Context: an optimization exercise on an open-source flow, tuned for small area and a short achievable clock period. The choices shown serve that exercise and are no tape-out recipe. RTL that was checked went through simulation tests only; none was proved equivalent to the original. The series may have gaps, and a smaller design here may also do less where the tests do not look. For runs 3 and 4, only the layout was checked, not whether the RTL still works. Power figures rest on the tool's default switching activity, not on a simulated workload.

**design/flow/design.v**
```verilog
`timescale 1ns / 1ps
module program_counter 
#(
    parameter INSTRUCTION_BITSIZE = 32
)
(
    input  wire clk,
    input  wire reset,
    input  wire [INSTRUCTION_BITSIZE-1:0] pc_next,
    output reg  [INSTRUCTION_BITSIZE-1:0] pc_current
);
always @(posedge clk or posedge reset) begin
    if (reset)
        pc_current <= {INSTRUCTION_BITSIZE{1'b0}};
    else
        pc_current <= pc_next;
end
endmodule
`timescale 1ns / 1ps
module alu 
(
    input  wire [31:0] a,
    input  wire [31:0] b,
    input  wire [3:0]  alu_control,
    output reg  [31:0] result,
    output wire        zero
);
always @(*) begin
    case (alu_control)
        4'b0000: result = a + b;                            
        4'b0001: result = a - b;                            
        4'b0010: result = a & b;                            
        4'b0011: result = a | b;                            
        4'b0100: result = a ^ b;                            
        4'b0101: result = ($signed(a) < $signed(b)) ? 1 : 0;  
        4'b0110: result = a << b[4:0];                      
        4'b0111: result = a >> b[4:0];                      
        4'b1000: result = $signed(a) >>> b[4:0];            
        4'b1001: result = (a < b) ? 1 : 0;                  
        default: result = 32'b0;
    endcase
end
assign zero = (result == 32'b0);
endmodule
`timescale 1ns / 1ps
module branch_unit 
#(parameter INSTRUCTION_BITSIZE = 32
)
(
    input  wire [2:0] funct3,
    input  wire [INSTRUCTION_BITSIZE-1:0] a,
    input  wire [INSTRUCTION_BITSIZE-1:0] b,
    output reg branch_taken
);
always @(*) begin
    case (funct3)
        3'b000: branch_taken = (a == b);                          
        3'b001: branch_taken = (a != b);                          
        3'b100: branch_taken = ($signed(a) < $signed(b));         
        3'b101: branch_taken = ($signed(a) >= $signed(b));        
        3'b110: branch_taken = (a < b);                           
        3'b111: branch_taken = (a >= b);                          
        default: branch_taken = 1'b0;
    endcase
end
endmodule
`timescale 1ns / 1ps
module immediate_generator
#(
    parameter INSTRUCTION_BITSIZE = 32,
    parameter OPCODE_SIZE = 7
)
(
    input  [INSTRUCTION_BITSIZE-1:0] instruction,
    output reg [INSTRUCTION_BITSIZE-1:0] immediate
);
    wire [OPCODE_SIZE-1:0] opcode;
    assign opcode = instruction[OPCODE_SIZE-1:0];
    always @(*) begin
        case (opcode)
            7'b0010011,
            7'b0000011,
            7'b1100111:
                immediate = {{20{instruction[31]}}, instruction[31:20]};
            7'b0100011:
                immediate = {{20{instruction[31]}},
                             instruction[31:25],
                             instruction[11:7]};
            7'b1100011:
                immediate = {{19{instruction[31]}},
                             instruction[31],
                             instruction[7],
                             instruction[30:25],
                             instruction[11:8],
                             1'b0};
            7'b0110111,
            7'b0010111:
                immediate = {instruction[31:12], 12'b0};
            7'b1101111:
                immediate = {{11{instruction[31]}},
                             instruction[31],
                             instruction[19:12],
                             instruction[20],
                             instruction[30:21],
                             1'b0};
            default:
                immediate = {INSTRUCTION_BITSIZE{1'b0}};
        endcase
    end
endmodule
`timescale 1ns / 1ps
module register_bank 
#(
    parameter INSTRUCTION_BITSIZE = 32,
    parameter REGISTER_ADDR_BITS = 5
)
(
    input wire clk,
    input wire reset,
    input wire register_enable_write,
    input wire [REGISTER_ADDR_BITS-1:0] register1_address,
    input wire [REGISTER_ADDR_BITS-1:0] register2_address,
    input wire [REGISTER_ADDR_BITS-1:0] register_address_to_write,
    input wire [INSTRUCTION_BITSIZE-1:0] register_data_to_write,
	input wire [REGISTER_ADDR_BITS-1:0] register_data_debug_address,
    output wire [INSTRUCTION_BITSIZE-1:0] register1_data,
    output wire [INSTRUCTION_BITSIZE-1:0] register2_data,
	output wire [INSTRUCTION_BITSIZE-1:0] register_data_debug
);
reg [INSTRUCTION_BITSIZE-1:0] registers [0:(1<<REGISTER_ADDR_BITS)-1];
integer i;
always @(posedge clk or posedge reset) begin
    if (reset) begin
        for (i = 0; i < (1<<REGISTER_ADDR_BITS); i = i + 1)
            registers[i] <= {INSTRUCTION_BITSIZE{1'b0}};
    end
    else if (register_enable_write && register_address_to_write != {REGISTER_ADDR_BITS{1'b0}})
        registers[register_address_to_write] <= register_data_to_write;
end
assign register1_data =  
	(register1_address == 0) ? 0 : registers[register1_address];
assign register2_data =   
	(register2_address == 0) ? 0 : registers[register2_address];
assign register_data_debug = 
	(register_data_debug_address == 0) ? 32'b0:
	registers[register_data_debug_address];
endmodule
`timescale 1ns / 1ps
module data_memory 
#(
    parameter DATA_WIDTH   = 32,
    parameter DATA_MEMORY_DEPTH = 256    
)
(
    input  wire                     clk,
    input  wire                     memory_enable_write,
    input  wire                     memory_enable_read,
    input  wire [1:0]               memory_size,       
    input  wire                     memory_sign_ext,   
    input  wire [DATA_WIDTH-1:0]    memory_address,
    input  wire [DATA_WIDTH-1:0]    memory_data_to_write,
    output reg  [DATA_WIDTH-1:0]    memory_data_read,
    output wire                     misaligned_exception
);
reg [DATA_WIDTH-1:0] memory [0:DATA_MEMORY_DEPTH-1];
wire [$clog2(DATA_MEMORY_DEPTH)-1:0] word_address;
wire [DATA_WIDTH-1:0] raw_word_address;
assign raw_word_address = memory_address >> 2;
assign word_address =
    (raw_word_address < DATA_MEMORY_DEPTH) ?
    raw_word_address[$clog2(DATA_MEMORY_DEPTH)-1:0] :
    {($clog2(DATA_MEMORY_DEPTH)){1'b0}};
wire misaligned_word = (memory_size == 2'b10) && (memory_address[1:0] != 2'b00);
wire misaligned_half = (memory_size == 2'b01) && (memory_address[0]   != 1'b0);
assign misaligned_exception = misaligned_word | misaligned_half;
always @(posedge clk) begin
    if (memory_enable_write && !misaligned_exception) begin
        case (memory_size)
            2'b00: begin
                case (memory_address[1:0])
                    2'b00: memory[word_address][7:0]   <= memory_data_to_write[7:0];
                    2'b01: memory[word_address][15:8]  <= memory_data_to_write[7:0];
                    2'b10: memory[word_address][23:16] <= memory_data_to_write[7:0];
                    2'b11: memory[word_address][31:24] <= memory_data_to_write[7:0];
                endcase
            end
            2'b01: begin
                if (memory_address[1] == 1'b0)
                    memory[word_address][15:0]  <= memory_data_to_write[15:0];
                else
                    memory[word_address][31:16] <= memory_data_to_write[15:0];
            end
            2'b10: begin
                memory[word_address] <= memory_data_to_write;
            end
        endcase
    end
end
reg [7:0]  read_byte;
reg [15:0] read_half;
reg [31:0] read_word;
always @(*) begin
    read_word        = 32'b0;
    read_byte        = 8'b0;
    read_half        = 16'b0;
    memory_data_read = 32'b0;
    if (memory_enable_read && !misaligned_exception) begin
        read_word = memory[word_address];
        case (memory_address[1:0])
            2'b00: read_byte = memory[word_address][7:0];
            2'b01: read_byte = memory[word_address][15:8];
            2'b10: read_byte = memory[word_address][23:16];
            2'b11: read_byte = memory[word_address][31:24];
        endcase
        if (memory_address[1] == 1'b0)
            read_half = memory[word_address][15:0];
        else
            read_half = memory[word_address][31:16];
        case (memory_size)
            2'b00:
                memory_data_read = memory_sign_ext ?
                    {{24{read_byte[7]}}, read_byte} :
                    {24'b0, read_byte};
            2'b01:
                memory_data_read = memory_sign_ext ?
                    {{16{read_half[15]}}, read_half} :
                    {16'b0, read_half};
            2'b10:
                memory_data_read = read_word;
        endcase
    end
end
endmodule
`timescale 1ns / 1ps
module control_unit 
(
    input  wire [6:0] opcode,
    input  wire [2:0] funct3,
    input  wire [6:0] funct7,
    output reg        register_enable_write,
    output reg        mem_enable_read,
    output reg        mem_enable_write,
    output reg        mem_to_reg,
    output reg        alu_src,
    output reg        branch,
    output reg        jump,
    output reg        alu_src_a_pc,
    output reg [1:0]  wb_select,
    output reg [1:0]  next_pc_select,
    output reg [1:0]  memory_size,
    output reg        memory_sign_ext,
    output reg [3:0]  alu_control
);
always @(*) begin
    register_enable_write = 0;
    mem_enable_read       = 0;
    mem_enable_write      = 0;
    mem_to_reg            = 0;
    alu_src               = 0;
    branch                = 0;
    jump                  = 0;
    alu_src_a_pc          = 0;
    wb_select             = 2'b00;
    next_pc_select        = 2'b00;
    memory_size           = 2'b10;
    memory_sign_ext       = 1'b1;
    alu_control           = 4'b0000;
    case (opcode)
    7'b0110011: begin
        register_enable_write = 1;
        wb_select = 2'b00;  
        case ({funct7, funct3})
            {7'b0000000,3'b000}: alu_control = 4'b0000;  
            {7'b0100000,3'b000}: alu_control = 4'b0001;  
            {7'b0000000,3'b001}: alu_control = 4'b0110;  
            {7'b0000000,3'b010}: alu_control = 4'b0101;  
            {7'b0000000,3'b011}: alu_control = 4'b1001;  
            {7'b0000000,3'b100}: alu_control = 4'b0100;  
            {7'b0000000,3'b101}: alu_control = 4'b0111;  
            {7'b0100000,3'b101}: alu_control = 4'b1000;  
            {7'b0000000,3'b110}: alu_control = 4'b0011;  
            {7'b0000000,3'b111}: alu_control = 4'b0010;  
        endcase
    end
    7'b0010011: begin
        register_enable_write = 1;
        alu_src = 1;
        wb_select = 2'b00;  
        case (funct3)
            3'b000: alu_control = 4'b0000;                        
            3'b001: alu_control = 4'b0110;                        
            3'b010: alu_control = 4'b0101;                        
            3'b011: alu_control = 4'b1001;                        
            3'b100: alu_control = 4'b0100;                        
            3'b101: alu_control = funct7[5] ? 4'b1000 : 4'b0111;  
            3'b110: alu_control = 4'b0011;                        
            3'b111: alu_control = 4'b0010;                        
        endcase
    end
    7'b0000011: begin
        register_enable_write = 1;
        mem_enable_read = 1;
        alu_src = 1;
        wb_select = 2'b01;  
        memory_size = funct3[1:0];
        memory_sign_ext = ~funct3[2];
    end
    7'b0100011: begin
        mem_enable_write = 1;
        alu_src = 1;
        memory_size = funct3[1:0];
    end
    7'b1100011: begin
        branch = 1;
        next_pc_select = 2'b01;  
    end
    7'b1101111: begin
        register_enable_write = 1;
        wb_select = 2'b10;        
        next_pc_select = 2'b10;   
    end
    7'b1100111: begin
        register_enable_write = 1;
        alu_src = 1;
        wb_select = 2'b10;        
        next_pc_select = 2'b11;   
    end
    7'b0110111: begin
        register_enable_write = 1;
        wb_select = 2'b11;  
    end
    7'b0010111: begin
        register_enable_write = 1;
        alu_src = 1;
        alu_src_a_pc = 1;
        wb_select = 2'b00;
        alu_control = 4'b0000;
    end
    endcase
end
endmodule
`timescale 1ns / 1ps
module cpu_riscv 
	#(
	parameter DATA_MEMORY_DEPTH = 32,
    parameter INSTRUCTION_BITSIZE = 32,
    parameter REGISTER_ADDR_BITS  = 5,
    parameter OPCODE_SIZE         = 7,
    parameter ENABLE_DEBUG        = 1)
	(
    input  wire clk,
    input  wire reset,
    output wire [31:0] instr_addr,
    input  wire [31:0] instr_data,
    input  wire [REGISTER_ADDR_BITS-1:0] register_data_debug_address,
    output wire [INSTRUCTION_BITSIZE-1:0] register_data_debug
);
wire [31:0] pc_current;
wire [31:0] pc_next;
program_counter pc (
    .clk(clk),
    .reset(reset),
    .pc_next(pc_next),
    .pc_current(pc_current)
);
wire [31:0] pc_plus_4 = pc_current + 32'd4;
wire [31:0] instruction;
assign instr_addr  = pc_current;
assign instruction = instr_data;
wire [4:0] rs1 = instruction[19:15];
wire [4:0] rs2 = instruction[24:20];
wire [4:0] rd  = instruction[11:7];
wire [6:0] opcode = instruction[6:0];
wire [2:0] funct3 = instruction[14:12];
wire [6:0] funct7 = instruction[31:25];
wire [31:0] register1_data;
wire [31:0] register2_data;
wire [31:0] register_data_to_write;
wire register_enable_write;
generate
if (ENABLE_DEBUG) begin
    register_bank regbank (
        .clk(clk),
        .reset(reset),
        .register_enable_write(register_enable_write),
        .register1_address(rs1),
        .register2_address(rs2),
        .register_address_to_write(rd),
        .register_data_to_write(register_data_to_write),
        .register1_data(register1_data),
        .register2_data(register2_data),
        .register_data_debug_address(register_data_debug_address),
        .register_data_debug(register_data_debug)
    );
end else begin
    register_bank regbank (
        .clk(clk),
        .reset(reset),
        .register_enable_write(register_enable_write),
        .register1_address(rs1),
        .register2_address(rs2),
        .register_address_to_write(rd),
        .register_data_to_write(register_data_to_write),
        .register1_data(register1_data),
        .register2_data(register2_data)
    );
    assign register_data_debug = 32'b0;
end
endgenerate
wire [31:0] immediate;
immediate_generator imm_gen (
    .instruction(instruction),
    .immediate(immediate)
);
wire mem_enable_read;
wire mem_enable_write;
wire mem_to_reg;
wire alu_src;
wire branch;
wire jump;
wire alu_src_a_pc;
wire [1:0] wb_select;
wire [1:0] next_pc_select;
wire [1:0] memory_size;
wire memory_sign_ext;
wire [3:0] alu_control;
control_unit control (
    .opcode(opcode),
    .funct3(funct3),
    .funct7(funct7),
    .register_enable_write(register_enable_write),
    .mem_enable_read(mem_enable_read),
    .mem_enable_write(mem_enable_write),
    .mem_to_reg(mem_to_reg),
    .alu_src(alu_src),
    .branch(branch),
    .jump(jump),
    .alu_src_a_pc(alu_src_a_pc),
    .wb_select(wb_select),
    .next_pc_select(next_pc_select),
    .memory_size(memory_size),
    .memory_sign_ext(memory_sign_ext),
    .alu_control(alu_control)
);
wire [31:0] alu_operand1;
wire [31:0] alu_operand2;
wire [31:0] alu_result;
wire zero_flag;
assign alu_operand1 =
    alu_src_a_pc ? pc_current :
                   register1_data;
assign alu_operand2 =
    alu_src ? immediate : register2_data;
alu alu_core (
    .a(alu_operand1),
    .b(alu_operand2),
    .alu_control(alu_control),
    .result(alu_result),
    .zero(zero_flag)
);
wire [31:0] memory_data_read;
wire misaligned_exception;
data_memory #(.DATA_MEMORY_DEPTH(DATA_MEMORY_DEPTH)) dataMem (
    .clk(clk),
    .memory_enable_write(mem_enable_write),
    .memory_enable_read(mem_enable_read),
    .memory_size(memory_size),
    .memory_sign_ext(memory_sign_ext),
    .memory_address(alu_result),
    .memory_data_to_write(register2_data),
    .memory_data_read(memory_data_read),
    .misaligned_exception(misaligned_exception)
);
wire branch_taken;
branch_unit brancher (
    .funct3(funct3),
    .a(register1_data),
    .b(register2_data),
    .branch_taken(branch_taken)
);
assign register_data_to_write =
    (wb_select == 2'b00) ? alu_result :
    (wb_select == 2'b01) ? memory_data_read :
    (wb_select == 2'b10) ? pc_plus_4 :
                           immediate;
wire [31:0] branch_target = pc_current + immediate;
wire [31:0] jal_target    = pc_current + immediate;
wire [31:0] jalr_target   = (register1_data + immediate) & 32'hFFFFFFFE;
assign pc_next =
    (next_pc_select == 2'b11) ? jalr_target :
    (next_pc_select == 2'b10) ? jal_target  :
    (next_pc_select == 2'b01 && branch_taken) ? branch_target :
                                                pc_plus_4;
endmodule
```
**design/flow/run.sh**
```bash
#!/bin/bash
# synth_recipe.tcl (not shown) runs the flow's synth.tcl, then flattens the netlist and writes it again
# the make line also repeats each setting of config.mk as NAME=value (left out here)
make -C /OpenROAD-flow-scripts/flow DESIGN_CONFIG=/design/flow/config.mk WORK_HOME=/design/flow/orfs CLKGATE_MAP_FILE= SYNTH_SCRIPT=/design/flow/synth_recipe.tcl finish
```
**design/flow/config.mk**
```make
export PLATFORM = sky130hd
export DESIGN_NAME = cpu_riscv
export DESIGN_NICKNAME = cpu_riscv
export VERILOG_FILES = /design/flow/design.v
export SDC_FILE = /design/flow/constraint.sdc
export NUM_CORES = 8
export LEC_CHECK = 0
export CAP_MARGIN = 20
export CORE_MARGIN = 2
export CORE_UTILIZATION = 30
export SETUP_SLACK_MARGIN = 0.3
export SLEW_MARGIN = 20
```
**design/flow/constraint.sdc**
```tcl
create_clock -name core_clock -period 13.0 [get_ports {clk}]
set_input_delay 2.6000 -clock core_clock [delete_from_list [all_inputs] [get_ports {clk}]]
set_output_delay 2.6000 -clock core_clock [all_outputs]
set_load 0.01 [all_outputs]
```
==> results.sh, run 1 <==
export IMPL_initial_core_util_pct=30.08
export IMPL_drt_iter0_drc=24220
export IMPL_seq_share_pct=40.65
export IMPL_cts_root_buf="clkbuf_16"
export IMPL_dieArea_mm2=0.3912
export IMPL_core_area_mm2=0.3851
export IMPL_route_met2_wl_mm=287.7
export IMPL_wl_per_cell_um=41.13
export IMPL_insertion_delay_ns=1.01
export IMPL_pre_cts_ws_ns=-0.3329
export IMPL_grt_overflow_total=0
export IMPL_finClkSkew_ns=0.1145
export IMPL_grt_total_usage_pct=36.33
export IMPL_clk_path_buf_depth=4
export IMPL_synth_edf_count=1024
export IMPL_outcome="complete, no violations"
export IMPL_max_freq_mhz=79.07
export IMPL_multi_input_cells=8840
export IMPL_cap_viol_max_count=0
export IMPL_mostFrequentLayoutCells="nand2_1 (1802), edfxtp_1 (1024), dfrtp_1 (1024)"
export IMPL_tns_ns=0
export IMPL_rr_startpoint="genblk1.regbank.registers[11][1]"
export IMPL_vias=123000
export IMPL_power_per_cell_area_mw_per_mm2=121.0
export IMPL_cts_tree="done"
export IMPL_hold_viol=0
export IMPL_fp_dieH_um=625.4
export IMPL_synth_top_cell_area_share_pct=26.54
export IMPL_grt_max_degree=158
export IMPL_yosys_cell_types_count=111
export IMPL_drcViolationCount=0
export IMPL_cpMostUsedCell="buf_4"
export IMPL_synth_area_top_cells="edfxtp_1 (27%), dfrtp_1 (22%), nand2_1 (5.9%)"
export IMPL_fin_crit_ns=12.65
export IMPL_num_io_pins=103
export IMPL_yosys_area_share_simple_pct=17.47
export IMPL_syn_cell_area_mm2=0.1158
export IMPL_cp_startpoint="instr_data[16]"
export IMPL_yosys_area_share_adder_pct=2.154
export IMPL_dieWidth_um=625.4
export IMPL_vias_per_cell=6.856
export IMPL_setup_violations=0
export IMPL_avgSynthCellArea_um2=9.531
export IMPL_dp_hpwl_mm=490.5
export IMPL_ys_async_sr_fraction_pct=50.00
export IMPL_power_leakage_nw=54.91
export IMPL_dr_wl_met3_mm=108.2
export IMPL_synthXorXnorAreaFrac_pct=0.6804
export IMPL_grtUsageMet2_pct=48.74
export IMPL_power_frac_clock_pct=40.7
export IMPL_grt_busiest_layer="met2"
export IMPL_top_layer="met5"
export IMPL_postPlaceCellArea_mm2=0.1304
export IMPL_p_sw_mw=5.256
export IMPL_final_util_pct=36.01
export IMPL_peakVddDrop_mv=0.1455
export IMPL_clock_sinks=2048
export IMPL_taps=5060
export IMPL_cpMaxStageDelayCell="o21ai_0"
export IMPL_layout_nets=12790
export IMPL_worst_slew_pin_slew_ns=1.424
export IMPL_required_ns=13.79
export IMPL_seq_area_mm2=0.05637
export IMPL_final_common_cell="nand2_1"
export IMPL_largest_class="flip-flops and latches"
export IMPL_io_buffers=102
export IMPL_postRouteAntennaNets=0
export IMPL_min_from="genblk1.regbank.registers[1][27]"
run 1: cells in the mapped netlist (all sizes together), types with 53 or more instances:
master   number
nand2      1829
dfrtp      1024
edfxtp     1024
o21ai       944
clkbuf      765
a22oi       671
nor2        667
a21oi       501
nand3       482
and3        437
buf         305
nor3        267
a22o        245
a221oi      228
mux2        207
nand4       203
inv         196
ha          193
mux2i       184
a31oi       158
o22ai       158
a2111oi     137
o31ai        89
o211ai       85
nand2b       73
nor4         73
a222oi       69
a211oi       61
a21o         61
xnor2        59
and2         58
or3          53
run 1: worst max-delay path, delay by kind of cell:
family | cells | cell delay (ns)
multiplexers | 2 | 0.55
buffers and inverters | 9 | 2.25
AO/OA/AOI/OAI | 17 | 5.20
AND/OR/NAND/NOR | 8 | 2.28
adder cells (fa/ha/maj) | 1 | 0.47
run 1: repair_timing:
item,4_1_cts,5_1_grt
endpoints found under the setup margin,0,630
setup buffers,0,16
gates resized for setup,0,7
endpoints found under the hold margin,0,0
run 1: registers in the layout, summed over array words and instances (netlist names):
| register | flops |
|---|---|
| genblk1.regbank.registers | 992 |
| dataMem.memory | 1024 |
| pc.pc_current | 32 |
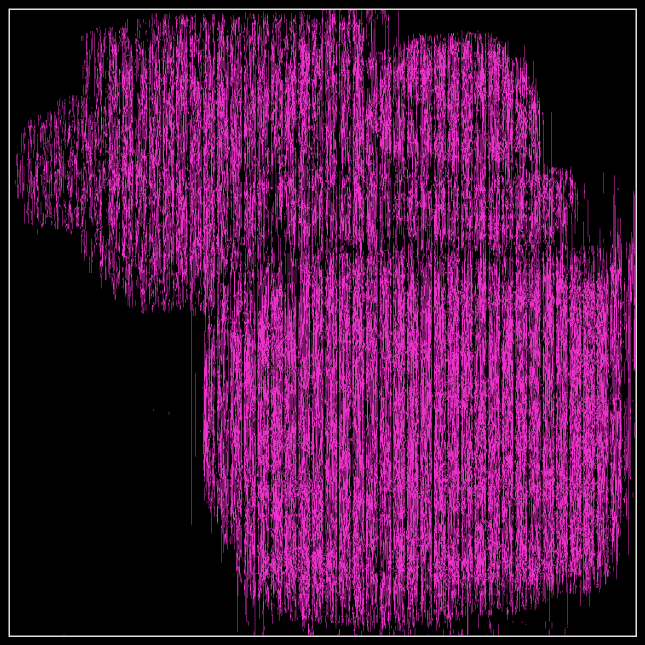
run_1/met2.png
(1 px per um)
share of all routed wire: 39%
longest straight run: 299 um
nets with wire on the layer: 10002

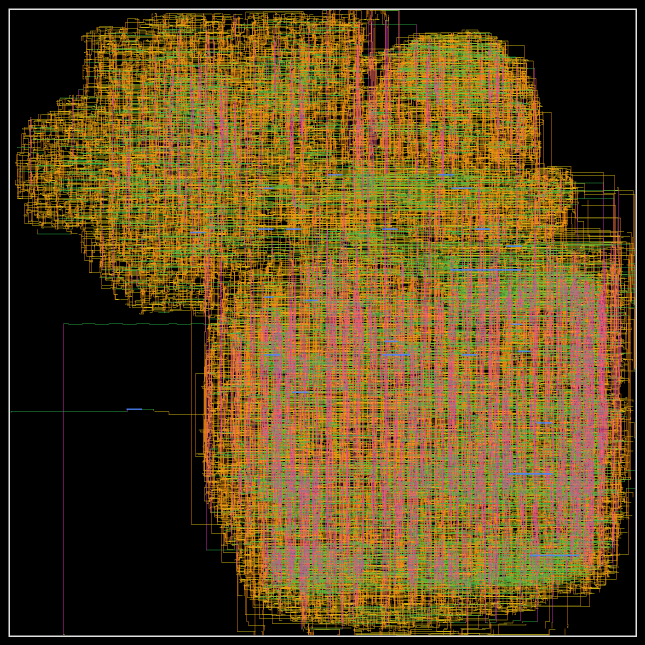
run_1/metal_stack.png
(1 px per um)
| colour | layer | wire length |
|---|---|---|
| magenta | met4 | 66.9 mm |
| green | met3 | 108 mm |
| blue | met5 | 447 um |
| orange | met2 | 288 mm |
| yellow | met1 | 275 mm |

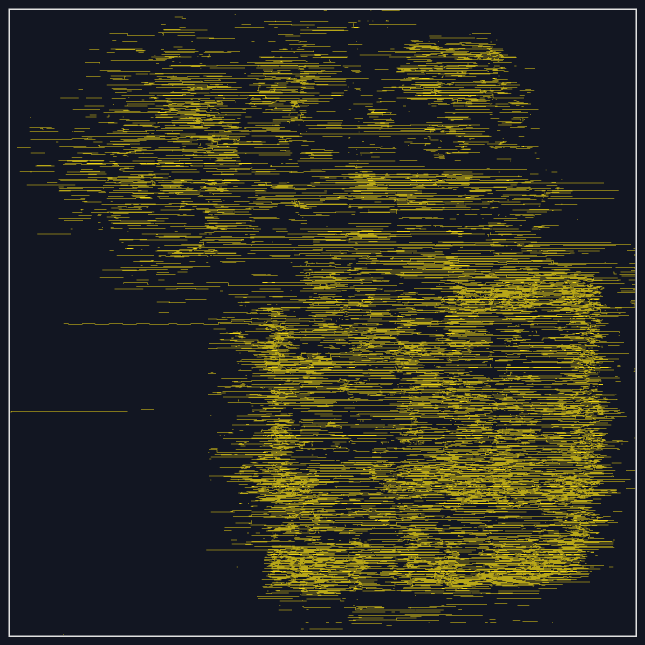
run_1/met3.png
(1 px per um)
nets with wire on the layer: 2412
main direction: horizontal
share of all routed wire: 15%

==> run 2: a larger rewrite; changed files in full <==
==> design/flow/design.v <==
`timescale 1ns / 1ps
module program_counter (
    input  wire        clk,
    input  wire        reset,
    input  wire [31:0] pc_next,
    output reg  [31:0] pc_current
);
always @(posedge clk or posedge reset) begin
    if (reset)
        pc_current <= 32'b0;
    else
        pc_current <= pc_next;
end
endmodule
`timescale 1ns / 1ps
module alu (
    input  wire [31:0] a,
    input  wire [31:0] rs2,
    input  wire [31:0] imm,
    input  wire        use_rs2,
    input  wire        sub,
    input  wire        shift_left,
    input  wire        shift_arith,
    output wire [31:0] sum,
    output wire [31:0] p,       
    output wire [31:0] g,       
    output wire [31:0] sh_r,    
    output wire        lt,
    output wire        ltu,
    output wire        eq       
);
wire [31:0] b_eff;
wire        b31;
wire [4:0]  shamt;
alu_operand operand (
    .rs2(rs2), .imm(imm), .use_rs2(use_rs2), .sub(sub),
    .b31(b31), .shamt(shamt), .b_eff(b_eff)
);
vec_xor pgen (.a(a), .b(b_eff), .y(p));
vec_and ggen (.a(a), .b(b_eff), .y(g));
wire [32:0] c;
prefix_carry carry (.g(g), .p(p), .cin(sub), .c(c));
vec_xor sgen (.a(p), .b(c[31:0]), .y(sum));
assign ltu = ~c[32];
assign lt  = (a[31] ^ b31) ? a[31] : ~c[32];
and_reduce32 eq_reduce (.a(p), .y(eq));
shifter sh (
    .a(a), .amount(shamt), .left(shift_left), .arith(shift_arith),
    .y(sh_r)
);
endmodule
module alu_operand (
    input  wire [31:0] rs2,
    input  wire [31:0] imm,
    input  wire        use_rs2,
    input  wire        sub,
    output wire        b31,
    output wire [4:0]  shamt,
    output wire [31:0] b_eff
);
wire [31:0] t;
alu_operand_t tgen (.imm(imm), .use_rs2(use_rs2), .sub(sub), .t(t));
and_xor32     mix  (.a(rs2), .en(use_rs2), .t(t), .y(b_eff));
assign b31   = use_rs2 ? rs2[31]  : imm[31];
assign shamt = use_rs2 ? rs2[4:0] : imm[4:0];
endmodule
module alu_operand_t (
    input  wire [31:0] imm,
    input  wire        use_rs2,
    input  wire        sub,
    output wire [31:0] t
);
assign t = use_rs2 ? {32{sub}} : (imm ^ {32{sub}});
endmodule
module and_xor32 (
    input  wire [31:0] a,
    input  wire        en,
    input  wire [31:0] t,
    output wire [31:0] y
);
assign y = (a & {32{en}}) ^ t;
endmodule
module vec_xor (
    input  wire [31:0] a,
    input  wire [31:0] b,
    output wire [31:0] y
);
assign y = a ^ b;
endmodule
module vec_and (
    input  wire [31:0] a,
    input  wire [31:0] b,
    output wire [31:0] y
);
assign y = a & b;
endmodule
module and_reduce32 (
    input  wire [31:0] a,
    output wire        y
);
assign y = &a;
endmodule
module prefix_carry (
    input  wire [31:0] g,
    input  wire [31:0] p,
    input  wire        cin,
    output wire [32:0] c
);
wire [31:0] gg [0:5];
wire [31:0] pp [0:5];
assign gg[0] = {g[31:1], g[0] | (p[0] & cin)};
assign pp[0] = p;
genvar l, i;
generate
    for (l = 1; l <= 5; l = l + 1) begin : lvl
        for (i = 0; i < 32; i = i + 1) begin : n
            if (i >= (1 << (l - 1))) begin
                assign gg[l][i] = gg[l-1][i] | (pp[l-1][i] & gg[l-1][i - (1 << (l - 1))]);
                assign pp[l][i] = pp[l-1][i] & pp[l-1][i - (1 << (l - 1))];
            end else begin
                assign gg[l][i] = gg[l-1][i];
                assign pp[l][i] = pp[l-1][i];
            end
        end
    end
endgenerate
assign c = {gg[5], cin};
endmodule
module shifter (
    input  wire [31:0] a,
    input  wire [4:0]  amount,
    input  wire        left,
    input  wire        arith,
    output wire [31:0] y
);
wire [31:0] a_rev;
genvar i;
generate
    for (i = 0; i < 32; i = i + 1) begin : rev
        assign a_rev[i] = a[31 - i];
    end
endgenerate
wire [31:0] sh_in   = left ? a_rev : a;
wire        sh_fill = arith & a[31];
wire [63:0] sh_wide = {{32{sh_fill}}, sh_in} >> amount;
assign y = sh_wide[31:0];
endmodule
`timescale 1ns / 1ps
module branch_unit (
    input  wire [2:0]  funct3,
    input  wire        eq,     
    input  wire        lt,     
    input  wire        ltu,    
    output wire        branch_taken
);
assign branch_taken = funct3[2] ? ((funct3[1] ? ltu : lt) ^ funct3[0])
                                : (~funct3[1] & (eq ^ funct3[0]));
endmodule
`timescale 1ns / 1ps
module immediate_generator (
    input  wire [31:0] instr,
    input  wire        is_jal,
    input  wire        is_auipc,
    output wire [31:0] imm_pc
);
wire [31:0] imm_b = {{20{instr[31]}}, instr[7], instr[30:25], instr[11:8], 1'b0};
wire [31:0] imm_j = {{12{instr[31]}}, instr[19:12], instr[20], instr[30:21], 1'b0};
wire [31:0] imm_u = {instr[31:12], 12'b0};
assign imm_pc = is_jal ? imm_j : (is_auipc ? imm_u : imm_b);
endmodule
`timescale 1ns / 1ps
module register_bank (
    input  wire        clk,
    input  wire        reset,
    input  wire        write_enable,
    input  wire [4:0]  rs1,
    input  wire [4:0]  rs2,
    input  wire [4:0]  rd,
    input  wire [31:0] write_data,
    output wire [31:0] rs1_data,
    output wire [31:0] rs2_data,
    input  wire [4:0]  debug_address,
    output wire [31:0] debug_data
);
reg  [31:0] pend_data;
reg  [4:0]  pend_rd;
reg         pend_valid;
always @(posedge clk) begin
    pend_data <= write_data;
    pend_rd   <= rd;
end
always @(posedge clk or posedge reset)
    if (reset)
        pend_valid <= 1'b0;
    else
        pend_valid <= write_enable;
reg  [31:0] data  [1:31];
reg  [31:1] valid;
wire [31:1] wsel;      
wire [31:1] nsel;      
wire [32*31-1:0] flat;
genvar g;
generate
    for (g = 1; g < 32; g = g + 1) begin : w
        assign wsel[g] = pend_valid & (pend_rd == g);
        assign nsel[g] = write_enable & (rd == g);
        always @(posedge clk)
            if (wsel[g])
                data[g] <= pend_data;
        always @(posedge clk or posedge reset)
            if (reset)
                valid[g] <= 1'b0;
            else if (wsel[g] | nsel[g])
                valid[g] <= ~nsel[g];
        assign flat[32*(g-1) +: 32] = data[g];
    end
endgenerate
read_port port1  (.address(rs1),           .valid(valid), .data(flat),
                  .pend_valid(pend_valid), .pend_rd(pend_rd), .pend_data(pend_data), .q(rs1_data));
read_port port2  (.address(rs2),           .valid(valid), .data(flat),
                  .pend_valid(pend_valid), .pend_rd(pend_rd), .pend_data(pend_data), .q(rs2_data));
read_port port_d (.address(debug_address), .valid(valid), .data(flat),
                  .pend_valid(pend_valid), .pend_rd(pend_rd), .pend_data(pend_data), .q(debug_data));
endmodule
module read_port (
    input  wire [4:0]        address,
    input  wire [31:1]       valid,
    input  wire [32*31-1:0]  data,
    input  wire              pend_valid,
    input  wire [4:0]        pend_rd,
    input  wire [31:0]       pend_data,
    output wire [31:0]       q
);
wire        hit = pend_valid & (address == pend_rd);
wire [31:1] sel;
genvar g, b;
generate
    for (g = 1; g < 32; g = g + 1) begin : dec
        assign sel[g] = valid[g] & (address == g);
    end
    for (b = 0; b < 32; b = b + 1) begin : bits
        wire [30:0] column;
        for (g = 1; g < 32; g = g + 1) begin : col
            assign column[g-1] = data[32*(g-1) + b];
        end
        onehot_mux31 m (.sel(sel), .d(column), .sel_x(hit), .d_x(pend_data[b]), .q(q[b]));
    end
endgenerate
endmodule
module onehot_mux32 (
    input  wire [31:0] sel,
    input  wire [31:0] d,
    output wire        q
);
wire [3:0] grp;
wire [1:0] n;
onehot_or8 g0 (.sel(sel[7:0]),   .d(d[7:0]),   .q(grp[0]));
onehot_or8 g1 (.sel(sel[15:8]),  .d(d[15:8]),  .q(grp[1]));
onehot_or8 g2 (.sel(sel[23:16]), .d(d[23:16]), .q(grp[2]));
onehot_or8 g3 (.sel(sel[31:24]), .d(d[31:24]), .q(grp[3]));
nor2_cell  n0 (.a(grp[0]), .b(grp[1]), .y(n[0]));
nor2_cell  n1 (.a(grp[2]), .b(grp[3]), .y(n[1]));
nand2_cell n2 (.a(n[0]), .b(n[1]), .y(q));
endmodule
module onehot_mux31 (
    input  wire [30:0] sel,
    input  wire [30:0] d,
    input  wire        sel_x,     
    input  wire        d_x,
    output wire        q
);
wire [3:0] grp;
wire [1:0] n;
wire       nx;
onehot_or8 g0 (.sel(sel[7:0]),   .d(d[7:0]),   .q(grp[0]));
onehot_or8 g1 (.sel(sel[15:8]),  .d(d[15:8]),  .q(grp[1]));
onehot_or8 g2 (.sel(sel[23:16]), .d(d[23:16]), .q(grp[2]));
onehot_or7 g3 (.sel(sel[30:24]), .d(d[30:24]), .q(grp[3]));
nor2_cell  n0 (.a(grp[0]), .b(grp[1]), .y(n[0]));
nor2_cell  n1 (.a(grp[2]), .b(grp[3]), .y(n[1]));
nand2_cell x0 (.a(sel_x), .b(d_x), .y(nx));
nand3_cell n2 (.a(n[0]), .b(n[1]), .c(nx), .y(q));
endmodule
module onehot_or8 (
    input  wire [7:0] sel,
    input  wire [7:0] d,
    output wire       q
);
assign q = |(sel & d);
endmodule
module onehot_or7 (
    input  wire [6:0] sel,
    input  wire [6:0] d,
    output wire       q
);
assign q = |(sel & d);
endmodule
module nor2_cell (input wire a, b, output wire y);
assign y = ~(a | b);
endmodule
module nand2_cell (input wire a, b, output wire y);
assign y = ~(a & b);
endmodule
module nand3_cell (input wire a, b, c, output wire y);
assign y = ~(a & b & c);
endmodule
`timescale 1ns / 1ps
module data_memory (
    input  wire        clk,
    input  wire        store,
    input  wire [2:0]  funct3,
    input  wire [31:0] base,
    input  wire [11:0] offset,
    input  wire [31:0] store_data,
    output wire [31:0] word,        
    output wire [1:0]  addr_lo,     
    output wire        aligned      
);
wire [31:0] off = {{20{offset[11]}}, offset};
assign addr_lo = base[1:0] + off[1:0];
wire [1:0] size = funct3[1:0];
assign aligned = (size == 2'b00) |
               ((size == 2'b01) & ~addr_lo[0]) |
               ((size == 2'b10) & (addr_lo == 2'b00));
wire [31:0] word_sel;
genvar g;
dmem_decode decode (
    .base(base),
    .off(off),
    .word_sel(word_sel)
);
wire [6:0] addr = {5'b0, addr_lo};
wire [3:0] lane_en;
assign lane_en[0] = (size == 2'b10) | ((size == 2'b01) & ~addr[1]) | ((size == 2'b00) & (addr[1:0] == 2'd0));
assign lane_en[1] = (size == 2'b10) | ((size == 2'b01) & ~addr[1]) | ((size == 2'b00) & (addr[1:0] == 2'd1));
assign lane_en[2] = (size == 2'b10) | ((size == 2'b01) &  addr[1]) | ((size == 2'b00) & (addr[1:0] == 2'd2));
assign lane_en[3] = (size == 2'b10) | ((size == 2'b01) &  addr[1]) | ((size == 2'b00) & (addr[1:0] == 2'd3));
wire [31:0] wdata;
assign wdata[7:0]   = store_data[7:0];
assign wdata[15:8]  = (size == 2'b00) ? store_data[7:0] : store_data[15:8];
assign wdata[23:16] = size[1] ? store_data[23:16] : store_data[7:0];
assign wdata[31:24] = size[1] ? store_data[31:24] : (size[0] ? store_data[15:8] : store_data[7:0]);
wire do_store = store & aligned;
reg [31:0] mem [0:31];
generate
    for (g = 0; g < 32; g = g + 1) begin : wr
        genvar l;
        for (l = 0; l < 4; l = l + 1) begin : lane
            always @(posedge clk)
                if (do_store & word_sel[g] & lane_en[l])
                    mem[g][8*l +: 8] <= wdata[8*l +: 8];
        end
    end
endgenerate
generate
    for (g = 0; g < 32; g = g + 1) begin : rd
        wire [31:0] column;
        genvar k;
        for (k = 0; k < 32; k = k + 1) begin : col
            assign column[k] = mem[k][g];
        end
        onehot_mux32 m (.sel(word_sel), .d(column), .q(word[g]));
    end
endgenerate
endmodule
module dmem_decode (
    input  wire [31:0] base,
    input  wire [31:0] off,
    output wire [31:0] word_sel
);
wire [31:0] p;
wire [6:0]  g;
wire [30:0] o;
vec_xor          pgen (.a(base), .b(off), .y(p));
vec_and7         ggen (.a(base[6:0]), .b(off[6:0]), .y(g));
vec_or31         ogen (.a(base[30:0]), .b(off[30:0]), .y(o));
dmem_match       match (.p(p), .g(g), .o(o), .word_sel(word_sel));
endmodule
module vec_and7 (
    input  wire [6:0] a,
    input  wire [6:0] b,
    output wire [6:0] y
);
assign y = a & b;
endmodule
module vec_or31 (
    input  wire [30:0] a,
    input  wire [30:0] b,
    output wire [30:0] y
);
assign y = a | b;
endmodule
module dmem_match (
    input  wire [31:0] p,
    input  wire [6:0]  g,
    input  wire [30:0] o,
    output wire [31:0] word_sel
);
wire c2 = g[1] | (p[1] & g[0]);
wire c3 = g[2] | (p[2] & c2);
wire c4 = g[3] | (p[3] & c3);
wire c5 = g[4] | (p[4] & c4);
wire c6 = g[5] | (p[5] & c5);
wire c7 = g[6] | (p[6] & c6);
wire [31:7] z;
assign z[7] = ~(p[7] ^ c7);
genvar i;
generate
    for (i = 8; i < 32; i = i + 1) begin : hz
        assign z[i] = ~(p[i] ^ o[i-1]);
    end
endgenerate
wire in_range = &z;
wire [1:0] m2;
assign m2[1] = p[2] ^ c2;
assign m2[0] = ~m2[1];
wire [3:0] m3, m4, m5, m6;
assign m3[0] = ~(p[3] ^ o[2]);  assign m3[1] = ~(p[3] ^ g[2]);
assign m3[2] =  (p[3] ^ o[2]);  assign m3[3] =  (p[3] ^ g[2]);
assign m4[0] = ~(p[4] ^ o[3]);  assign m4[1] = ~(p[4] ^ g[3]);
assign m4[2] =  (p[4] ^ o[3]);  assign m4[3] =  (p[4] ^ g[3]);
assign m5[0] = ~(p[5] ^ o[4]);  assign m5[1] = ~(p[5] ^ g[4]);
assign m5[2] =  (p[5] ^ o[4]);  assign m5[3] =  (p[5] ^ g[4]);
assign m6[0] = ~(p[6] ^ o[5]);  assign m6[1] = ~(p[6] ^ g[5]);
assign m6[2] =  (p[6] ^ o[5]);  assign m6[3] =  (p[6] ^ g[5]);
genvar w;
generate
    for (w = 0; w < 32; w = w + 1) begin : sel
        wire hit = m2[w & 1] & m3[(w >> 0) & 3] & m4[(w >> 1) & 3] &
                   m5[(w >> 2) & 3] & m6[(w >> 3) & 3];
        if (w == 0)
            assign word_sel[w] = hit | ~in_range;
        else
            assign word_sel[w] = hit & in_range;
    end
endgenerate
endmodule
`timescale 1ns / 1ps
module control_unit (
    input  wire [31:0] instr,
    output wire is_op,
    output wire is_opi,
    output wire is_load,
    output wire is_store,
    output wire is_br,
    output wire is_jal,
    output wire is_jalr,
    output wire is_lui,
    output wire is_auipc,
    output wire sel_sum,
    output wire sel_p,       
    output wire sel_g,       
    output wire sel_shr,     
    output wire sel_shl,     
    output wire sel_slt,
    output wire sel_sltu,
    output wire alu_sub,
    output wire use_rs2,
    output wire shift_left,
    output wire shift_arith,
    output wire reg_write
);
wire [6:0] opcode = instr[6:0];
wire [2:0] f3     = instr[14:12];
wire [6:0] f7     = instr[31:25];
assign is_op    = opcode == 7'b0110011;
assign is_opi   = opcode == 7'b0010011;
assign is_load  = opcode == 7'b0000011;
assign is_store = opcode == 7'b0100011;
assign is_br    = opcode == 7'b1100011;
assign is_jal   = opcode == 7'b1101111;
assign is_jalr  = opcode == 7'b1100111;
assign is_lui   = opcode == 7'b0110111;
assign is_auipc = opcode == 7'b0010111;
wire f7z = f7 == 7'b0000000;
wire f7s = f7 == 7'b0100000;
wire rz  = is_op & f7z;    
wire ri  = rz | is_opi;
wire op_sll  = ri & (f3 == 3'b001);
wire op_slt  = ri & (f3 == 3'b010);
wire op_sltu = ri & (f3 == 3'b011);
wire op_xor  = ri & (f3 == 3'b100);
wire op_srl  = (rz | (is_opi & ~instr[30])) & (f3 == 3'b101);
wire op_sra  = ((is_op & f7s) | (is_opi & instr[30])) & (f3 == 3'b101);
wire op_or   = ri & (f3 == 3'b110);
wire op_and  = ri & (f3 == 3'b111);
wire op_sub  = is_op & f7s & (f3 == 3'b000);
assign sel_sum  = (is_op | is_opi) &
                  ~(op_sll | op_slt | op_sltu | op_xor | op_srl | op_sra | op_or | op_and);
assign sel_p    = op_xor | op_or;
assign sel_g    = op_and | op_or;
assign sel_shr  = op_srl | op_sra;
assign sel_shl  = op_sll;
assign sel_slt  = op_slt;
assign sel_sltu = op_sltu;
assign alu_sub     = op_sub | op_slt | op_sltu | is_br;
assign use_rs2     = is_op | is_br;
assign shift_left  = op_sll;
assign shift_arith = op_sra;
assign reg_write = (is_op | is_opi | is_load | is_jal | is_jalr | is_lui | is_auipc)
                   & (instr[11:7] != 5'd0);
endmodule
`timescale 1ns / 1ps
module cpu_riscv (
    input  wire        clk,
    input  wire        reset,
    output wire [31:0] instr_addr,
    input  wire [31:0] instr_data,
    input  wire [4:0]  register_data_debug_address,
    output wire [31:0] register_data_debug
);
wire [31:0] instr = instr_data;
wire [31:0] pc;
wire [31:0] pc_next;
program_counter pc_reg (
    .clk(clk),
    .reset(reset),
    .pc_next(pc_next),
    .pc_current(pc)
);
assign instr_addr = pc;
wire is_op, is_opi, is_load, is_store, is_br, is_jal, is_jalr, is_lui, is_auipc;
wire sel_sum, sel_p, sel_g, sel_shr, sel_shl, sel_slt, sel_sltu;
wire alu_sub, use_rs2, shift_left, shift_arith;
wire reg_write;
control_unit ctrl (
    .instr(instr),
    .is_op(is_op), .is_opi(is_opi), .is_load(is_load), .is_store(is_store),
    .is_br(is_br), .is_jal(is_jal), .is_jalr(is_jalr), .is_lui(is_lui), .is_auipc(is_auipc),
    .sel_sum(sel_sum), .sel_p(sel_p), .sel_g(sel_g), .sel_shr(sel_shr), .sel_shl(sel_shl),
    .sel_slt(sel_slt), .sel_sltu(sel_sltu),
    .alu_sub(alu_sub), .use_rs2(use_rs2), .shift_left(shift_left), .shift_arith(shift_arith),
    .reg_write(reg_write)
);
wire [31:0] imm_i = {{20{instr[31]}}, instr[31:20]};
wire [31:0] imm_s = {{20{instr[31]}}, instr[31:25], instr[11:7]};
wire [31:0] imm_u = {instr[31:12], 12'b0};
wire [31:0] pc_imm;
immediate_generator imm_gen (
    .instr(instr),
    .is_jal(is_jal),
    .is_auipc(is_auipc),
    .imm_pc(pc_imm)
);
wire [31:0] rs1_data, rs2_data, wb_data;
register_bank regs (
    .clk(clk),
    .reset(reset),
    .write_enable(reg_write),
    .rs1(instr[19:15]),
    .rs2(instr[24:20]),
    .rd(instr[11:7]),
    .write_data(wb_data),
    .rs1_data(rs1_data),
    .rs2_data(rs2_data),
    .debug_address(register_data_debug_address),
    .debug_data(register_data_debug)
);
wire [31:0] alu_sum, alu_p, alu_g, alu_sh;
wire        alu_lt, alu_ltu, alu_eq;
alu alu_core (
    .a(rs1_data), .rs2(rs2_data), .imm(imm_i), .use_rs2(use_rs2), .sub(alu_sub),
    .shift_left(shift_left), .shift_arith(shift_arith),
    .sum(alu_sum), .p(alu_p), .g(alu_g), .sh_r(alu_sh),
    .lt(alu_lt), .ltu(alu_ltu), .eq(alu_eq)
);
wire branch_taken;
branch_unit brancher (
    .funct3(instr[14:12]),
    .eq(alu_eq),
    .lt(alu_lt),
    .ltu(alu_ltu),
    .branch_taken(branch_taken)
);
wire [31:0] mem_word;
wire [1:0]  mem_addr_lo;
wire        mem_aligned;
data_memory dmem (
    .clk(clk),
    .store(is_store),
    .funct3(instr[14:12]),
    .base(rs1_data),
    .offset(is_store ? imm_s[11:0] : imm_i[11:0]),
    .store_data(rs2_data),
    .word(mem_word),
    .addr_lo(mem_addr_lo),
    .aligned(mem_aligned)
);
wire [31:0] pc_plus_4 = {pc[31:2] + 30'd1, pc[1:0]};
wire [31:0] pc_target = pc + pc_imm;
assign pc_next =
    is_jalr                          ? {alu_sum[31:1], 1'b0} :
    (is_jal | (is_br & branch_taken)) ? pc_target :
                                       pc_plus_4;
wire l0, l1, l2, l3, h0, h1, w0, s7, s15, s23, s31, e8, e16;
load_select lsel (
    .is_load(is_load), .funct3(instr[14:12]), .addr_lo(mem_addr_lo), .aligned(mem_aligned),
    .l0(l0), .l1(l1), .l2(l2), .l3(l3), .h0(h0), .h1(h1), .w0(w0),
    .s7(s7), .s15(s15), .s23(s23), .s31(s31), .e8(e8), .e16(e16)
);
write_back wb (
    .sel_sum(sel_sum), .sel_p(sel_p), .sel_g(sel_g), .sel_shr(sel_shr), .sel_shl(sel_shl),
    .sel_slt(sel_slt), .sel_sltu(sel_sltu),
    .is_link(is_jal | is_jalr),
    .is_lui(is_lui),
    .is_auipc(is_auipc),
    .l0(l0), .l1(l1), .l2(l2), .l3(l3), .h0(h0), .h1(h1), .w0(w0),
    .s7(s7), .s15(s15), .s23(s23), .s31(s31), .e8(e8), .e16(e16),
    .word(mem_word),
    .sum(alu_sum), .p(alu_p), .g(alu_g), .sh(alu_sh), .lt(alu_lt), .ltu(alu_ltu),
    .pc_plus_4(pc_plus_4),
    .imm_u(imm_u),
    .pc_target(pc_target),
    .wb_data(wb_data)
);
endmodule
module load_select (
    input  wire        is_load,
    input  wire [2:0]  funct3,
    input  wire [1:0]  addr_lo,
    input  wire        aligned,
    output wire        l0, l1, l2, l3,       
    output wire        h0, h1,               
    output wire        w0,                   
    output wire        s7, s15, s23, s31,    
    output wire        e8, e16               
);
wire ld   = is_load & aligned;     
wire sb   = funct3[1:0] == 2'b00;
wire sh16 = funct3[1:0] == 2'b01;
wire sw   = funct3[1:0] == 2'b10;
wire sx   = ~funct3[2];
assign l0 = ld & (addr_lo == 2'd0);
assign l1 = ld & (addr_lo == 2'd1);
assign l2 = ld & (addr_lo == 2'd2);
assign l3 = ld & (addr_lo == 2'd3);
assign h0 = ld & (sw | (sh16 & ~addr_lo[1]));
assign h1 = ld & sh16 & addr_lo[1];
assign w0 = ld & sw;
assign s7  = sb & (addr_lo == 2'd0);
assign s15 = (sb & (addr_lo == 2'd1)) | (sh16 & ~addr_lo[1]);
assign s23 = sb & (addr_lo == 2'd2);
assign s31 = (sb & (addr_lo == 2'd3)) | (sh16 & addr_lo[1]);
assign e8  = ld & sb & sx;
assign e16 = ld & (sb | sh16) & sx;
endmodule
module write_back (
    input  wire        sel_sum,
    input  wire        sel_p,
    input  wire        sel_g,
    input  wire        sel_shr,
    input  wire        sel_shl,
    input  wire        sel_slt,
    input  wire        sel_sltu,
    input  wire        is_link,
    input  wire        is_lui,
    input  wire        is_auipc,
    input  wire        l0, l1, l2, l3, h0, h1, w0,
    input  wire        s7, s15, s23, s31, e8, e16,
    input  wire [31:0] word,
    input  wire [31:0] sum,
    input  wire [31:0] p,
    input  wire [31:0] g,
    input  wire [31:0] sh,
    input  wire        lt,
    input  wire        ltu,
    input  wire [31:0] pc_plus_4,
    input  wire [31:0] imm_u,
    input  wire [31:0] pc_target,
    output wire [31:0] wb_data
);
wire [31:0] sh_rev;
genvar i;
generate
    for (i = 0; i < 32; i = i + 1) begin : rev
        assign sh_rev[i] = sh[31 - i];
    end
endgenerate
wire [31:0] other =
    ({32{sel_sum}}  & sum)       |
    ({32{sel_p}}    & p)         |
    ({32{sel_g}}    & g)         |
    ({32{sel_shr}}  & sh)        |
    ({32{sel_shl}}  & sh_rev)    |
    {31'b0, (sel_slt & lt) | (sel_sltu & ltu)} |
    ({32{is_link}}  & pc_plus_4) |
    ({32{is_lui}}   & imm_u)     |
    ({32{is_auipc}} & pc_target);
wire sign = (s7 & word[7]) | (s15 & word[15]) | (s23 & word[23]) | (s31 & word[31]);
assign wb_data[7:0]   = other[7:0] |
                        ({8{l0}} & word[7:0])   | ({8{l1}} & word[15:8]) |
                        ({8{l2}} & word[23:16]) | ({8{l3}} & word[31:24]);
assign wb_data[15:8]  = other[15:8] |
                        ({8{h0}} & word[15:8]) | ({8{h1}} & word[31:24]) | {8{e8 & sign}};
assign wb_data[31:16] = other[31:16] |
                        ({16{w0}} & word[31:16]) | {16{e16 & sign}};
endmodule
==> design/flow/config.mk <==
export PLATFORM = sky130hd
export DESIGN_NAME = cpu_riscv
export DESIGN_NICKNAME = cpu_riscv
export VERILOG_FILES = /design/flow/design.v
export SDC_FILE = /design/flow/constraint.sdc
export NUM_CORES = 8
export LEC_CHECK = 0
export CAP_MARGIN = 20
export CORE_MARGIN = 2
export CORE_UTILIZATION = 35
export CTS_BUF_LIST = sky130_fd_sc_hd__clkbuf_16
export CTS_CLUSTER_DIAMETER = 100
export CTS_CLUSTER_SIZE = 20
export PLACE_DENSITY = 0.5
export SETUP_SLACK_MARGIN = 5
export SLEW_MARGIN = 20
export SYNTH_HIERARCHICAL = 1
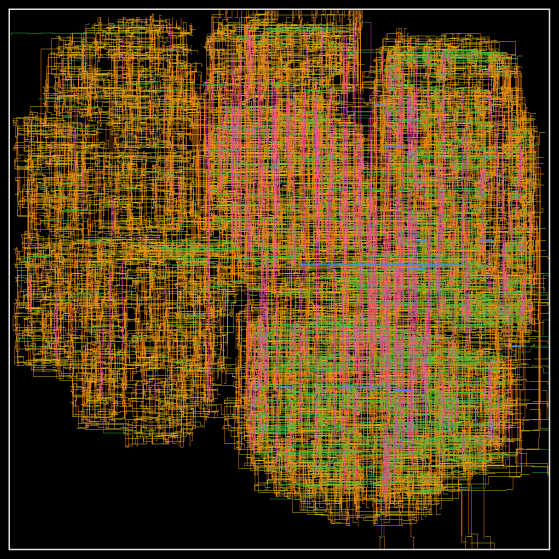
run_2/metal_stack.png
(1 px per um)
| colour | layer | wire length |
|---|---|---|
| blue | met5 | 303 um |
| green | met3 | 52.5 mm |
| orange | met2 | 201 mm |
| yellow | met1 | 168 mm |
| magenta | met4 | 35.6 mm |

==> run 2 against run 1 <==
- wire length shrank 38%
- combinational power is 37% lower
- clock skew fell by 0.043 ns
- maximum frequency up 55%
- non-clock buffer count fell by 669
- highest routed layer unchanged
==> results.sh, run 2 <==
export IMPL_outcome="complete, no violations"
export IMPL_worst_path_buf_inv=7
export IMPL_final_area_mm2=0.1159
export IMPL_min_from="regs.valid[27]"
export IMPL_mostFrequentLayoutCells="edfxtp_1 (2016), a22oi_1 (1886), nand4_1 (474)"
export IMPL_max_freq_mhz=122.7
export IMPL_hold_viol=0
export IMPL_core_area_mm2=0.2850
export IMPL_drcViolationCount=0
export IMPL_critPathKind="input pin to flop"
export IMPL_io_buffers=102
export IMPL_synthToLayoutAreaGrowth_pct=15.79
export IMPL_dp_hpwl_mm=293.0
export IMPL_top_register="dmem.mem"
export IMPL_cp_max_fo=36
export IMPL_taps=3762
export IMPL_fin_crit_sh_pct=62.68
export IMPL_first_pass_iters=10
export IMPL_setup_violations=0
export IMPL_wl_per_cell_um=39.20
export IMPL_reg2reg_slack_ns=6.60
export IMPL_slowest_delay_ns=0.46
export IMPL_multi_input_area_share_pct=33.93
export IMPL_inverters=31
export IMPL_finClkSkew_ns=0.07109
export IMPL_clk_share_pct=3.356
export IMPL_syn_inst=7255
export IMPL_cts_setup_buffers=78
export IMPL_relSlewSlack_pct=20.25
export IMPL_wirelength_mm=457.3
export IMPL_cp_depth=26
export IMPL_multi_input_area_mm2=0.03934
export IMPL_n_antenna_cell=15
export IMPL_power_per_cell_area_mw_per_mm2=118.6
export IMPL_cts_hold_buffers_added=0
export IMPL_avgSynthCellArea_um2=13.80
export IMPL_h_tree_depth=4
export IMPL_drt_iter0_drc=13510
export IMPL_rsz0062_at_grt="yes"
export IMPL_dieWidth_um=538.9
export IMPL_layout_nets=7915
export IMPL_cp_top_family="simple AND/OR/NAND/NOR gates"
export IMPL_grt_pass1_wl_mm=620.5
export IMPL_rr_worst_depth=23
export IMPL_nClkBuffers=140
export IMPL_fill_cells=26330
export IMPL_end_kind="flop"
export IMPL_tns_ns=0
export IMPL_peakVddDrop_mv=0.08882
export IMPL_cp_arrival_ns=8.82
export IMPL_largest_register_ff_count=1024
export IMPL_insertion_delay_ns=0.88
export IMPL_cpMaxStageDelayCell="and3_2"
export IMPL_grt_max_degree=88
export IMPL_drive_gt1_share_pct=18.87
export IMPL_seq_share_pct=54.24
export IMPL_vias_per_cell=6.849
export IMPL_multi_input_cells=4984
export IMPL_worstHoldPathCells=1
export IMPL_finalWeightedCongestion=1.014
export IMPL_largest_class="flip-flops and latches"
export IMPL_start_kind="input pin"
export IMPL_initial_core_util_pct=35.14
export IMPL_cp_startpoint="instr_data[19]"
export IMPL_clock_sinks=2117
export IMPL_cts_buffers=138
export IMPL_cpMostUsedCell="buf_4"
export IMPL_num_io_pins=103
export IMPL_grt_pass1_vias=75090
export IMPL_fp_dieH_um=538.9
export IMPL_dieArea_mm2=0.2904
export IMPL_seq_cells=2117
export IMPL_rows=196
export IMPL_vias=79900
export IMPL_clk_pin_slew_worst_paths_ns=0.09
export IMPL_worst_slew_pin_slew_ns=1.180
export IMPL_antenna_found_initial=27
export IMPL_cap_viol_max_count=0
export IMPL_final_common_cell="edfxtp_1"
export IMPL_worstHoldPathType="flop to flop"
export IMPL_cts_tree="done"
export IMPL_bufAreaShareNonClock_pct=4.280
export IMPL_required_ns=13.67
export IMPL_ys_warn_count=12
export IMPL_seq_area_mm2=0.06289
export IMPL_power_leakage_nw=37.80
export IMPL_grt_overflow_total=0
export IMPL_rr_startpoint="regs.valid[16]"
export IMPL_slew_violations=0
export IMPL_clk_path_buf_depth=4
export IMPL_buffers=569
export IMPL_postRouteAntennaNets=0
export IMPL_top_regs="dmem.mem: 1024 flops, regs.data: 992 flops"
export IMPL_cts_root_buf="clkbuf_16"
export IMPL_cts_resized=492
export IMPL_syn_cell_area_mm2=0.1001
export IMPL_fin_crit_ns=8.149
export IMPL_final_util_pct=40.69
export IMPL_grt_total_usage_pct=30.12
export IMPL_postPlaceCellArea_mm2=0.1082
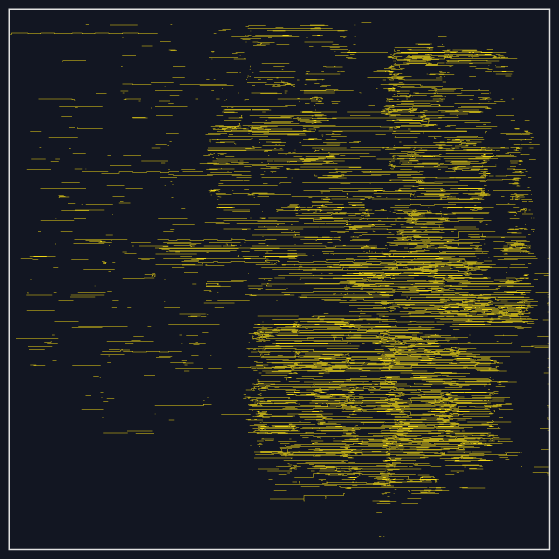
run_2/met3.png
(1 px per um)
nets with wire on the layer: 1503
longest straight run: 187 um
wire length on this layer: 52.5 mm

run 2: through the flow:
step | cells | power, mW | setup slack (ns) | hold slack, ns
2_1_floorplan | 7266 | 8.635 | 5.011 | 0.4797
3_3_place_gp | 11310 | 9.368 | 1.707 | 0.5496
3_5_place_dp | 11310 | 9.372 | 1.634 | 0.5410
4_1_cts | 11590 | 13.74 | 5.001 | 0.5768
5_1_grt | 11660 | 14.09 | 4.839 | 0.6153
6_report | 11670 | 13.75 | 4.851 | 0.5963
run 2: power breakdown:
part | internal, mW | total [mW] | switching, mW
combinational | 0.556 | 1.74 | 1.19
sequential | 7.49 | 7.62 | 0.127
clock | 2.03 | 4.39 | 2.36
run 2: metal layers:
metal | vias to the layer above | track usage (%) | part of all wire (%)
li1 | 32100 | - | -
met1 | 40460 | 37.54 | 37
met2 | 5917 | 46.06 | 44
met3 | 1402 | 8.579 | 11
met4 | 21 | 18.84 | 7.8
met5 | - | 0.03288 | 0.066
run 2: path summary, 6_finish.rpt:
path	to
setup reg to reg	regs.pend_data[1]
max in group asynchronous	regs.valid[15]
setup / recovery	regs.pend_data[1]
hold reg to reg	regs.valid[27]
min in group asynchronous	regs.valid[20]
hold / removal	regs.valid[27]
==> run 3: changes to the inputs <==
--- a/design/flow/design.v
+++ b/design/flow/design.v
@@ -27,6 +27,7 @@
     output wire [31:0] sh_r,    
     output wire        lt,
     output wire        ltu,
+    output wire        cout,    
     output wire        eq       
 );
 wire [31:0] b_eff;
@@ -41,6 +42,7 @@
 wire [32:0] c;
 prefix_carry carry (.g(g), .p(p), .cin(sub), .c(c));
 vec_xor sgen (.a(p), .b(c[31:0]), .y(sum));
+assign cout = c[32];
 assign ltu = ~c[32];
 assign lt  = (a[31] ^ b31) ? a[31] : ~c[32];
 and_reduce32 eq_reduce (.a(p), .y(eq));
@@ -70,7 +72,9 @@
     input  wire        sub,
     output wire [31:0] t
 );
-assign t = use_rs2 ? {32{sub}} : (imm ^ {32{sub}});
+wire [11:0] lo = use_rs2 ? {12{sub}} : (imm[11:0] ^ {12{sub}});
+wire        hi = use_rs2 ? sub : (imm[11] ^ sub);
+assign t = {{20{hi}}, lo};
 endmodule
 module and_xor32 (
     input  wire [31:0] a,
@@ -140,21 +144,54 @@
         assign a_rev[i] = a[31 - i];
     end
 endgenerate
-wire [31:0] sh_in   = left ? a_rev : a;
-wire        sh_fill = arith & a[31];
-wire [63:0] sh_wide = {{32{sh_fill}}, sh_in} >> amount;
-assign y = sh_wide[31:0];
+wire        fill = arith & a[31];
+wire [31:0] s0 = left ? a_rev : a;
+wire [31:0] s1 = amount[0] ? {fill,       s0[31:1]}  : s0;
+wire [31:0] s2 = amount[1] ? {{2{fill}},  s1[31:2]}  : s1;
+wire [31:0] s3 = amount[2] ? {{4{fill}},  s2[31:4]}  : s2;
+wire [31:0] s4 = amount[3] ? {{8{fill}},  s3[31:8]}  : s3;
+assign      y  = amount[4] ? {{16{fill}}, s4[31:16]} : s4;
 endmodule
 `timescale 1ns / 1ps
 module branch_unit (
     input  wire [2:0]  funct3,
+    input  wire        is_br,
+    input  wire        is_jal,
     input  wire        eq,     
-    input  wire        lt,     
-    input  wire        ltu,    
-    output wire        branch_taken
+    input  wire        a31,    
+    input  wire        b31,    
+    output wire        taken1,
+    output wire        taken0
+);
+wire sd = a31 ^ b31;
+wire lt1 = sd & a31;
+wire lt0 = ~sd | a31;
+wire c_eq  = ~funct3[1] & (eq ^ funct3[0]);
+wire c1 = funct3[2] ? ((funct3[1] ? 1'b0 : lt1) ^ funct3[0]) : c_eq;
+wire c0 = funct3[2] ? ((funct3[1] ? 1'b1 : lt0) ^ funct3[0]) : c_eq;
+assign taken1 = is_jal | (is_br & c1);
+assign taken0 = is_jal | (is_br & c0);
+endmodule
+module pc_candidates (
+    input  wire        taken1,
+    input  wire        taken0,
+    input  wire [31:0] pc_target,
+    input  wire [31:0] pc_plus_4,
+    output wire [31:0] next1,
+    output wire [31:0] next0
+);
+assign next1 = taken1 ? pc_target : pc_plus_4;
+assign next0 = taken0 ? pc_target : pc_plus_4;
+endmodule
+module pc_select (
+    input  wire        is_jalr,
+    input  wire        cout,
+    input  wire [31:0] sum,
+    input  wire [31:0] next1,
+    input  wire [31:0] next0,
+    output wire [31:0] pc_next
 );
-assign branch_taken = funct3[2] ? ((funct3[1] ? ltu : lt) ^ funct3[0])
-                                : (~funct3[1] & (eq ^ funct3[0]));
+assign pc_next = is_jalr ? {sum[31:1], 1'b0} : (cout ? next1 : next0);
 endmodule
 `timescale 1ns / 1ps
 module immediate_generator (
@@ -247,21 +284,6 @@
     end
 endgenerate
 endmodule
-module onehot_mux32 (
-    input  wire [31:0] sel,
-    input  wire [31:0] d,
-    output wire        q
-);
-wire [3:0] grp;
-wire [1:0] n;
-onehot_or8 g0 (.sel(sel[7:0]),   .d(d[7:0]),   .q(grp[0]));
-onehot_or8 g1 (.sel(sel[15:8]),  .d(d[15:8]),  .q(grp[1]));
-onehot_or8 g2 (.sel(sel[23:16]), .d(d[23:16]), .q(grp[2]));
-onehot_or8 g3 (.sel(sel[31:24]), .d(d[31:24]), .q(grp[3]));
-nor2_cell  n0 (.a(grp[0]), .b(grp[1]), .y(n[0]));
-nor2_cell  n1 (.a(grp[2]), .b(grp[3]), .y(n[1]));
-nand2_cell n2 (.a(n[0]), .b(n[1]), .y(q));
-endmodule
 module onehot_mux31 (
     input  wire [30:0] sel,
     input  wire [30:0] d,
@@ -322,11 +344,15 @@
 assign aligned = (size == 2'b00) |
                ((size == 2'b01) & ~addr_lo[0]) |
                ((size == 2'b10) & (addr_lo == 2'b00));
+wire [31:0] hit;
+wire        in_range;
 wire [31:0] word_sel;
 genvar g;
 dmem_decode decode (
     .base(base),
     .off(off),
+    .hit(hit),
+    .in_range(in_range),
     .word_sel(word_sel)
 );
 wire [6:0] addr = {5'b0, addr_lo};
@@ -359,13 +385,15 @@
         for (k = 0; k < 32; k = k + 1) begin : col
             assign column[k] = mem[k][g];
         end
-        onehot_mux32 m (.sel(word_sel), .d(column), .q(word[g]));
+        dmem_mux32 m (.sel(hit), .d(column), .in_range(in_range), .q(word[g]));
     end
 endgenerate
 endmodule
 module dmem_decode (
     input  wire [31:0] base,
     input  wire [31:0] off,
+    output wire [31:0] hit,
+    output wire        in_range,
     output wire [31:0] word_sel
 );
 wire [31:0] p;
@@ -374,7 +402,7 @@
 vec_xor          pgen (.a(base), .b(off), .y(p));
 vec_and7         ggen (.a(base[6:0]), .b(off[6:0]), .y(g));
 vec_or31         ogen (.a(base[30:0]), .b(off[30:0]), .y(o));
-dmem_match       match (.p(p), .g(g), .o(o), .word_sel(word_sel));
+dmem_match       match (.p(p), .g(g), .o(o), .hit(hit), .in_range(in_range), .word_sel(word_sel));
 endmodule
 module vec_and7 (
     input  wire [6:0] a,
@@ -394,6 +422,8 @@
     input  wire [31:0] p,
     input  wire [6:0]  g,
     input  wire [30:0] o,
+    output wire [31:0] hit,
+    output wire        in_range,
     output wire [31:0] word_sel
 );
 wire c2 = g[1] | (p[1] & g[0]);
@@ -410,7 +440,7 @@
         assign z[i] = ~(p[i] ^ o[i-1]);
     end
 endgenerate
-wire in_range = &z;
+assign in_range = &z;
 wire [1:0] m2;
 assign m2[1] = p[2] ^ c2;
 assign m2[0] = ~m2[1];
@@ -426,15 +456,39 @@
 genvar w;
 generate
     for (w = 0; w < 32; w = w + 1) begin : sel
-        wire hit = m2[w & 1] & m3[(w >> 0) & 3] & m4[(w >> 1) & 3] &
-                   m5[(w >> 2) & 3] & m6[(w >> 3) & 3];
+        assign hit[w] = m2[w & 1] & m3[(w >> 0) & 3] & m4[(w >> 1) & 3] &
+                        m5[(w >> 2) & 3] & m6[(w >> 3) & 3];
         if (w == 0)
-            assign word_sel[w] = hit | ~in_range;
+            assign word_sel[w] = hit[w] | ~in_range;
         else
-            assign word_sel[w] = hit & in_range;
+            assign word_sel[w] = hit[w] & in_range;
     end
 endgenerate
 endmodule
+module dmem_mux32 (
+    input  wire [31:0] sel,
+    input  wire [31:0] d,
+    input  wire        in_range,
+    output wire        q
+);
+wire [3:0] grp;
+wire [1:0] n;
+wire       x;
+onehot_or8 g0 (.sel(sel[7:0]),   .d(d[7:0]),   .q(grp[0]));
+onehot_or8 g1 (.sel(sel[15:8]),  .d(d[15:8]),  .q(grp[1]));
+onehot_or8 g2 (.sel(sel[23:16]), .d(d[23:16]), .q(grp[2]));
+onehot_or8 g3 (.sel(sel[31:24]), .d(d[31:24]), .q(grp[3]));
+oai21_cell n0 (.a1(grp[0]), .a2(grp[1]), .b(in_range), .y(n[0]));
+oai21_cell n1 (.a1(grp[2]), .a2(grp[3]), .b(in_range), .y(n[1]));
+nand2b_cell x0 (.a_n(in_range), .b(d[0]), .y(x));
+nand3_cell n2 (.a(n[0]), .b(n[1]), .c(x), .y(q));
+endmodule
+module oai21_cell (input wire a1, a2, b, output wire y);
+assign y = ~((a1 | a2) & b);
+endmodule
+module nand2b_cell (input wire a_n, b, output wire y);
+assign y = ~(~a_n & b);
+endmodule
 `timescale 1ns / 1ps
 module control_unit (
     input  wire [31:0] instr,
@@ -557,20 +611,23 @@
     .debug_data(register_data_debug)
 );
 wire [31:0] alu_sum, alu_p, alu_g, alu_sh;
-wire        alu_lt, alu_ltu, alu_eq;
+wire        alu_lt, alu_ltu, alu_cout, alu_eq;
 alu alu_core (
     .a(rs1_data), .rs2(rs2_data), .imm(imm_i), .use_rs2(use_rs2), .sub(alu_sub),
     .shift_left(shift_left), .shift_arith(shift_arith),
     .sum(alu_sum), .p(alu_p), .g(alu_g), .sh_r(alu_sh),
-    .lt(alu_lt), .ltu(alu_ltu), .eq(alu_eq)
+    .lt(alu_lt), .ltu(alu_ltu), .cout(alu_cout), .eq(alu_eq)
 );
-wire branch_taken;
+wire taken1, taken0;
 branch_unit brancher (
     .funct3(instr[14:12]),
+    .is_br(is_br),
+    .is_jal(is_jal),
     .eq(alu_eq),
-    .lt(alu_lt),
-    .ltu(alu_ltu),
-    .branch_taken(branch_taken)
+    .a31(rs1_data[31]),
+    .b31(rs2_data[31]),
+    .taken1(taken1),
+    .taken0(taken0)
 );
 wire [31:0] mem_word;
 wire [1:0]  mem_addr_lo;
@@ -588,10 +645,17 @@
 );
 wire [31:0] pc_plus_4 = {pc[31:2] + 30'd1, pc[1:0]};
 wire [31:0] pc_target = pc + pc_imm;
-assign pc_next =
-    is_jalr                          ? {alu_sum[31:1], 1'b0} :
-    (is_jal | (is_br & branch_taken)) ? pc_target :
-                                       pc_plus_4;
+wire [31:0] next1, next0;
+pc_candidates pc_cand (
+    .taken1(taken1), .taken0(taken0),
+    .pc_target(pc_target), .pc_plus_4(pc_plus_4),
+    .next1(next1), .next0(next0)
+);
+pc_select pc_sel (
+    .is_jalr(is_jalr), .cout(alu_cout), .sum(alu_sum),
+    .next1(next1), .next0(next0),
+    .pc_next(pc_next)
+);
 wire l0, l1, l2, l3, h0, h1, w0, s7, s15, s23, s31, e8, e16;
 load_select lsel (
     .is_load(is_load), .funct3(instr[14:12]), .addr_lo(mem_addr_lo), .aligned(mem_aligned),
==> design/flow/flow/run.sh (new file) <==
#!/bin/bash
set -euo pipefail
cd "$(dirname "$0")/.."
MARGIN=6
bash standard.sh SETUP_SLACK_MARGIN=$MARGIN finish > flow_make.log 2>&1
==> design/flow/standard.sh (new file) <==
#!/bin/bash
# synth_recipe.tcl (not shown) runs the flow's synth.tcl, then flattens the netlist and writes it again
# the make line also repeats each setting of config.mk as NAME=value (left out here)
make -C /OpenROAD-flow-scripts/flow DESIGN_CONFIG=/design/flow/config.mk WORK_HOME=/design/flow/orfs CLKGATE_MAP_FILE= SYNTH_SCRIPT=/design/flow/synth_recipe.tcl "${@:-finish}"
removed: design/flow/run.sh
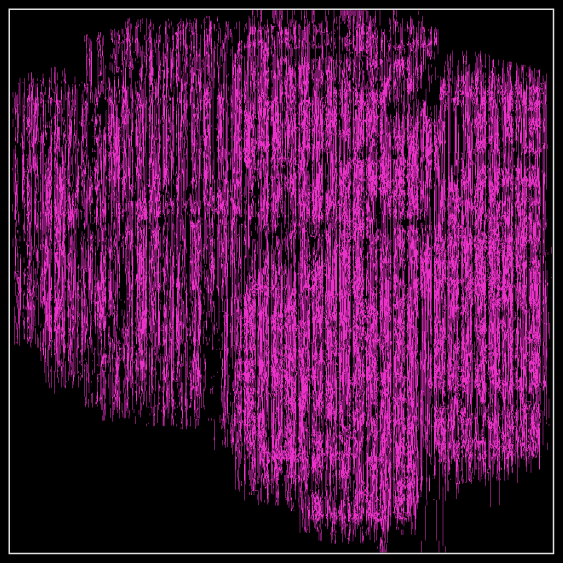
run_3/met2.png
(1 px per um)
longest straight run: 153 um
share of all routed wire: 43%

==> run 3 against run 2 <==
- still clean
- synthesized cell count up 2.1%
- wire length up 12%
- clock skew down 0.0064 ns
- setup slack better by 0.62 ns
- critical endpoint is now register_data_debug[31]
- highest routed layer unchanged
==> results.sh, run 3 <==
export IMPL_outcome="complete, no violations"
export IMPL_cpMaxStageDelayCell="nand4_1"
export IMPL_largest_class="flip-flops and latches"
export IMPL_hold_viol=0
export IMPL_postRouteAntennaNets=0
export IMPL_p_int_mw=10.50
export IMPL_seq_area_mm2=0.06288
export IMPL_syn_inst=7406
export IMPL_power_per_cell_area_mw_per_mm2=115.1
export IMPL_peakVddDrop_mv=0.1099
export IMPL_cts_tree="done"
export IMPL_slew_violations=0
export IMPL_final_common_cell="edfxtp_1"
export IMPL_io_buffers=102
export IMPL_clk_share_pct=3.066
export IMPL_fp_dieH_um=542.9
export IMPL_start_kind="input pin"
export IMPL_power_frac_clock_pct=30.1
export IMPL_route_met2_wl_mm=222.3
export IMPL_drcViolationCount=0
export IMPL_grt_max_degree=65
export IMPL_top_regs="dmem.mem: 1024 flops, regs.data: 992 flops"
export IMPL_p_seq_share_pct=51.8
export IMPL_cp_max_fo=7
export IMPL_multi_input_area_share_pct=34.40
export IMPL_cp_top_family="simple AND/OR/NAND/NOR gates"
export IMPL_p_total_mw=14.78
export IMPL_worstHoldPathType="flop to flop"
export IMPL_rsz0062_at_grt="yes"
export IMPL_worst_path_buf_inv=5
export IMPL_max_freq_mhz=132.8
export IMPL_pre_cts_ws_ns=2.242
export IMPL_vias_per_cell=6.969
export IMPL_num_io_pins=103
export IMPL_cts_root_buf="clkbuf_16"
export IMPL_dr_wl_met3_mm=62.96
export IMPL_rows=197
export IMPL_final_cells=12380
export IMPL_wirelength_mm=511.8
export IMPL_slowest_delay_ns=0.42
export IMPL_multi_input_area_mm2=0.04420
export IMPL_vias=86290
export IMPL_relSlewSlack_pct=10.53
export IMPL_seq_cells=2117
export IMPL_final_util_pct=44.55
export IMPL_synthToLayoutAreaGrowth_pct=26.41
export IMPL_p_sw_share_pct=28.95
export IMPL_top_layer="met5"
export IMPL_top_register="dmem.mem"
export IMPL_place_inst=11400
export IMPL_whs_ns=0.6284
export IMPL_h_tree_depth=4
export IMPL_power_leader="sequential cells"
export IMPL_grt_pass1_vias=80540
export IMPL_m1WireLength_mm=181.1
export IMPL_dieArea_mm2=0.2947
export IMPL_grt_overflow_total=0
export IMPL_dp_hpwl_mm=297.9
export IMPL_grt_pass1_wl_mm=678.2
export IMPL_critPathKind="input pin to output port"
export IMPL_required_ns=10.40
export IMPL_core_area_mm2=0.2884
export IMPL_clk_pin_slew_worst_paths_ns=0.09
export IMPL_antenna_found_initial=25
export IMPL_cap_viol_max_count=0
export IMPL_buffers=1094
export IMPL_fin_crit_sh_pct=57.91
export IMPL_seq_power_mw=7.65
export IMPL_setup_violations=0
export IMPL_mostFrequentLayoutCells="edfxtp_1 (2016), a22oi_1 (1740), buf_4 (648)"
export IMPL_insertion_delay_ns=0.91
export IMPL_layout_nets=8601
export IMPL_clk_power_mw=4.46
export IMPL_layout_setup_ws_ns=5.472
export IMPL_power_leakage_nw=44.19
export IMPL_clock_sinks=2117
export IMPL_multi_input_cells=5112
export IMPL_ys_warn_count=12
export IMPL_cts_buffers=136
export IMPL_syn_cell_area_mm2=0.1016
export IMPL_taps=3781
export IMPL_power_frac_comb_pct=18.1
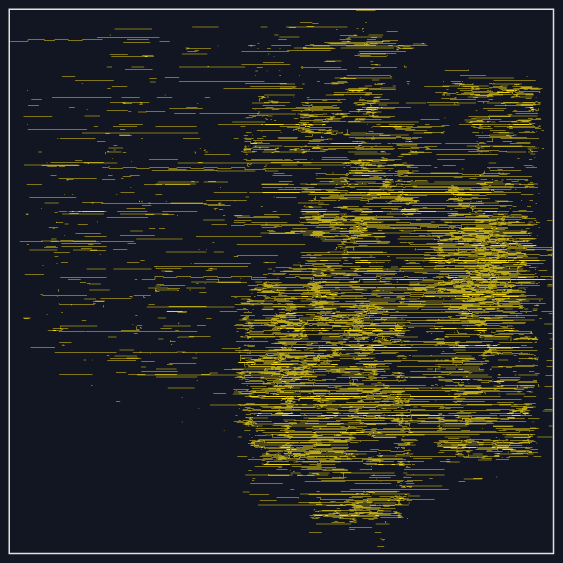
run_3/met3.png
(1 px per um)
wire length on this layer: 63.0 mm
main direction: horizontal

run 3: cell count changes in the layout (fill, tap and decap cells not counted), moves of 61 or more:
cell	previous run	this run
a22oi_1	1886	1740
nor2_1	167	106
buf_12	24	195
nor3b_2	125	15
a22oi_2	3	148
buf_4	413	648
nor3b_4	0	110
buf_6	27	120
run 3: worst paths after layout:
kind / from / endpoint / slack [ns] / cells after the start
setup reg to reg: regs.pend_rd[1] / regs.pend_data[2] / 7.28 / 22
setup / recovery: register_data_debug_address[0] / register_data_debug[31] / 5.47 / 12
hold / removal: regs.valid[27] / regs.valid[27] / 0.63 / 1
hold reg to reg: regs.valid[27] / regs.valid[27] / 0.63 / 1
min in group asynchronous: reset / regs.valid[26] / 2.35 / 3
max in group asynchronous: reset / pc_reg.pc_current[15] / 10.15 / 3
run 3: per-layer routing:
metal,GRT usage [%],vias to the layer above
li1,-,33810
met1,39.81,43450
met2,50.52,7085
met3,10.50,1935
met4,22.60,16
met5,0.2795,-
run 3: timing repair:
action	4_1_cts	5_1_grt
resized for setup	1410	390
setup buffers	474	198
pin swaps	393	357
gates cloned	87	14
setup endpoints to repair	1134	1100
==> run 4: changes to the inputs <==
--- a/design/flow/design.v
+++ b/design/flow/design.v
@@ -426,12 +426,12 @@
     output wire        in_range,
     output wire [31:0] word_sel
 );
-wire c2 = g[1] | (p[1] & g[0]);
-wire c3 = g[2] | (p[2] & c2);
-wire c4 = g[3] | (p[3] & c3);
-wire c5 = g[4] | (p[4] & c4);
-wire c6 = g[5] | (p[5] & c5);
-wire c7 = g[6] | (p[6] & c6);
+wire c2 = g[1] | (o[1] & g[0]);
+wire c3 = g[2] | (o[2] & c2);
+wire c4 = g[3] | (o[3] & c3);
+wire c5 = g[4] | (o[4] & c4);
+wire c6 = g[5] | (o[5] & c5);
+wire c7 = g[6] | (o[6] & c6);
 wire [31:7] z;
 assign z[7] = ~(p[7] ^ c7);
 genvar i;
==> design/flow/run.sh (new file) <==
#!/bin/bash
# synth_recipe.tcl (not shown) runs the flow's synth.tcl, then flattens the netlist and writes it again
# the make line also repeats each setting of config.mk as NAME=value (left out here)
make -C /OpenROAD-flow-scripts/flow DESIGN_CONFIG=/design/flow/config.mk WORK_HOME=/design/flow/orfs CLKGATE_MAP_FILE= SYNTH_SCRIPT=/design/flow/synth_recipe.tcl finish
--- a/design/flow/config.mk
+++ b/design/flow/config.mk
@@ -11,7 +11,7 @@
 export CTS_BUF_LIST = sky130_fd_sc_hd__clkbuf_16
 export CTS_CLUSTER_DIAMETER = 100
 export CTS_CLUSTER_SIZE = 20
-export PLACE_DENSITY = 0.5
+export PLACE_DENSITY = 0.62
 export SETUP_SLACK_MARGIN = 5
 export SLEW_MARGIN = 20
 export SYNTH_HIERARCHICAL = 1
removed: design/flow/flow/run.sh
removed: design/flow/standard.sh
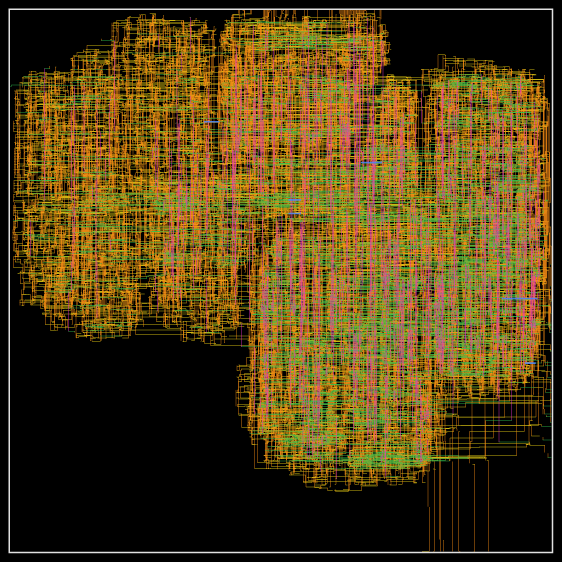
run_4/metal_stack.png
(1 px per um)
| colour | layer | wire length |
|---|---|---|
| orange | met2 | 189 mm |
| yellow | met1 | 153 mm |
| blue | met5 | 98.4 um |
| green | met3 | 61.2 mm |
| magenta | met4 | 31.0 mm |

==> run 4 against run 3 <==
- setup slack got worse by 0.60 ns
- die area decreased by 0.40%
- clock skew rose by 0.0090 ns
- critical path depth decreased by 2
- via count fell by 5.4%
- power decreased by 5.8%
- final cell count down 5.7%
- synthesized cell count shrank 0.58%
- wire length shrank 15%
- clock-buffer cell count is 20 lower
- sequential share of layout area grew 5.5 points
==> results.sh, run 4 <==
export IMPL_rr_worst_depth=19
export IMPL_cp_arrival_ns=5.53
export IMPL_core_area_mm2=0.2879
export IMPL_cp_top_family="simple AND/OR/NAND/NOR gates"
export IMPL_cpMaxStageDelayCell="nand4_1"
export IMPL_dieArea_mm2=0.2935
export IMPL_avgSynthCellArea_um2=13.75
export IMPL_seq_power_mw=7.63
export IMPL_cp_max_fo=32
export IMPL_worst_slew_pin_slew_ns=1.317
export IMPL_final_area_mm2=0.1154
export IMPL_worstHoldPathCells=1
export IMPL_rows=197
export IMPL_power_frac_comb_pct=16.5
export IMPL_slew_violations=0
export IMPL_timing_rr_end="pc_reg.pc_current[31]"
export IMPL_start_kind="input pin"
export IMPL_layout_setup_ws_ns=4.868
export IMPL_tns_ns=0
export IMPL_ys_warn_count=12
export IMPL_top_regs="dmem.mem: 1024 flops, regs.data: 992 flops"
export IMPL_drcViolationCount=0
export IMPL_p_seq_share_pct=54.8
export IMPL_finalWeightedCongestion=1.009
export IMPL_insertion_delay_ns=0.85
export IMPL_worst_path_buf_inv=3
export IMPL_p_int_mw=10.02
export IMPL_crit_path_end="register_data_debug[24]"
export IMPL_largest_register_ff_count=1024
export IMPL_grt_overflow_total=0
export IMPL_pre_cts_ws_ns=1.909
export IMPL_p_sw_mw=3.910
export IMPL_fin_crit_ns=8.132
export IMPL_syn_inst=7363
export IMPL_drive_gt1_share_pct=16.70
export IMPL_reg2reg_slack_ns=7.13
export IMPL_cp_depth=10
export IMPL_cts_tree="done"
export IMPL_required_ns=10.40
export IMPL_h_tree_depth=3
export IMPL_final_cells=11670
export IMPL_cts_buffers=120
export IMPL_comb_power_mw=2.30
export IMPL_fin_crit_sh_pct=62.55
export IMPL_top_register="dmem.mem"
export IMPL_syn_cell_area_mm2=0.1012
export IMPL_num_io_pins=103
export IMPL_final_common_cell="edfxtp_1"
export IMPL_wl_per_cell_um=37.24
export IMPL_relSlewSlack_pct=11.45
export IMPL_antenna_found_initial=16
export IMPL_whs_ns=0.5526
export IMPL_drt_iter0_drc=16410
export IMPL_clock_sinks=2117
export IMPL_slowest_delay_ns=0.46
export IMPL_p_sw_share_pct=28.07
export IMPL_power_leakage_nw=37.65
export IMPL_grt_total_usage_pct=28.26
export IMPL_dp_hpwl_mm=277.2
export IMPL_vias_per_cell=6.993
export IMPL_power_frac_clock_pct=28.7
export IMPL_synthToLayoutAreaGrowth_pct=14.03
export IMPL_fp_dieH_um=541.8
export IMPL_critPathKind="input pin to output port"
export IMPL_outcome="complete, no violations"
export IMPL_postRouteAntennaNets=0
export IMPL_cts_hold_buffers_added=0
export IMPL_hold_end="regs.valid[20]"
export IMPL_end_kind="output port"
export IMPL_finClkSkew_ns=0.07367
export IMPL_cts_root_buf="clkbuf_16"
export IMPL_clk_power_mw=4.00
export IMPL_grt_pass1_wl_mm=594.6
export IMPL_power_leader="sequential cells"
export IMPL_cp_startpoint="register_data_debug_address[0]"
export IMPL_first_pass_iters=16
export IMPL_layout_nets=7890
export IMPL_clk_path_buf_depth=3
export IMPL_path_cells="clkdlybuf4s15_2, and2_4, and2b_1, and3_1, buf_6, a22oi_1, nand4_1, nor2_4, nand3_1, dlygate4sd2_1"
export IMPL_grt_max_degree=127
export IMPL_initial_core_util_pct=35.16
export IMPL_setup_violations=0
export IMPL_cap_viol_max_count=0
export IMPL_min_from="regs.valid[20]"
export IMPL_final_util_pct=40.09
export IMPL_fill_cells=26440
export IMPL_vias=81610
export IMPL_worstHoldPathType="flop to flop"
export IMPL_peakVddDrop_mv=0.1317
export IMPL_postPlaceCellArea_mm2=0.1086
export IMPL_max_freq_mhz=123.0
export IMPL_wirelength_mm=434.6
export IMPL_grt_pass1_vias=75250
export IMPL_power_per_cell_area_mw_per_mm2=120.7
export IMPL_dieWidth_um=541.8
export IMPL_io_buffers=102
export IMPL_hold_viol=0
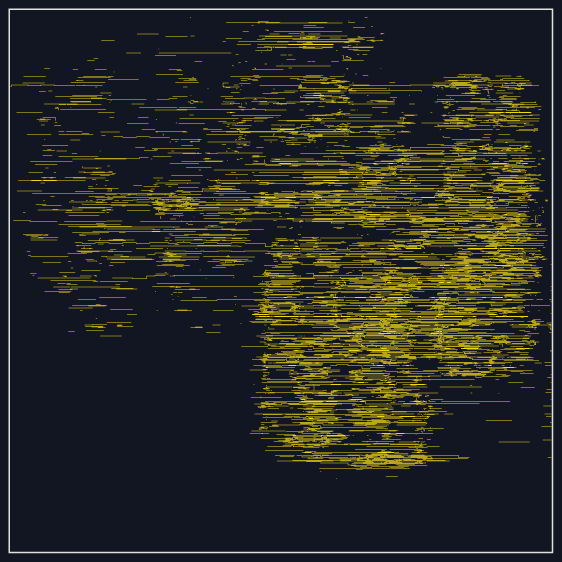
run_4/met3.png
(1 px per um)
nets with wire on the layer: 1643
longest straight run: 158 um
share of all routed wire: 14%
wire length on this layer: 61.2 mm
main direction: horizontal

## run 4: per-layer routing
| layer | up-vias | GRT usage, % | wire length, um |
|---|---|---|---|
| met5 | - | 0 | 98 |
| met4 | 12 | 15.41 | 30990 |
| met3 | 1460 | 9.412 | 61220 |
| met2 | 6904 | 42.65 | 188900 |
| met1 | 41000 | 35.69 | 153400 |
| li1 | 32240 | - | - |
## run 4: cell type report
class | instances | area, um2 | area share [%]
Timing Repair inverter | 1 | 5.005 | 0.004336
Clock buffer | 121 | 3028 | 2.623
Clock inverter | 68 | 439.2 | 0.3805
Sequential cell | 2117 | 62880 | 54.48
Multi-Input combinational cell | 5059 | 39880 | 34.55
Timing Repair Buffer | 482 | 4309 | 3.733
Inverter | 36 | 138.9 | 0.1203
Antenna cell | 6 | 15.01 | 0.01301
Tap cell | 3781 | 4731 | 4.099
## run 4: repair_timing
| item | in CTS | in global routing |
|---|---|---|
| gates resized for setup | 390 | 262 |
| pin swaps | 36 | 92 |
| gates cloned | 7 | 1 |
| setup endpoints to repair | 1120 | 1068 |
| setup buffers | 19 | 49 |
==> run 5: changes to the inputs <==
--- a/design/flow/design.v
+++ b/design/flow/design.v
@@ -146,11 +146,29 @@
 endgenerate
 wire        fill = arith & a[31];
 wire [31:0] s0 = left ? a_rev : a;
-wire [31:0] s1 = amount[0] ? {fill,       s0[31:1]}  : s0;
-wire [31:0] s2 = amount[1] ? {{2{fill}},  s1[31:2]}  : s1;
-wire [31:0] s3 = amount[2] ? {{4{fill}},  s2[31:4]}  : s2;
-wire [31:0] s4 = amount[3] ? {{8{fill}},  s3[31:8]}  : s3;
-assign      y  = amount[4] ? {{16{fill}}, s4[31:16]} : s4;
+wire [34:0] e0 = {{3{fill}}, s0};
+reg  [31:0] s1, s2;
+integer k;
+always @(*) begin
+    for (k = 0; k < 32; k = k + 1)
+        case (amount[1:0])
+            2'd0:    s1[k] = e0[k];
+            2'd1:    s1[k] = e0[k+1];
+            2'd2:    s1[k] = e0[k+2];
+            default: s1[k] = e0[k+3];
+        endcase
+end
+wire [43:0] e1 = {{12{fill}}, s1};
+always @(*) begin
+    for (k = 0; k < 32; k = k + 1)
+        case (amount[3:2])
+            2'd0:    s2[k] = e1[k];
+            2'd1:    s2[k] = e1[k+4];
+            2'd2:    s2[k] = e1[k+8];
+            default: s2[k] = e1[k+12];
+        endcase
+end
+assign y = amount[4] ? {{16{fill}}, s2[31:16]} : s2;
 endmodule
 `timescale 1ns / 1ps
 module branch_unit (
@@ -172,26 +190,33 @@
 assign taken1 = is_jal | (is_br & c1);
 assign taken0 = is_jal | (is_br & c0);
 endmodule
-module pc_candidates (
-    input  wire        taken1,
-    input  wire        taken0,
-    input  wire [31:0] pc_target,
-    input  wire [31:0] pc_plus_4,
-    output wire [31:0] next1,
-    output wire [31:0] next0
-);
-assign next1 = taken1 ? pc_target : pc_plus_4;
-assign next0 = taken0 ? pc_target : pc_plus_4;
+module pc_choice (
+    input  wire is_jalr,
+    input  wire cout,
+    input  wire taken1,
+    input  wire taken0,
+    output wire take,
+    output wire step
+);
+wire t1 = ~is_jalr & taken1;
+wire t0 = ~is_jalr & taken0;
+wire s1 = ~is_jalr & ~taken1;
+wire s0 = ~is_jalr & ~taken0;
+assign take = cout ? t1 : t0;
+assign step = cout ? s1 : s0;
 endmodule
 module pc_select (
     input  wire        is_jalr,
-    input  wire        cout,
+    input  wire        take,
+    input  wire        step,
     input  wire [31:0] sum,
-    input  wire [31:0] next1,
-    input  wire [31:0] next0,
+    input  wire [31:0] pc_target,
+    input  wire [31:0] pc_plus_4,
     output wire [31:0] pc_next
 );
-assign pc_next = is_jalr ? {sum[31:1], 1'b0} : (cout ? next1 : next0);
+assign pc_next = ({32{is_jalr}} & {sum[31:1], 1'b0}) |
+                 ({32{take}}    & pc_target)         |
+                 ({32{step}}    & pc_plus_4);
 endmodule
 `timescale 1ns / 1ps
 module immediate_generator (
@@ -645,15 +670,14 @@
 );
 wire [31:0] pc_plus_4 = {pc[31:2] + 30'd1, pc[1:0]};
 wire [31:0] pc_target = pc + pc_imm;
-wire [31:0] next1, next0;
-pc_candidates pc_cand (
-    .taken1(taken1), .taken0(taken0),
-    .pc_target(pc_target), .pc_plus_4(pc_plus_4),
-    .next1(next1), .next0(next0)
+wire pc_take, pc_step;
+pc_choice pc_ch (
+    .is_jalr(is_jalr), .cout(alu_cout), .taken1(taken1), .taken0(taken0),
+    .take(pc_take), .step(pc_step)
 );
 pc_select pc_sel (
-    .is_jalr(is_jalr), .cout(alu_cout), .sum(alu_sum),
-    .next1(next1), .next0(next0),
+    .is_jalr(is_jalr), .take(pc_take), .step(pc_step), .sum(alu_sum),
+    .pc_target(pc_target), .pc_plus_4(pc_plus_4),
     .pc_next(pc_next)
 );
 wire l0, l1, l2, l3, h0, h1, w0, s7, s15, s23, s31, e8, e16;
--- a/design/flow/config.mk
+++ b/design/flow/config.mk
@@ -10,7 +10,7 @@
 export CORE_UTILIZATION = 35
 export CTS_BUF_LIST = sky130_fd_sc_hd__clkbuf_16
 export CTS_CLUSTER_DIAMETER = 100
-export CTS_CLUSTER_SIZE = 20
+export CTS_CLUSTER_SIZE = 25
 export PLACE_DENSITY = 0.62
 export SETUP_SLACK_MARGIN = 5
 export SLEW_MARGIN = 20
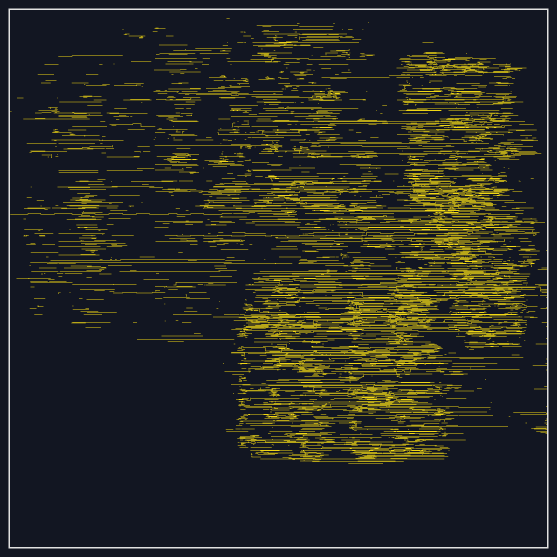
run_5/met3.png
(1 px per um)
share of all routed wire: 13%
wire length on this layer: 56.2 mm
nets with wire on the layer: 1583
longest straight run: 243 um

==> run 5 against run 4 <==
- still clean
- clock-buffer cell count fell by 21
- worst hold slack improved by 0.026 ns
- combinational power fell by 15%
- global-route usage rose by 0.20 points
- non-clock buffer count rose by 15
- flip-flop and latch count did not move
- clock skew rose by 0.0064 ns
- synthesized cell count fell by 2.0%
==> results.sh, run 5 <==
export IMPL_outcome="complete, no violations"
export IMPL_first_pass_iters=17
export IMPL_layout_setup_ws_ns=4.866
export IMPL_vias=79090
export IMPL_whs_ns=0.5782
export IMPL_cpMaxStageDelayCell="o21ai_1"
export IMPL_dr_wl_met3_mm=56.20
export IMPL_synthToLayoutAreaGrowth_pct=14.08
export IMPL_grtUsageMet2_pct=42.90
export IMPL_io_buffers=102
export IMPL_rsz0062_at_grt="yes"
export IMPL_drive_gt1_share_pct=16.42
export IMPL_cp_top_family="simple AND/OR/NAND/NOR gates"
export IMPL_ys_warn_count=13
export IMPL_h_tree_depth=3
export IMPL_power_per_cell_area_mw_per_mm2=117.4
export IMPL_vias_per_cell=6.898
export IMPL_postRouteAntennaNets=0
export IMPL_final_common_cell="edfxtp_1"
export IMPL_final_area_mm2=0.1135
export IMPL_grt_pass1_wl_mm=584.8
export IMPL_drt_iter0_drc=15160
export IMPL_num_io_pins=103
export IMPL_rows=195
export IMPL_antenna_found_initial=17
export IMPL_dieArea_mm2=0.2885
export IMPL_top_register="dmem.mem"
export IMPL_hold_viol=0
export IMPL_cp_arrival_ns=8.79
export IMPL_final_util_pct=40.16
export IMPL_place_inst=11250
export IMPL_worst_slew_pin_slew_ns=1.224
export IMPL_slowest_delay_ns=0.54
export IMPL_power_frac_comb_pct=14.7
export IMPL_grt_pass1_vias=73140
export IMPL_p_int_mw=9.629
export IMPL_pre_cts_ws_ns=2.002
export IMPL_finClkSkew_ns=0.08011
export IMPL_grt_overflow_total=0
export IMPL_postPlaceCellArea_mm2=0.1071
export IMPL_p_sw_mw=3.691
export IMPL_m1WireLength_mm=155.2
export IMPL_clock_sinks=2117
export IMPL_rr_startpoint="regs.pend_rd[4]"
export IMPL_drcViolationCount=0
export IMPL_fp_dieH_um=537.1
export IMPL_wl_per_cell_um=37.43
export IMPL_cts_hold_buffers_added=0
export IMPL_setup_violations=0
export IMPL_clk_pin_slew_worst_paths_ns=0.09
export IMPL_p_sw_share_pct=27.71
export IMPL_power_frac_clock_pct=28.1
export IMPL_cts_setup_buffers=9
export IMPL_use_met1_pct=36.74
export IMPL_largest_register_ff_count=1024
export IMPL_peakVddDrop_mv=0.1280
export IMPL_cap_viol_max_count=0
export IMPL_mostFrequentLayoutCells="edfxtp_1 (2016), a22oi_1 (1885), nand4_1 (469)"
export IMPL_layout_nets=7747
export IMPL_insertion_delay_ns=0.84
export IMPL_tns_ns=0
export IMPL_final_cells=11470
export IMPL_start_kind="input pin"
export IMPL_fill_cells=26060
export IMPL_grt_total_usage_pct=28.46
export IMPL_required_ns=13.66
export IMPL_cp_startpoint="instr_data[19]"
export IMPL_wirelength_mm=429.2
export IMPL_core_area_mm2=0.2825
export IMPL_p_seq_share_pct=57.2
export IMPL_clk_path_buf_depth=3
export IMPL_min_from="regs.valid[25]"
export IMPL_finalWeightedCongestion=1.011
export IMPL_syn_inst=7215
export IMPL_worstHoldPathType="flop to flop"
export IMPL_syn_cell_area_mm2=0.09946
export IMPL_cp_max_fo=32
export IMPL_top_layer="met5"
export IMPL_top_regs="dmem.mem: 1024 flops, regs.data: 992 flops"
export IMPL_route_met2_wl_mm=185.8
export IMPL_end_kind="flop"
export IMPL_dieWidth_um=537.1
export IMPL_max_freq_mhz=122.9
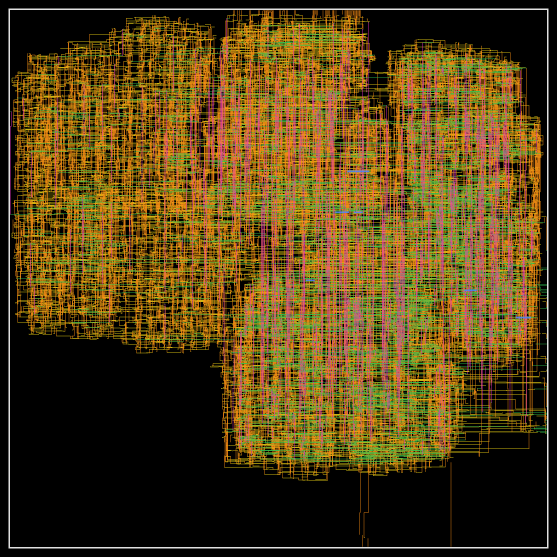
run_5/metal_stack.png
(1 px per um)
| colour | layer | wire length |
|---|---|---|
| yellow | met1 | 155 mm |
| blue | met5 | 71.8 um |
| magenta | met4 | 31.9 mm |
| orange | met2 | 186 mm |
| green | met3 | 56.2 mm |

-- run 5: final timing paths --
kind	slack (ns)	endpoint	depth (start not counted)
setup / recovery	4.87	regs.pend_data[9]	22
hold / removal	0.58	regs.valid[25]	1
setup reg to reg	6.92	pc_reg.pc_current[27]	21
hold reg to reg	0.58	regs.valid[25]	1
max in group asynchronous	9.97	pc_reg.pc_current[26]	3
min in group asynchronous	2.64	regs.valid[17]	3
-- run 5: cell type report --
type | instances | area, um2 | area share [%]
diodes | 6 | 15.01 | 0.01323
inverters | 66 | 247.7 | 0.2183
clock buffers | 100 | 2502 | 2.205
flip-flops and latches | 2117 | 62880 | 55.42
clock inverters | 45 | 519.2 | 0.4576
repair buffers | 497 | 4441 | 3.914
multi-input cells | 4892 | 38180 | 33.65
well taps | 3743 | 4683 | 4.127
-- run 5: power groups by stage --
| stage | clock, mW | combinational (mW) | sequential [mW] |
|---|---|---|---|
| 6_report | 3.74 | 1.96 | 7.62 |
| 5_1_grt | 3.98 | 2.03 | 7.63 |
| 4_1_cts | 3.76 | 1.85 | 7.62 |
| 3_5_place_dp | 0 | 1.79 | 7.77 |
| 3_3_place_gp | 0 | 1.79 | 7.77 |
| 2_1_floorplan | 0 | 0.971 | 7.76 |
==> run 6: changes to the inputs <==
--- a/design/flow/design.v
+++ b/design/flow/design.v
@@ -319,29 +319,43 @@
 wire [3:0] grp;
 wire [1:0] n;
 wire       nx;
-onehot_or8 g0 (.sel(sel[7:0]),   .d(d[7:0]),   .q(grp[0]));
-onehot_or8 g1 (.sel(sel[15:8]),  .d(d[15:8]),  .q(grp[1]));
-onehot_or8 g2 (.sel(sel[23:16]), .d(d[23:16]), .q(grp[2]));
-onehot_or7 g3 (.sel(sel[30:24]), .d(d[30:24]), .q(grp[3]));
+onehot_or9 g0 (.sel(sel[8:0]),   .d(d[8:0]),   .q(grp[0]));
+onehot_or9 g1 (.sel(sel[17:9]),  .d(d[17:9]),  .q(grp[1]));
+onehot_or9 g2 (.sel(sel[26:18]), .d(d[26:18]), .q(grp[2]));
+onehot_or4 g3 (.sel(sel[30:27]), .d(d[30:27]), .q(grp[3]));
 nor2_cell  n0 (.a(grp[0]), .b(grp[1]), .y(n[0]));
 nor2_cell  n1 (.a(grp[2]), .b(grp[3]), .y(n[1]));
 nand2_cell x0 (.a(sel_x), .b(d_x), .y(nx));
 nand3_cell n2 (.a(n[0]), .b(n[1]), .c(nx), .y(q));
 endmodule
-module onehot_or8 (
-    input  wire [7:0] sel,
-    input  wire [7:0] d,
+module onehot_or9 (
+    input  wire [8:0] sel,
+    input  wire [8:0] d,
+    output wire       q
+);
+wire [2:0] n;
+aoi222_cell a0 (.a1(sel[0]), .a2(d[0]), .b1(sel[1]), .b2(d[1]), .c1(sel[2]), .c2(d[2]), .y(n[0]));
+aoi222_cell a1 (.a1(sel[3]), .a2(d[3]), .b1(sel[4]), .b2(d[4]), .c1(sel[5]), .c2(d[5]), .y(n[1]));
+aoi222_cell a2 (.a1(sel[6]), .a2(d[6]), .b1(sel[7]), .b2(d[7]), .c1(sel[8]), .c2(d[8]), .y(n[2]));
+nand3_cell  r  (.a(n[0]), .b(n[1]), .c(n[2]), .y(q));
+endmodule
+module onehot_or4 (
+    input  wire [3:0] sel,
+    input  wire [3:0] d,
     output wire       q
 );
 assign q = |(sel & d);
 endmodule
-module onehot_or7 (
-    input  wire [6:0] sel,
-    input  wire [6:0] d,
+module onehot_or5 (
+    input  wire [4:0] sel,
+    input  wire [4:0] d,
     output wire       q
 );
 assign q = |(sel & d);
 endmodule
+module aoi222_cell (input wire a1, a2, b1, b2, c1, c2, output wire y);
+assign y = ~((a1 & a2) | (b1 & b2) | (c1 & c2));
+endmodule
 module nor2_cell (input wire a, b, output wire y);
 assign y = ~(a | b);
 endmodule
@@ -499,10 +513,10 @@
 wire [3:0] grp;
 wire [1:0] n;
 wire       x;
-onehot_or8 g0 (.sel(sel[7:0]),   .d(d[7:0]),   .q(grp[0]));
-onehot_or8 g1 (.sel(sel[15:8]),  .d(d[15:8]),  .q(grp[1]));
-onehot_or8 g2 (.sel(sel[23:16]), .d(d[23:16]), .q(grp[2]));
-onehot_or8 g3 (.sel(sel[31:24]), .d(d[31:24]), .q(grp[3]));
+onehot_or9 g0 (.sel(sel[8:0]),   .d(d[8:0]),   .q(grp[0]));
+onehot_or9 g1 (.sel(sel[17:9]),  .d(d[17:9]),  .q(grp[1]));
+onehot_or9 g2 (.sel(sel[26:18]), .d(d[26:18]), .q(grp[2]));
+onehot_or5 g3 (.sel(sel[31:27]), .d(d[31:27]), .q(grp[3]));
 oai21_cell n0 (.a1(grp[0]), .a2(grp[1]), .b(in_range), .y(n[0]));
 oai21_cell n1 (.a1(grp[2]), .a2(grp[3]), .b(in_range), .y(n[1]));
 nand2b_cell x0 (.a_n(in_range), .b(d[0]), .y(x));
--- a/design/flow/config.mk
+++ b/design/flow/config.mk
@@ -11,7 +11,7 @@
 export CTS_BUF_LIST = sky130_fd_sc_hd__clkbuf_16
 export CTS_CLUSTER_DIAMETER = 100
 export CTS_CLUSTER_SIZE = 25
-export PLACE_DENSITY = 0.62
+export PLACE_DENSITY = 0.55
 export SETUP_SLACK_MARGIN = 5
 export SLEW_MARGIN = 20
 export SYNTH_HIERARCHICAL = 1
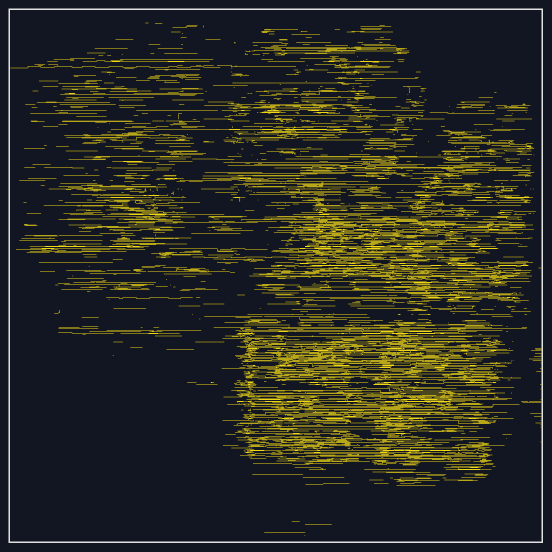
run_6/met3.png
(1 px per um)
main direction: horizontal
nets with wire on the layer: 1647
longest straight run: 196 um
share of all routed wire: 15%
wire length on this layer: 64.4 mm

==> run 6 against run 5 <==
- still clean on timing, DRC and antenna
- clock skew grew 0.0065 ns
- sequential power is essentially flat
- flip-flop and latch count is the same
- largest power group unchanged
- highest routed layer unchanged
==> results.sh, run 6 <==
export IMPL_grt_busiest_layer="met2"
export IMPL_power_frac_clock_pct=28.1
export IMPL_clk_power_mw=3.78
export IMPL_reg2reg_slack_ns=6.83
export IMPL_rr_worst_depth=23
export IMPL_vias=78330
export IMPL_cts_tree="done"
export IMPL_relSlewSlack_pct=7.046
export IMPL_dr_wl_met3_mm=64.45
export IMPL_synthToLayoutAreaGrowth_pct=15.20
export IMPL_cp_arrival_ns=5.49
export IMPL_postPlaceCellArea_mm2=0.1052
export IMPL_max_freq_mhz=123.5
export IMPL_cts_buffers=101
export IMPL_hold_end="regs.data[24][15]"
export IMPL_timing_rr_end="regs.pend_data[20]"
export IMPL_syn_cell_area_mm2=0.09742
export IMPL_buffers=553
export IMPL_rr_startpoint="regs.valid[24]"
export IMPL_clock_sinks=2117
export IMPL_route_met2_wl_mm=185.4
export IMPL_m1WireLength_mm=160.0
export IMPL_taps=3705
export IMPL_grt_max_degree=129
export IMPL_largest_register_ff_count=1024
export IMPL_start_kind="input pin"
export IMPL_first_pass_iters=23
export IMPL_cts_root_buf="clkbuf_16"
export IMPL_min_from="regs.pend_data[15]"
export IMPL_dp_hpwl_mm=284.9
export IMPL_cp_top_family="simple AND/OR/NAND/NOR gates"
export IMPL_dieArea_mm2=0.2826
export IMPL_seq_cells=2117
export IMPL_grt_util_met3_pct=9.311
export IMPL_multi_input_area_share_pct=32.48
export IMPL_bufAreaShareNonClock_pct=4.381
export IMPL_power_leakage_nw=38.71
export IMPL_cpMaxStageDelayCell="clkdlybuf4s50_1"
export IMPL_setup_violations=0
export IMPL_vias_per_cell=7.156
export IMPL_avgSynthCellArea_um2=14.60
export IMPL_end_kind="output port"
export IMPL_io_buffers=102
export IMPL_layout_setup_ws_ns=4.906
export IMPL_power_leader="sequential cells"
export IMPL_top_layer="met5"
export IMPL_clk_share_pct=2.731
export IMPL_multi_input_area_mm2=0.03645
export IMPL_top_register="dmem.mem"
export IMPL_use_met1_pct=38.91
export IMPL_dieWidth_um=531.6
export IMPL_cap_viol_max_count=0
export IMPL_num_io_pins=103
export IMPL_fin_crit_ns=8.094
export IMPL_p_sw_mw=3.815
export IMPL_comb_power_mw=2.04
export IMPL_syn_inst=6671
export IMPL_core_area_mm2=0.2767
export IMPL_fill_cells=25600
export IMPL_power_frac_comb_pct=15.2
export IMPL_postRouteAntennaNets=0
export IMPL_cp_max_fo=27
export IMPL_layout_nets=7262
export IMPL_largest_class="flip-flops and latches"
export IMPL_peakVddDrop_mv=0.1402
export IMPL_power_per_cell_area_mw_per_mm2=119.8
export IMPL_final_cells=10950
export IMPL_p_seq_share_pct=56.7
export IMPL_p_total_mw=13.44
export IMPL_tns_ns=0
export IMPL_p_sw_share_pct=28.38
export IMPL_antenna_found_initial=18
export IMPL_grt_pass1_wl_mm=590.3
export IMPL_critPathKind="input pin to output port"
export IMPL_finClkSkew_ns=0.08666
export IMPL_top_regs="dmem.mem: 1024 flops, regs.data: 992 flops"
export IMPL_required_ns=10.40
export IMPL_h_tree_depth=3
export IMPL_drive_gt1_share_pct=18.81
export IMPL_worstHoldPathType="flop to flop"
export IMPL_n_antenna_cell=11
export IMPL_nClkBuffers=102
export IMPL_slew_violations=0
export IMPL_seq_share_pct=56.03
export IMPL_grt_total_usage_pct=29.35
export IMPL_ys_warn_count=13
export IMPL_worst_path_buf_inv=3
export IMPL_slowest_delay_ns=0.60
export IMPL_fin_crit_sh_pct=62.26
export IMPL_clk_pin_slew_worst_paths_ns=0.11
export IMPL_rsz0062_at_grt="yes"
export IMPL_insertion_delay_ns=0.85
export IMPL_path_cells="buf_2, nor2b_4, and3_1, buf_6, a22oi_1, nand2_1, nor2_4, nand3_1, clkdlybuf4s50_1"
export IMPL_seq_power_mw=7.62
export IMPL_final_util_pct=40.55
export IMPL_worstHoldPathCells=0
export IMPL_drcViolationCount=0
export IMPL_initial_core_util_pct=35.20
export IMPL_finalWeightedCongestion=1.031
export IMPL_worst_slew_pin_slew_ns=1.380
export IMPL_grt_pass1_vias=71810
export IMPL_inverters=66
export IMPL_clk_path_buf_depth=3
export IMPL_multi_input_cells=4350
export IMPL_drt_iter0_drc=21300
export IMPL_final_area_mm2=0.1122
export IMPL_p_int_mw=9.629
export IMPL_grtUsageMet2_pct=42.77
export IMPL_mostFrequentLayoutCells="edfxtp_1 (2016), a222oi_1 (1231), nand3_1 (445)"
export IMPL_place_inst=10690
export IMPL_fp_dieH_um=531.6
export IMPL_final_common_cell="edfxtp_1"
export IMPL_grt_overflow_total=0
export IMPL_wl_per_cell_um=40.23
export IMPL_pre_cts_ws_ns=2.055
export IMPL_wirelength_mm=440.4
export IMPL_hold_viol=0
export IMPL_whs_ns=0.6048
export IMPL_outcome="complete, no violations"
export IMPL_rows=193
export IMPL_seq_area_mm2=0.06288
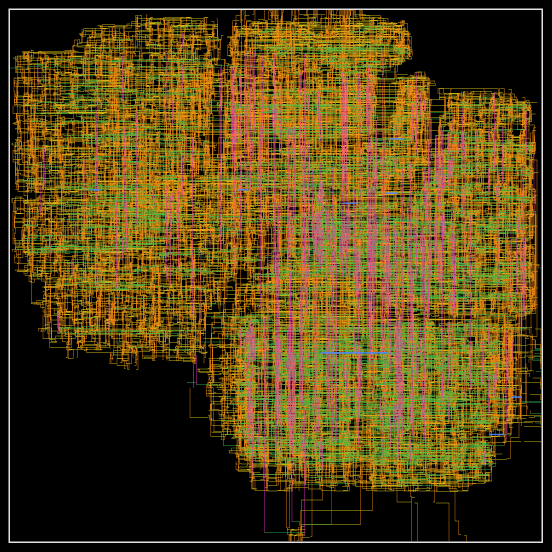
run_6/metal_stack.png
(1 px per um)
| colour | layer | wire length |
|---|---|---|
| green | met3 | 64.4 mm |
| blue | met5 | 144 um |
| yellow | met1 | 160 mm |
| magenta | met4 | 30.4 mm |
| orange | met2 | 185 mm |

[run 6: cell count changes in the layout (fill, tap and decap cells not counted), moves of 12 or more]
cell / change
nor3b_2: -28
a22oi_1: -1627
nand3_2: +58
nor3b_4: +27
nand2_1: +125
nor2_1: +29
nor2_2: -34
nand3_1: +240
nor4_2: +12
a222oi_1: +1088
buf_4: +45
nand4_1: -416
[run 6: how the worst max path moves through the flow]
| stage | slack (ns) | end | startpoint | cells past startpoint |
|---|---|---|---|---|
| after floorplan | 5.19 | regs.pend_data[21] | instr_data[17] | 20 |
| after global placement | 1.33 | dmem.mem[31][11] | instr_data[18] | 17 |
| after detailed placement | 2.05 | dmem.mem[30][28] | instr_data[19] | 17 |
| after CTS | 4.98 | regs.pend_data[13] | instr_data[17] | 24 |
| after global routing | 4.96 | register_data_debug[10] | register_data_debug_address[4] | 10 |
| final | 4.91 | register_data_debug[30] | register_data_debug_address[2] | 9 |
[run 6: repair_timing]
item | 4_1_cts | 5_1_grt
hold buffers | 0 | 0
endpoints found under the setup margin | 1120 | 1101
pin swaps | 62 | 148
gates cloned | 1 | 7
resized for setup | 481 | 227
buffers inserted | 42 | 53
==> run 7: changes to the inputs <==
--- a/design/flow/config.mk
+++ b/design/flow/config.mk
@@ -11,7 +11,7 @@
 export CTS_BUF_LIST = sky130_fd_sc_hd__clkbuf_16
 export CTS_CLUSTER_DIAMETER = 100
 export CTS_CLUSTER_SIZE = 25
-export PLACE_DENSITY = 0.55
+export PLACE_DENSITY = 0.62
 export SETUP_SLACK_MARGIN = 5
 export SLEW_MARGIN = 20
 export SYNTH_HIERARCHICAL = 1
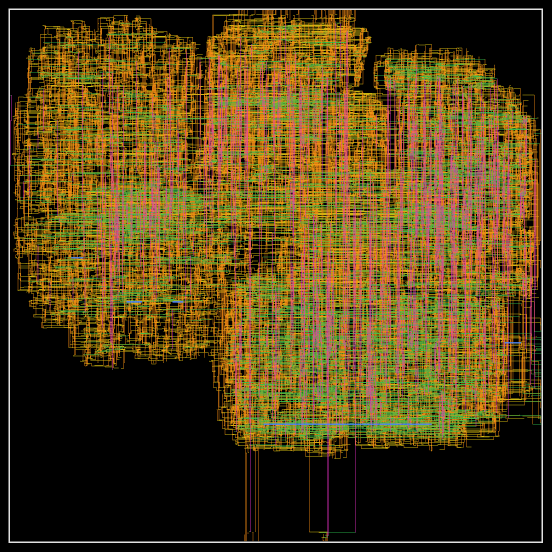
run_7/metal_stack.png
(1 px per um)
| colour | layer | wire length |
|---|---|---|
| blue | met5 | 214 um |
| green | met3 | 64.9 mm |
| yellow | met1 | 153 mm |
| magenta | met4 | 35.1 mm |
| orange | met2 | 186 mm |

==> run 7 against run 6 <==
- largest cell class unchanged
- power decreased by 0.12%
- wire length decreased by 0.20%
- via count increased by 0.57%
- highest routed layer unchanged
- area after synthesis unchanged
- largest power group unchanged
- synthesized cell count unchanged
- combinational power about the same
==> results.sh, run 7 <==
export IMPL_hold_viol=0
export IMPL_m1WireLength_mm=153.3
export IMPL_drt_iter0_drc=21010
export IMPL_reg2reg_slack_ns=6.79
export IMPL_h_tree_depth=3
export IMPL_hold_end="regs.valid[27]"
export IMPL_layout_setup_ws_ns=4.847
export IMPL_wl_per_cell_um=40.24
export IMPL_core_area_mm2=0.2767
export IMPL_dr_wl_met3_mm=64.86
export IMPL_cts_buffers=101
export IMPL_wirelength_mm=439.6
export IMPL_clock_sinks=2117
export IMPL_min_from="regs.valid[27]"
export IMPL_grt_max_degree=58
export IMPL_cts_tree="done"
export IMPL_dp_hpwl_mm=278.8
export IMPL_worst_path_buf_inv=4
export IMPL_drcViolationCount=0
export IMPL_cpMostUsedCell="nand3_1"
export IMPL_use_met1_pct=37.61
export IMPL_cts_root_buf="clkbuf_16"
export IMPL_grt_busiest_layer="met2"
export IMPL_worstHoldPathType="flop to flop"
export IMPL_drive_gt1_share_pct=18.50
export IMPL_avgSynthCellArea_um2=14.60
export IMPL_num_io_pins=103
export IMPL_peakVddDrop_mv=0.1233
export IMPL_worstHoldPathCells=1
export IMPL_antenna_found_initial=27
export IMPL_finClkSkew_ns=0.06286
export IMPL_grt_pass1_wl_mm=587.8
export IMPL_grt_overflow_total=0
export IMPL_final_cells=10930
export IMPL_setup_violations=0
export IMPL_slew_violations=0
export IMPL_insertion_delay_ns=0.85
export IMPL_slowest_delay_ns=0.90
export IMPL_finalWeightedCongestion=1.017
export IMPL_io_buffers=102
export IMPL_layout_nets=7227
export IMPL_fin_crit_sh_pct=62.72
export IMPL_end_kind="flop"
export IMPL_cts_hold_buffers_added=0
export IMPL_grt_total_usage_pct=29.22
export IMPL_cp_top_family="simple AND/OR/NAND/NOR gates"
export IMPL_top_regs="dmem.mem: 1024 flops, regs.data: 992 flops"
export IMPL_grt_util_met3_pct=8.894
export IMPL_clk_pin_slew_worst_paths_ns=0.10
export IMPL_syn_cell_area_mm2=0.09742
export IMPL_outcome="complete, no violations"
export IMPL_timing_rr_end="regs.pend_data[5]"
export IMPL_place_inst=10650
export IMPL_required_ns=13.67
export IMPL_syn_inst=6671
export IMPL_dieWidth_um=531.6
export IMPL_final_util_pct=40.47
export IMPL_relSlewSlack_pct=17.42
export IMPL_first_pass_iters=15
export IMPL_ys_warn_count=13
export IMPL_fin_crit_ns=8.153
export IMPL_cp_arrival_ns=8.82
export IMPL_fp_dieH_um=531.6
export IMPL_rr_startpoint="regs.valid[8]"
export IMPL_power_per_cell_area_mw_per_mm2=119.9
export IMPL_cp_max_fo=32
export IMPL_start_kind="input pin"
export IMPL_rsz0062_at_grt="yes"
export IMPL_tns_ns=0
export IMPL_top_layer="met5"
export IMPL_final_common_cell="edfxtp_1"
export IMPL_pre_cts_ws_ns=1.739
export IMPL_power_leakage_nw=38.65
export IMPL_p_total_mw=13.43
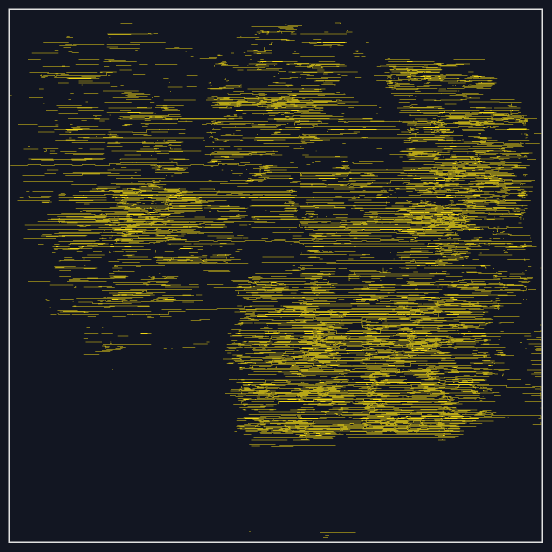
run_7/met3.png
(1 px per um)
longest straight run: 188 um
main direction: horizontal

## run 7: repair_timing
action	in CTS	in global routing
gates resized for setup	538	215
setup buffers	51	45
endpoints found under the setup margin	1120	1077
gates cloned	5	6
pin swaps	102	128
## run 7: report_power, final
group / switching [mW] / internal [mW] / total (mW)
registers: 0.121 / 7.50 / 7.62
clock network: 2.29 / 1.49 / 3.78
logic: 1.40 / 0.631 / 2.03
total: 3.81 / 9.62 / 13.4
## run 7: area by class of cell
class / count / area [um2]
repair buffers: 516 / 4796
clock inverters: 53 / 564.3
diodes: 15 / 37.54
inverters: 66 / 255.2
well taps: 3705 / 4636
multi-input cells: 4352 / 36310
fillers: 25390 / 164700
clock buffers: 101 / 2527
flip-flops and latches: 2117 / 62880
## run 7: worst max path at each step
stage               cells past startpoint                 endpoint  slack [ns]                           start
floorplan                              20       regs.pend_data[21]        5.19                  instr_data[17]
global placement                       17           dmem.mem[2][0]        1.56                  instr_data[15]
detailed placement                     21       regs.pend_data[24]        1.74                  instr_data[15]
CTS                                    20         dmem.mem[20][18]        5.00                  instr_data[18]
global route                           10  register_data_debug[22]        4.96  register_data_debug_address[3]
finish                                 24        regs.pend_data[5]        4.85                  instr_data[17]
==> run 8: changes to the inputs <==
--- a/design/flow/config.mk
+++ b/design/flow/config.mk
@@ -7,7 +7,7 @@
 export LEC_CHECK = 0
 export CAP_MARGIN = 20
 export CORE_MARGIN = 2
-export CORE_UTILIZATION = 35
+export CORE_UTILIZATION = 30
 export CTS_BUF_LIST = sky130_fd_sc_hd__clkbuf_16
 export CTS_CLUSTER_DIAMETER = 100
 export CTS_CLUSTER_SIZE = 25
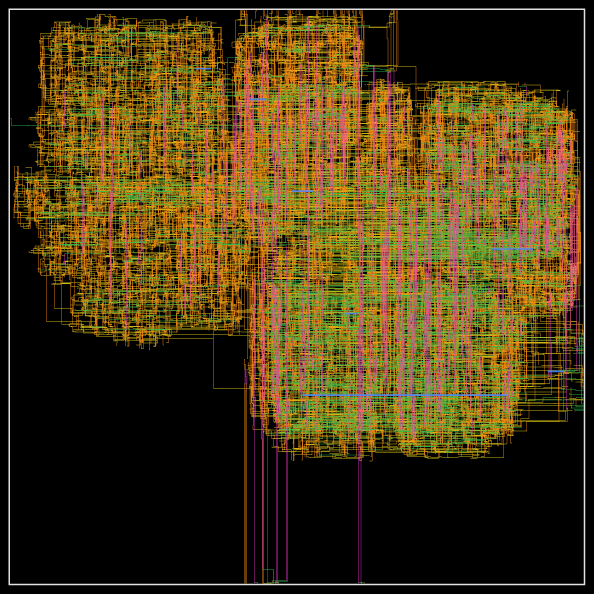
run_8/metal_stack.png
(1 px per um)
| colour | layer | wire length |
|---|---|---|
| yellow | met1 | 152 mm |
| green | met3 | 62.6 mm |
| magenta | met4 | 31.0 mm |
| blue | met5 | 317 um |
| orange | met2 | 182 mm |

==> run 8 against run 7 <==
- critical endpoint is now regs.pend_data[22]
- still clean on timing, DRC and antenna
- clock skew rose by 0.0040 ns
- critical path type unchanged
- sequential power barely moved
- worst hold slack gained 0.073 ns
- maximum frequency rose by 0.31%
- area after synthesis did not move
- final cell count up 5.0%
- synthesized cell count is the same
- core utilization decreased by 5.8 points
- sequential share of layout area fell by 0.071 points
==> results.sh, run 8 <==
export IMPL_cts_setup_buffers=34
export IMPL_vias_per_cell=6.792
export IMPL_tns_ns=0
export IMPL_fp_dieH_um=573.9
export IMPL_cts_hold_buffers_added=0
export IMPL_top_register="dmem.mem"
export IMPL_mostFrequentLayoutCells="edfxtp_1 (2016), a222oi_1 (1231), nand3_1 (427)"
export IMPL_p_sw_share_pct=27.86
export IMPL_fill_cells=30990
export IMPL_crit_path_end="regs.pend_data[22]"
export IMPL_relSlewSlack_pct=16.23
export IMPL_place_inst=11250
export IMPL_synthToLayoutAreaGrowth_pct=15.12
export IMPL_whs_ns=0.6253
export IMPL_largest_register_ff_count=1024
export IMPL_grt_total_usage_pct=24.48
export IMPL_seq_area_mm2=0.06288
export IMPL_peakVddDrop_mv=0.1209
export IMPL_cts_buffers=102
export IMPL_rsz0062_at_grt="yes"
export IMPL_clk_path_buf_depth=3
export IMPL_core_area_mm2=0.3237
export IMPL_final_area_mm2=0.1122
export IMPL_fin_crit_sh_pct=62.52
export IMPL_antenna_found_initial=35
export IMPL_final_cells=11470
export IMPL_wirelength_mm=427.6
export IMPL_layout_setup_ws_ns=4.872
export IMPL_seq_power_mw=7.62
export IMPL_initial_core_util_pct=30.09
export IMPL_p_total_mw=13.34
export IMPL_cts_root_buf="clkbuf_16"
export IMPL_end_kind="flop"
export IMPL_worst_slew_pin_slew_ns=1.243
export IMPL_max_freq_mhz=123.0
export IMPL_p_int_mw=9.625
export IMPL_clk_power_mw=3.78
export IMPL_power_frac_comb_pct=14.6
export IMPL_avgSynthCellArea_um2=14.60
export IMPL_setup_violations=0
export IMPL_rr_startpoint="regs.valid[16]"
export IMPL_syn_inst=6671
export IMPL_final_common_cell="edfxtp_1"
export IMPL_dieArea_mm2=0.3293
export IMPL_fin_crit_ns=8.128
export IMPL_critPathKind="input pin to flop"
export IMPL_vias=77880
export IMPL_p_sw_mw=3.718
export IMPL_first_pass_iters=15
export IMPL_cap_viol_max_count=0
export IMPL_final_util_pct=34.64
export IMPL_rows=209
export IMPL_hold_end="regs.valid[22]"
export IMPL_finClkSkew_ns=0.06686
export IMPL_layout_nets=7150
export IMPL_insertion_delay_ns=0.82
export IMPL_timing_rr_end="regs.pend_data[22]"
export IMPL_power_frac_clock_pct=28.4
export IMPL_cts_resized=532
export IMPL_required_ns=13.66
export IMPL_power_per_cell_area_mw_per_mm2=119.0
export IMPL_top_regs="dmem.mem: 1024 flops, regs.data: 992 flops"
export IMPL_comb_power_mw=1.94
export IMPL_worstHoldPathType="flop to flop"
export IMPL_clk_pin_slew_worst_paths_ns=0.11
export IMPL_clock_sinks=2117
export IMPL_wl_per_cell_um=37.29
export IMPL_postRouteAntennaNets=0
export IMPL_grt_pass1_wl_mm=578.2
export IMPL_ys_warn_count=13
export IMPL_cp_max_fo=32
export IMPL_worstHoldPathCells=1
export IMPL_power_leakage_nw=38.42
export IMPL_dieWidth_um=573.9
export IMPL_outcome="complete, no violations"
export IMPL_p_seq_share_pct=57.1
export IMPL_drt_iter0_drc=20880
export IMPL_grt_pass1_vias=71500
export IMPL_grt_overflow_total=0
export IMPL_drive_gt1_share_pct=17.66
export IMPL_power_leader="sequential cells"
export IMPL_postPlaceCellArea_mm2=0.1055
export IMPL_reg2reg_slack_ns=6.80
export IMPL_syn_cell_area_mm2=0.09742
export IMPL_cp_startpoint="instr_data[17]"
export IMPL_io_buffers=102
export IMPL_drcViolationCount=0
export IMPL_min_from="regs.valid[22]"
export IMPL_rr_worst_depth=22
export IMPL_multi_input_area_mm2=0.03666
export IMPL_cp_arrival_ns=8.79
export IMPL_h_tree_depth=3
export IMPL_cts_tree="done"
export IMPL_hold_viol=0
export IMPL_pre_cts_ws_ns=1.880
export IMPL_slew_violations=0
export IMPL_dp_hpwl_mm=271.9
export IMPL_start_kind="input pin"
export IMPL_finalWeightedCongestion=1.014
export IMPL_grt_max_degree=57
export IMPL_num_io_pins=103
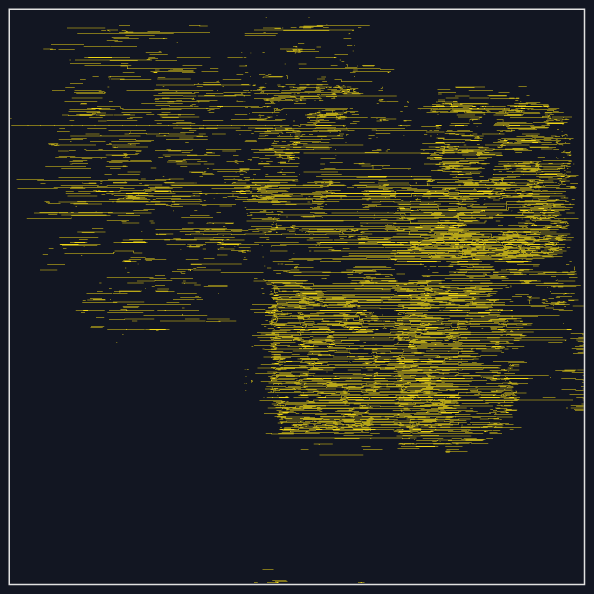
run_8/met3.png
(1 px per um)
wire length on this layer: 62.6 mm
nets with wire on the layer: 1644
share of all routed wire: 15%
main direction: horizontal

==> run 8: worst max-delay path, stage by stage <==
cell,delay (ns)
buf_2,0.20
and2_4,0.24
and2b_1,0.25
and3_1,0.22
buf_6,0.22
a222oi_1,0.53
nand3_2,0.27
nor2_4,0.33
nand3_1,0.13
buf_4,0.22
and2_1,0.21
a21oi_4,0.23
xor2_4,0.14
and2b_2,0.28
nand2_8,0.17
nor2_4,0.15
buf_6,0.21
a222oi_1,0.43
nand3_1,0.31
o21ai_2,0.33
nand3_2,0.19
a22o_2,0.33
o21ai_4,0.17
buf_12,0.17
nand4_1,0.15
==> run 8: area by class of cell <==
type,count,area share [%]
sequential,2117,56.07
multi-input combinational,4349,32.69
tap,4325,4.825
timing repair buffer,440,3.374
clock buffer,105,2.343
clock inverter,47,0.4295
inverter,66,0.2276
antenna,17,0.03793
timing repair inverter,1,0.004463
==> run 8: metal layers <==
metal  wire length, um  GRT usage, %  up-vias
met2            181600         36.71     7000
met4             30960         13.28       14
met5               316             0        -
met3             62640         8.075     1256
li1                  -             -    30460
met1            152100         31.20    39150

==> notes/layouts.md <==
Pictures saved along the way, in no particular order.

Met2 routing.
(1 px per um)
picture 1
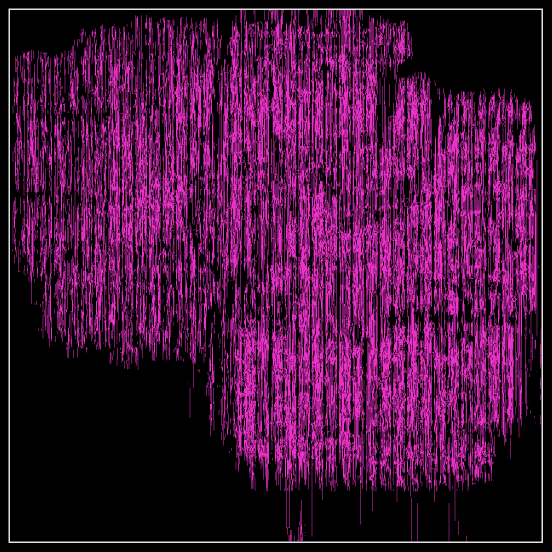
picture 2
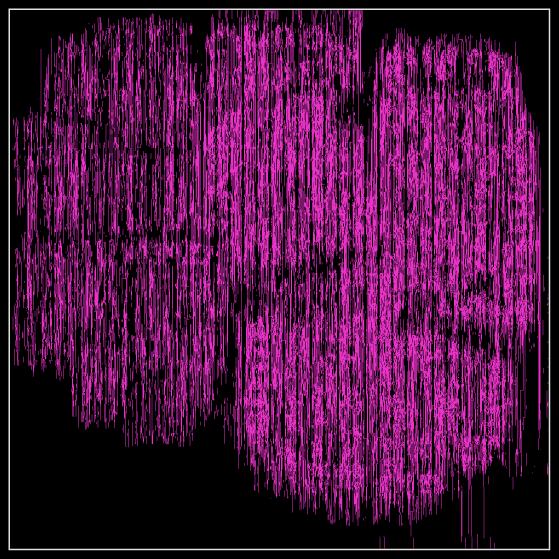
picture 3
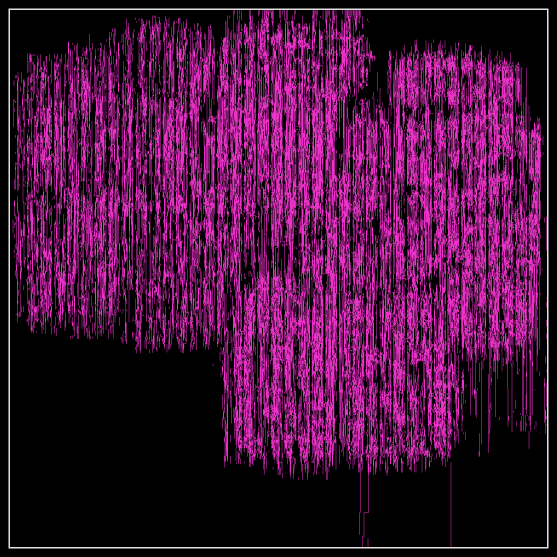
picture 4
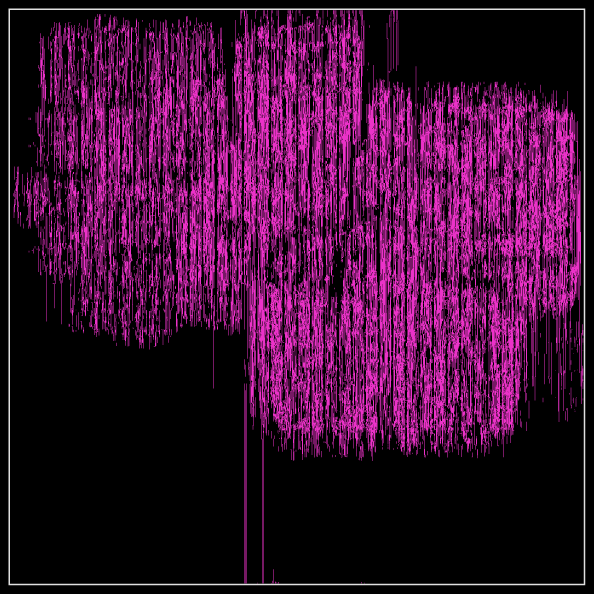
run 5 -> picture 3
run 6 -> picture 1
run 8 -> picture 4
run 2 -> picture 2

Key to picture 1:
main direction: vertical
share of all routed wire: 42%
longest straight run: 177 um

## static timing again, ports no longer ideal
Ports are ideal in the flow. The routed layouts listed here were re-timed in OpenROAD.
Step 1, drivers: a clkbuf_16 drives clk and a buf_2 each remaining input, both assumed.
Step 2 moves the port delays by t, midway between the first and last clock arrival at a register: inputs arrive t later, outputs are due t later. That takes back most of the time a late clock gives input paths.
Three values: ideal ports, drivers, drivers and shift; two values: the first two.
run | t, ns | slack for setup (ns) | worst hold slack (ns) | pins driven straight from the clock port
run 1 | 1.056 | 0.353 / 0.346 / -0.711 | 0.537 / 0.537 / 0.537 | 1
run 2 | 0.951 | 4.851 / 4.844 / 3.983 | 0.596 / 0.596 / 0.596 | 1
run 3 | 0.986 | 5.472 / 5.344 / 4.781 | 0.628 / 0.628 / 0.628 | 1
run 4 | 0.912 | 4.868 / 4.821 / 4.063 | 0.553 / 0.553 / 0.553 | 1
run 5 | 0.879 | 4.866 / 4.836 / 4.046 | 0.578 / 0.578 / 0.578 | 1
run 6 | 0.907 | 4.906 / 4.881 / 4.094 | 0.605 / 0.605 / 0.605 | 1
run 7 | 0.909 | 4.847 / 4.840 / 4.007 | 0.553 / 0.553 / 0.553 | 1
run 8 | 0.883 | 4.872 / 4.715 / 4.057 | 0.625 / 0.625 / 0.625 | 1
Met with ideal ports but missed after step 2: setup timing in run 1. For run 1, which loses most, drivers alone change the setup slack by -0.007 ns; drivers and shift together by -1.064 ns.
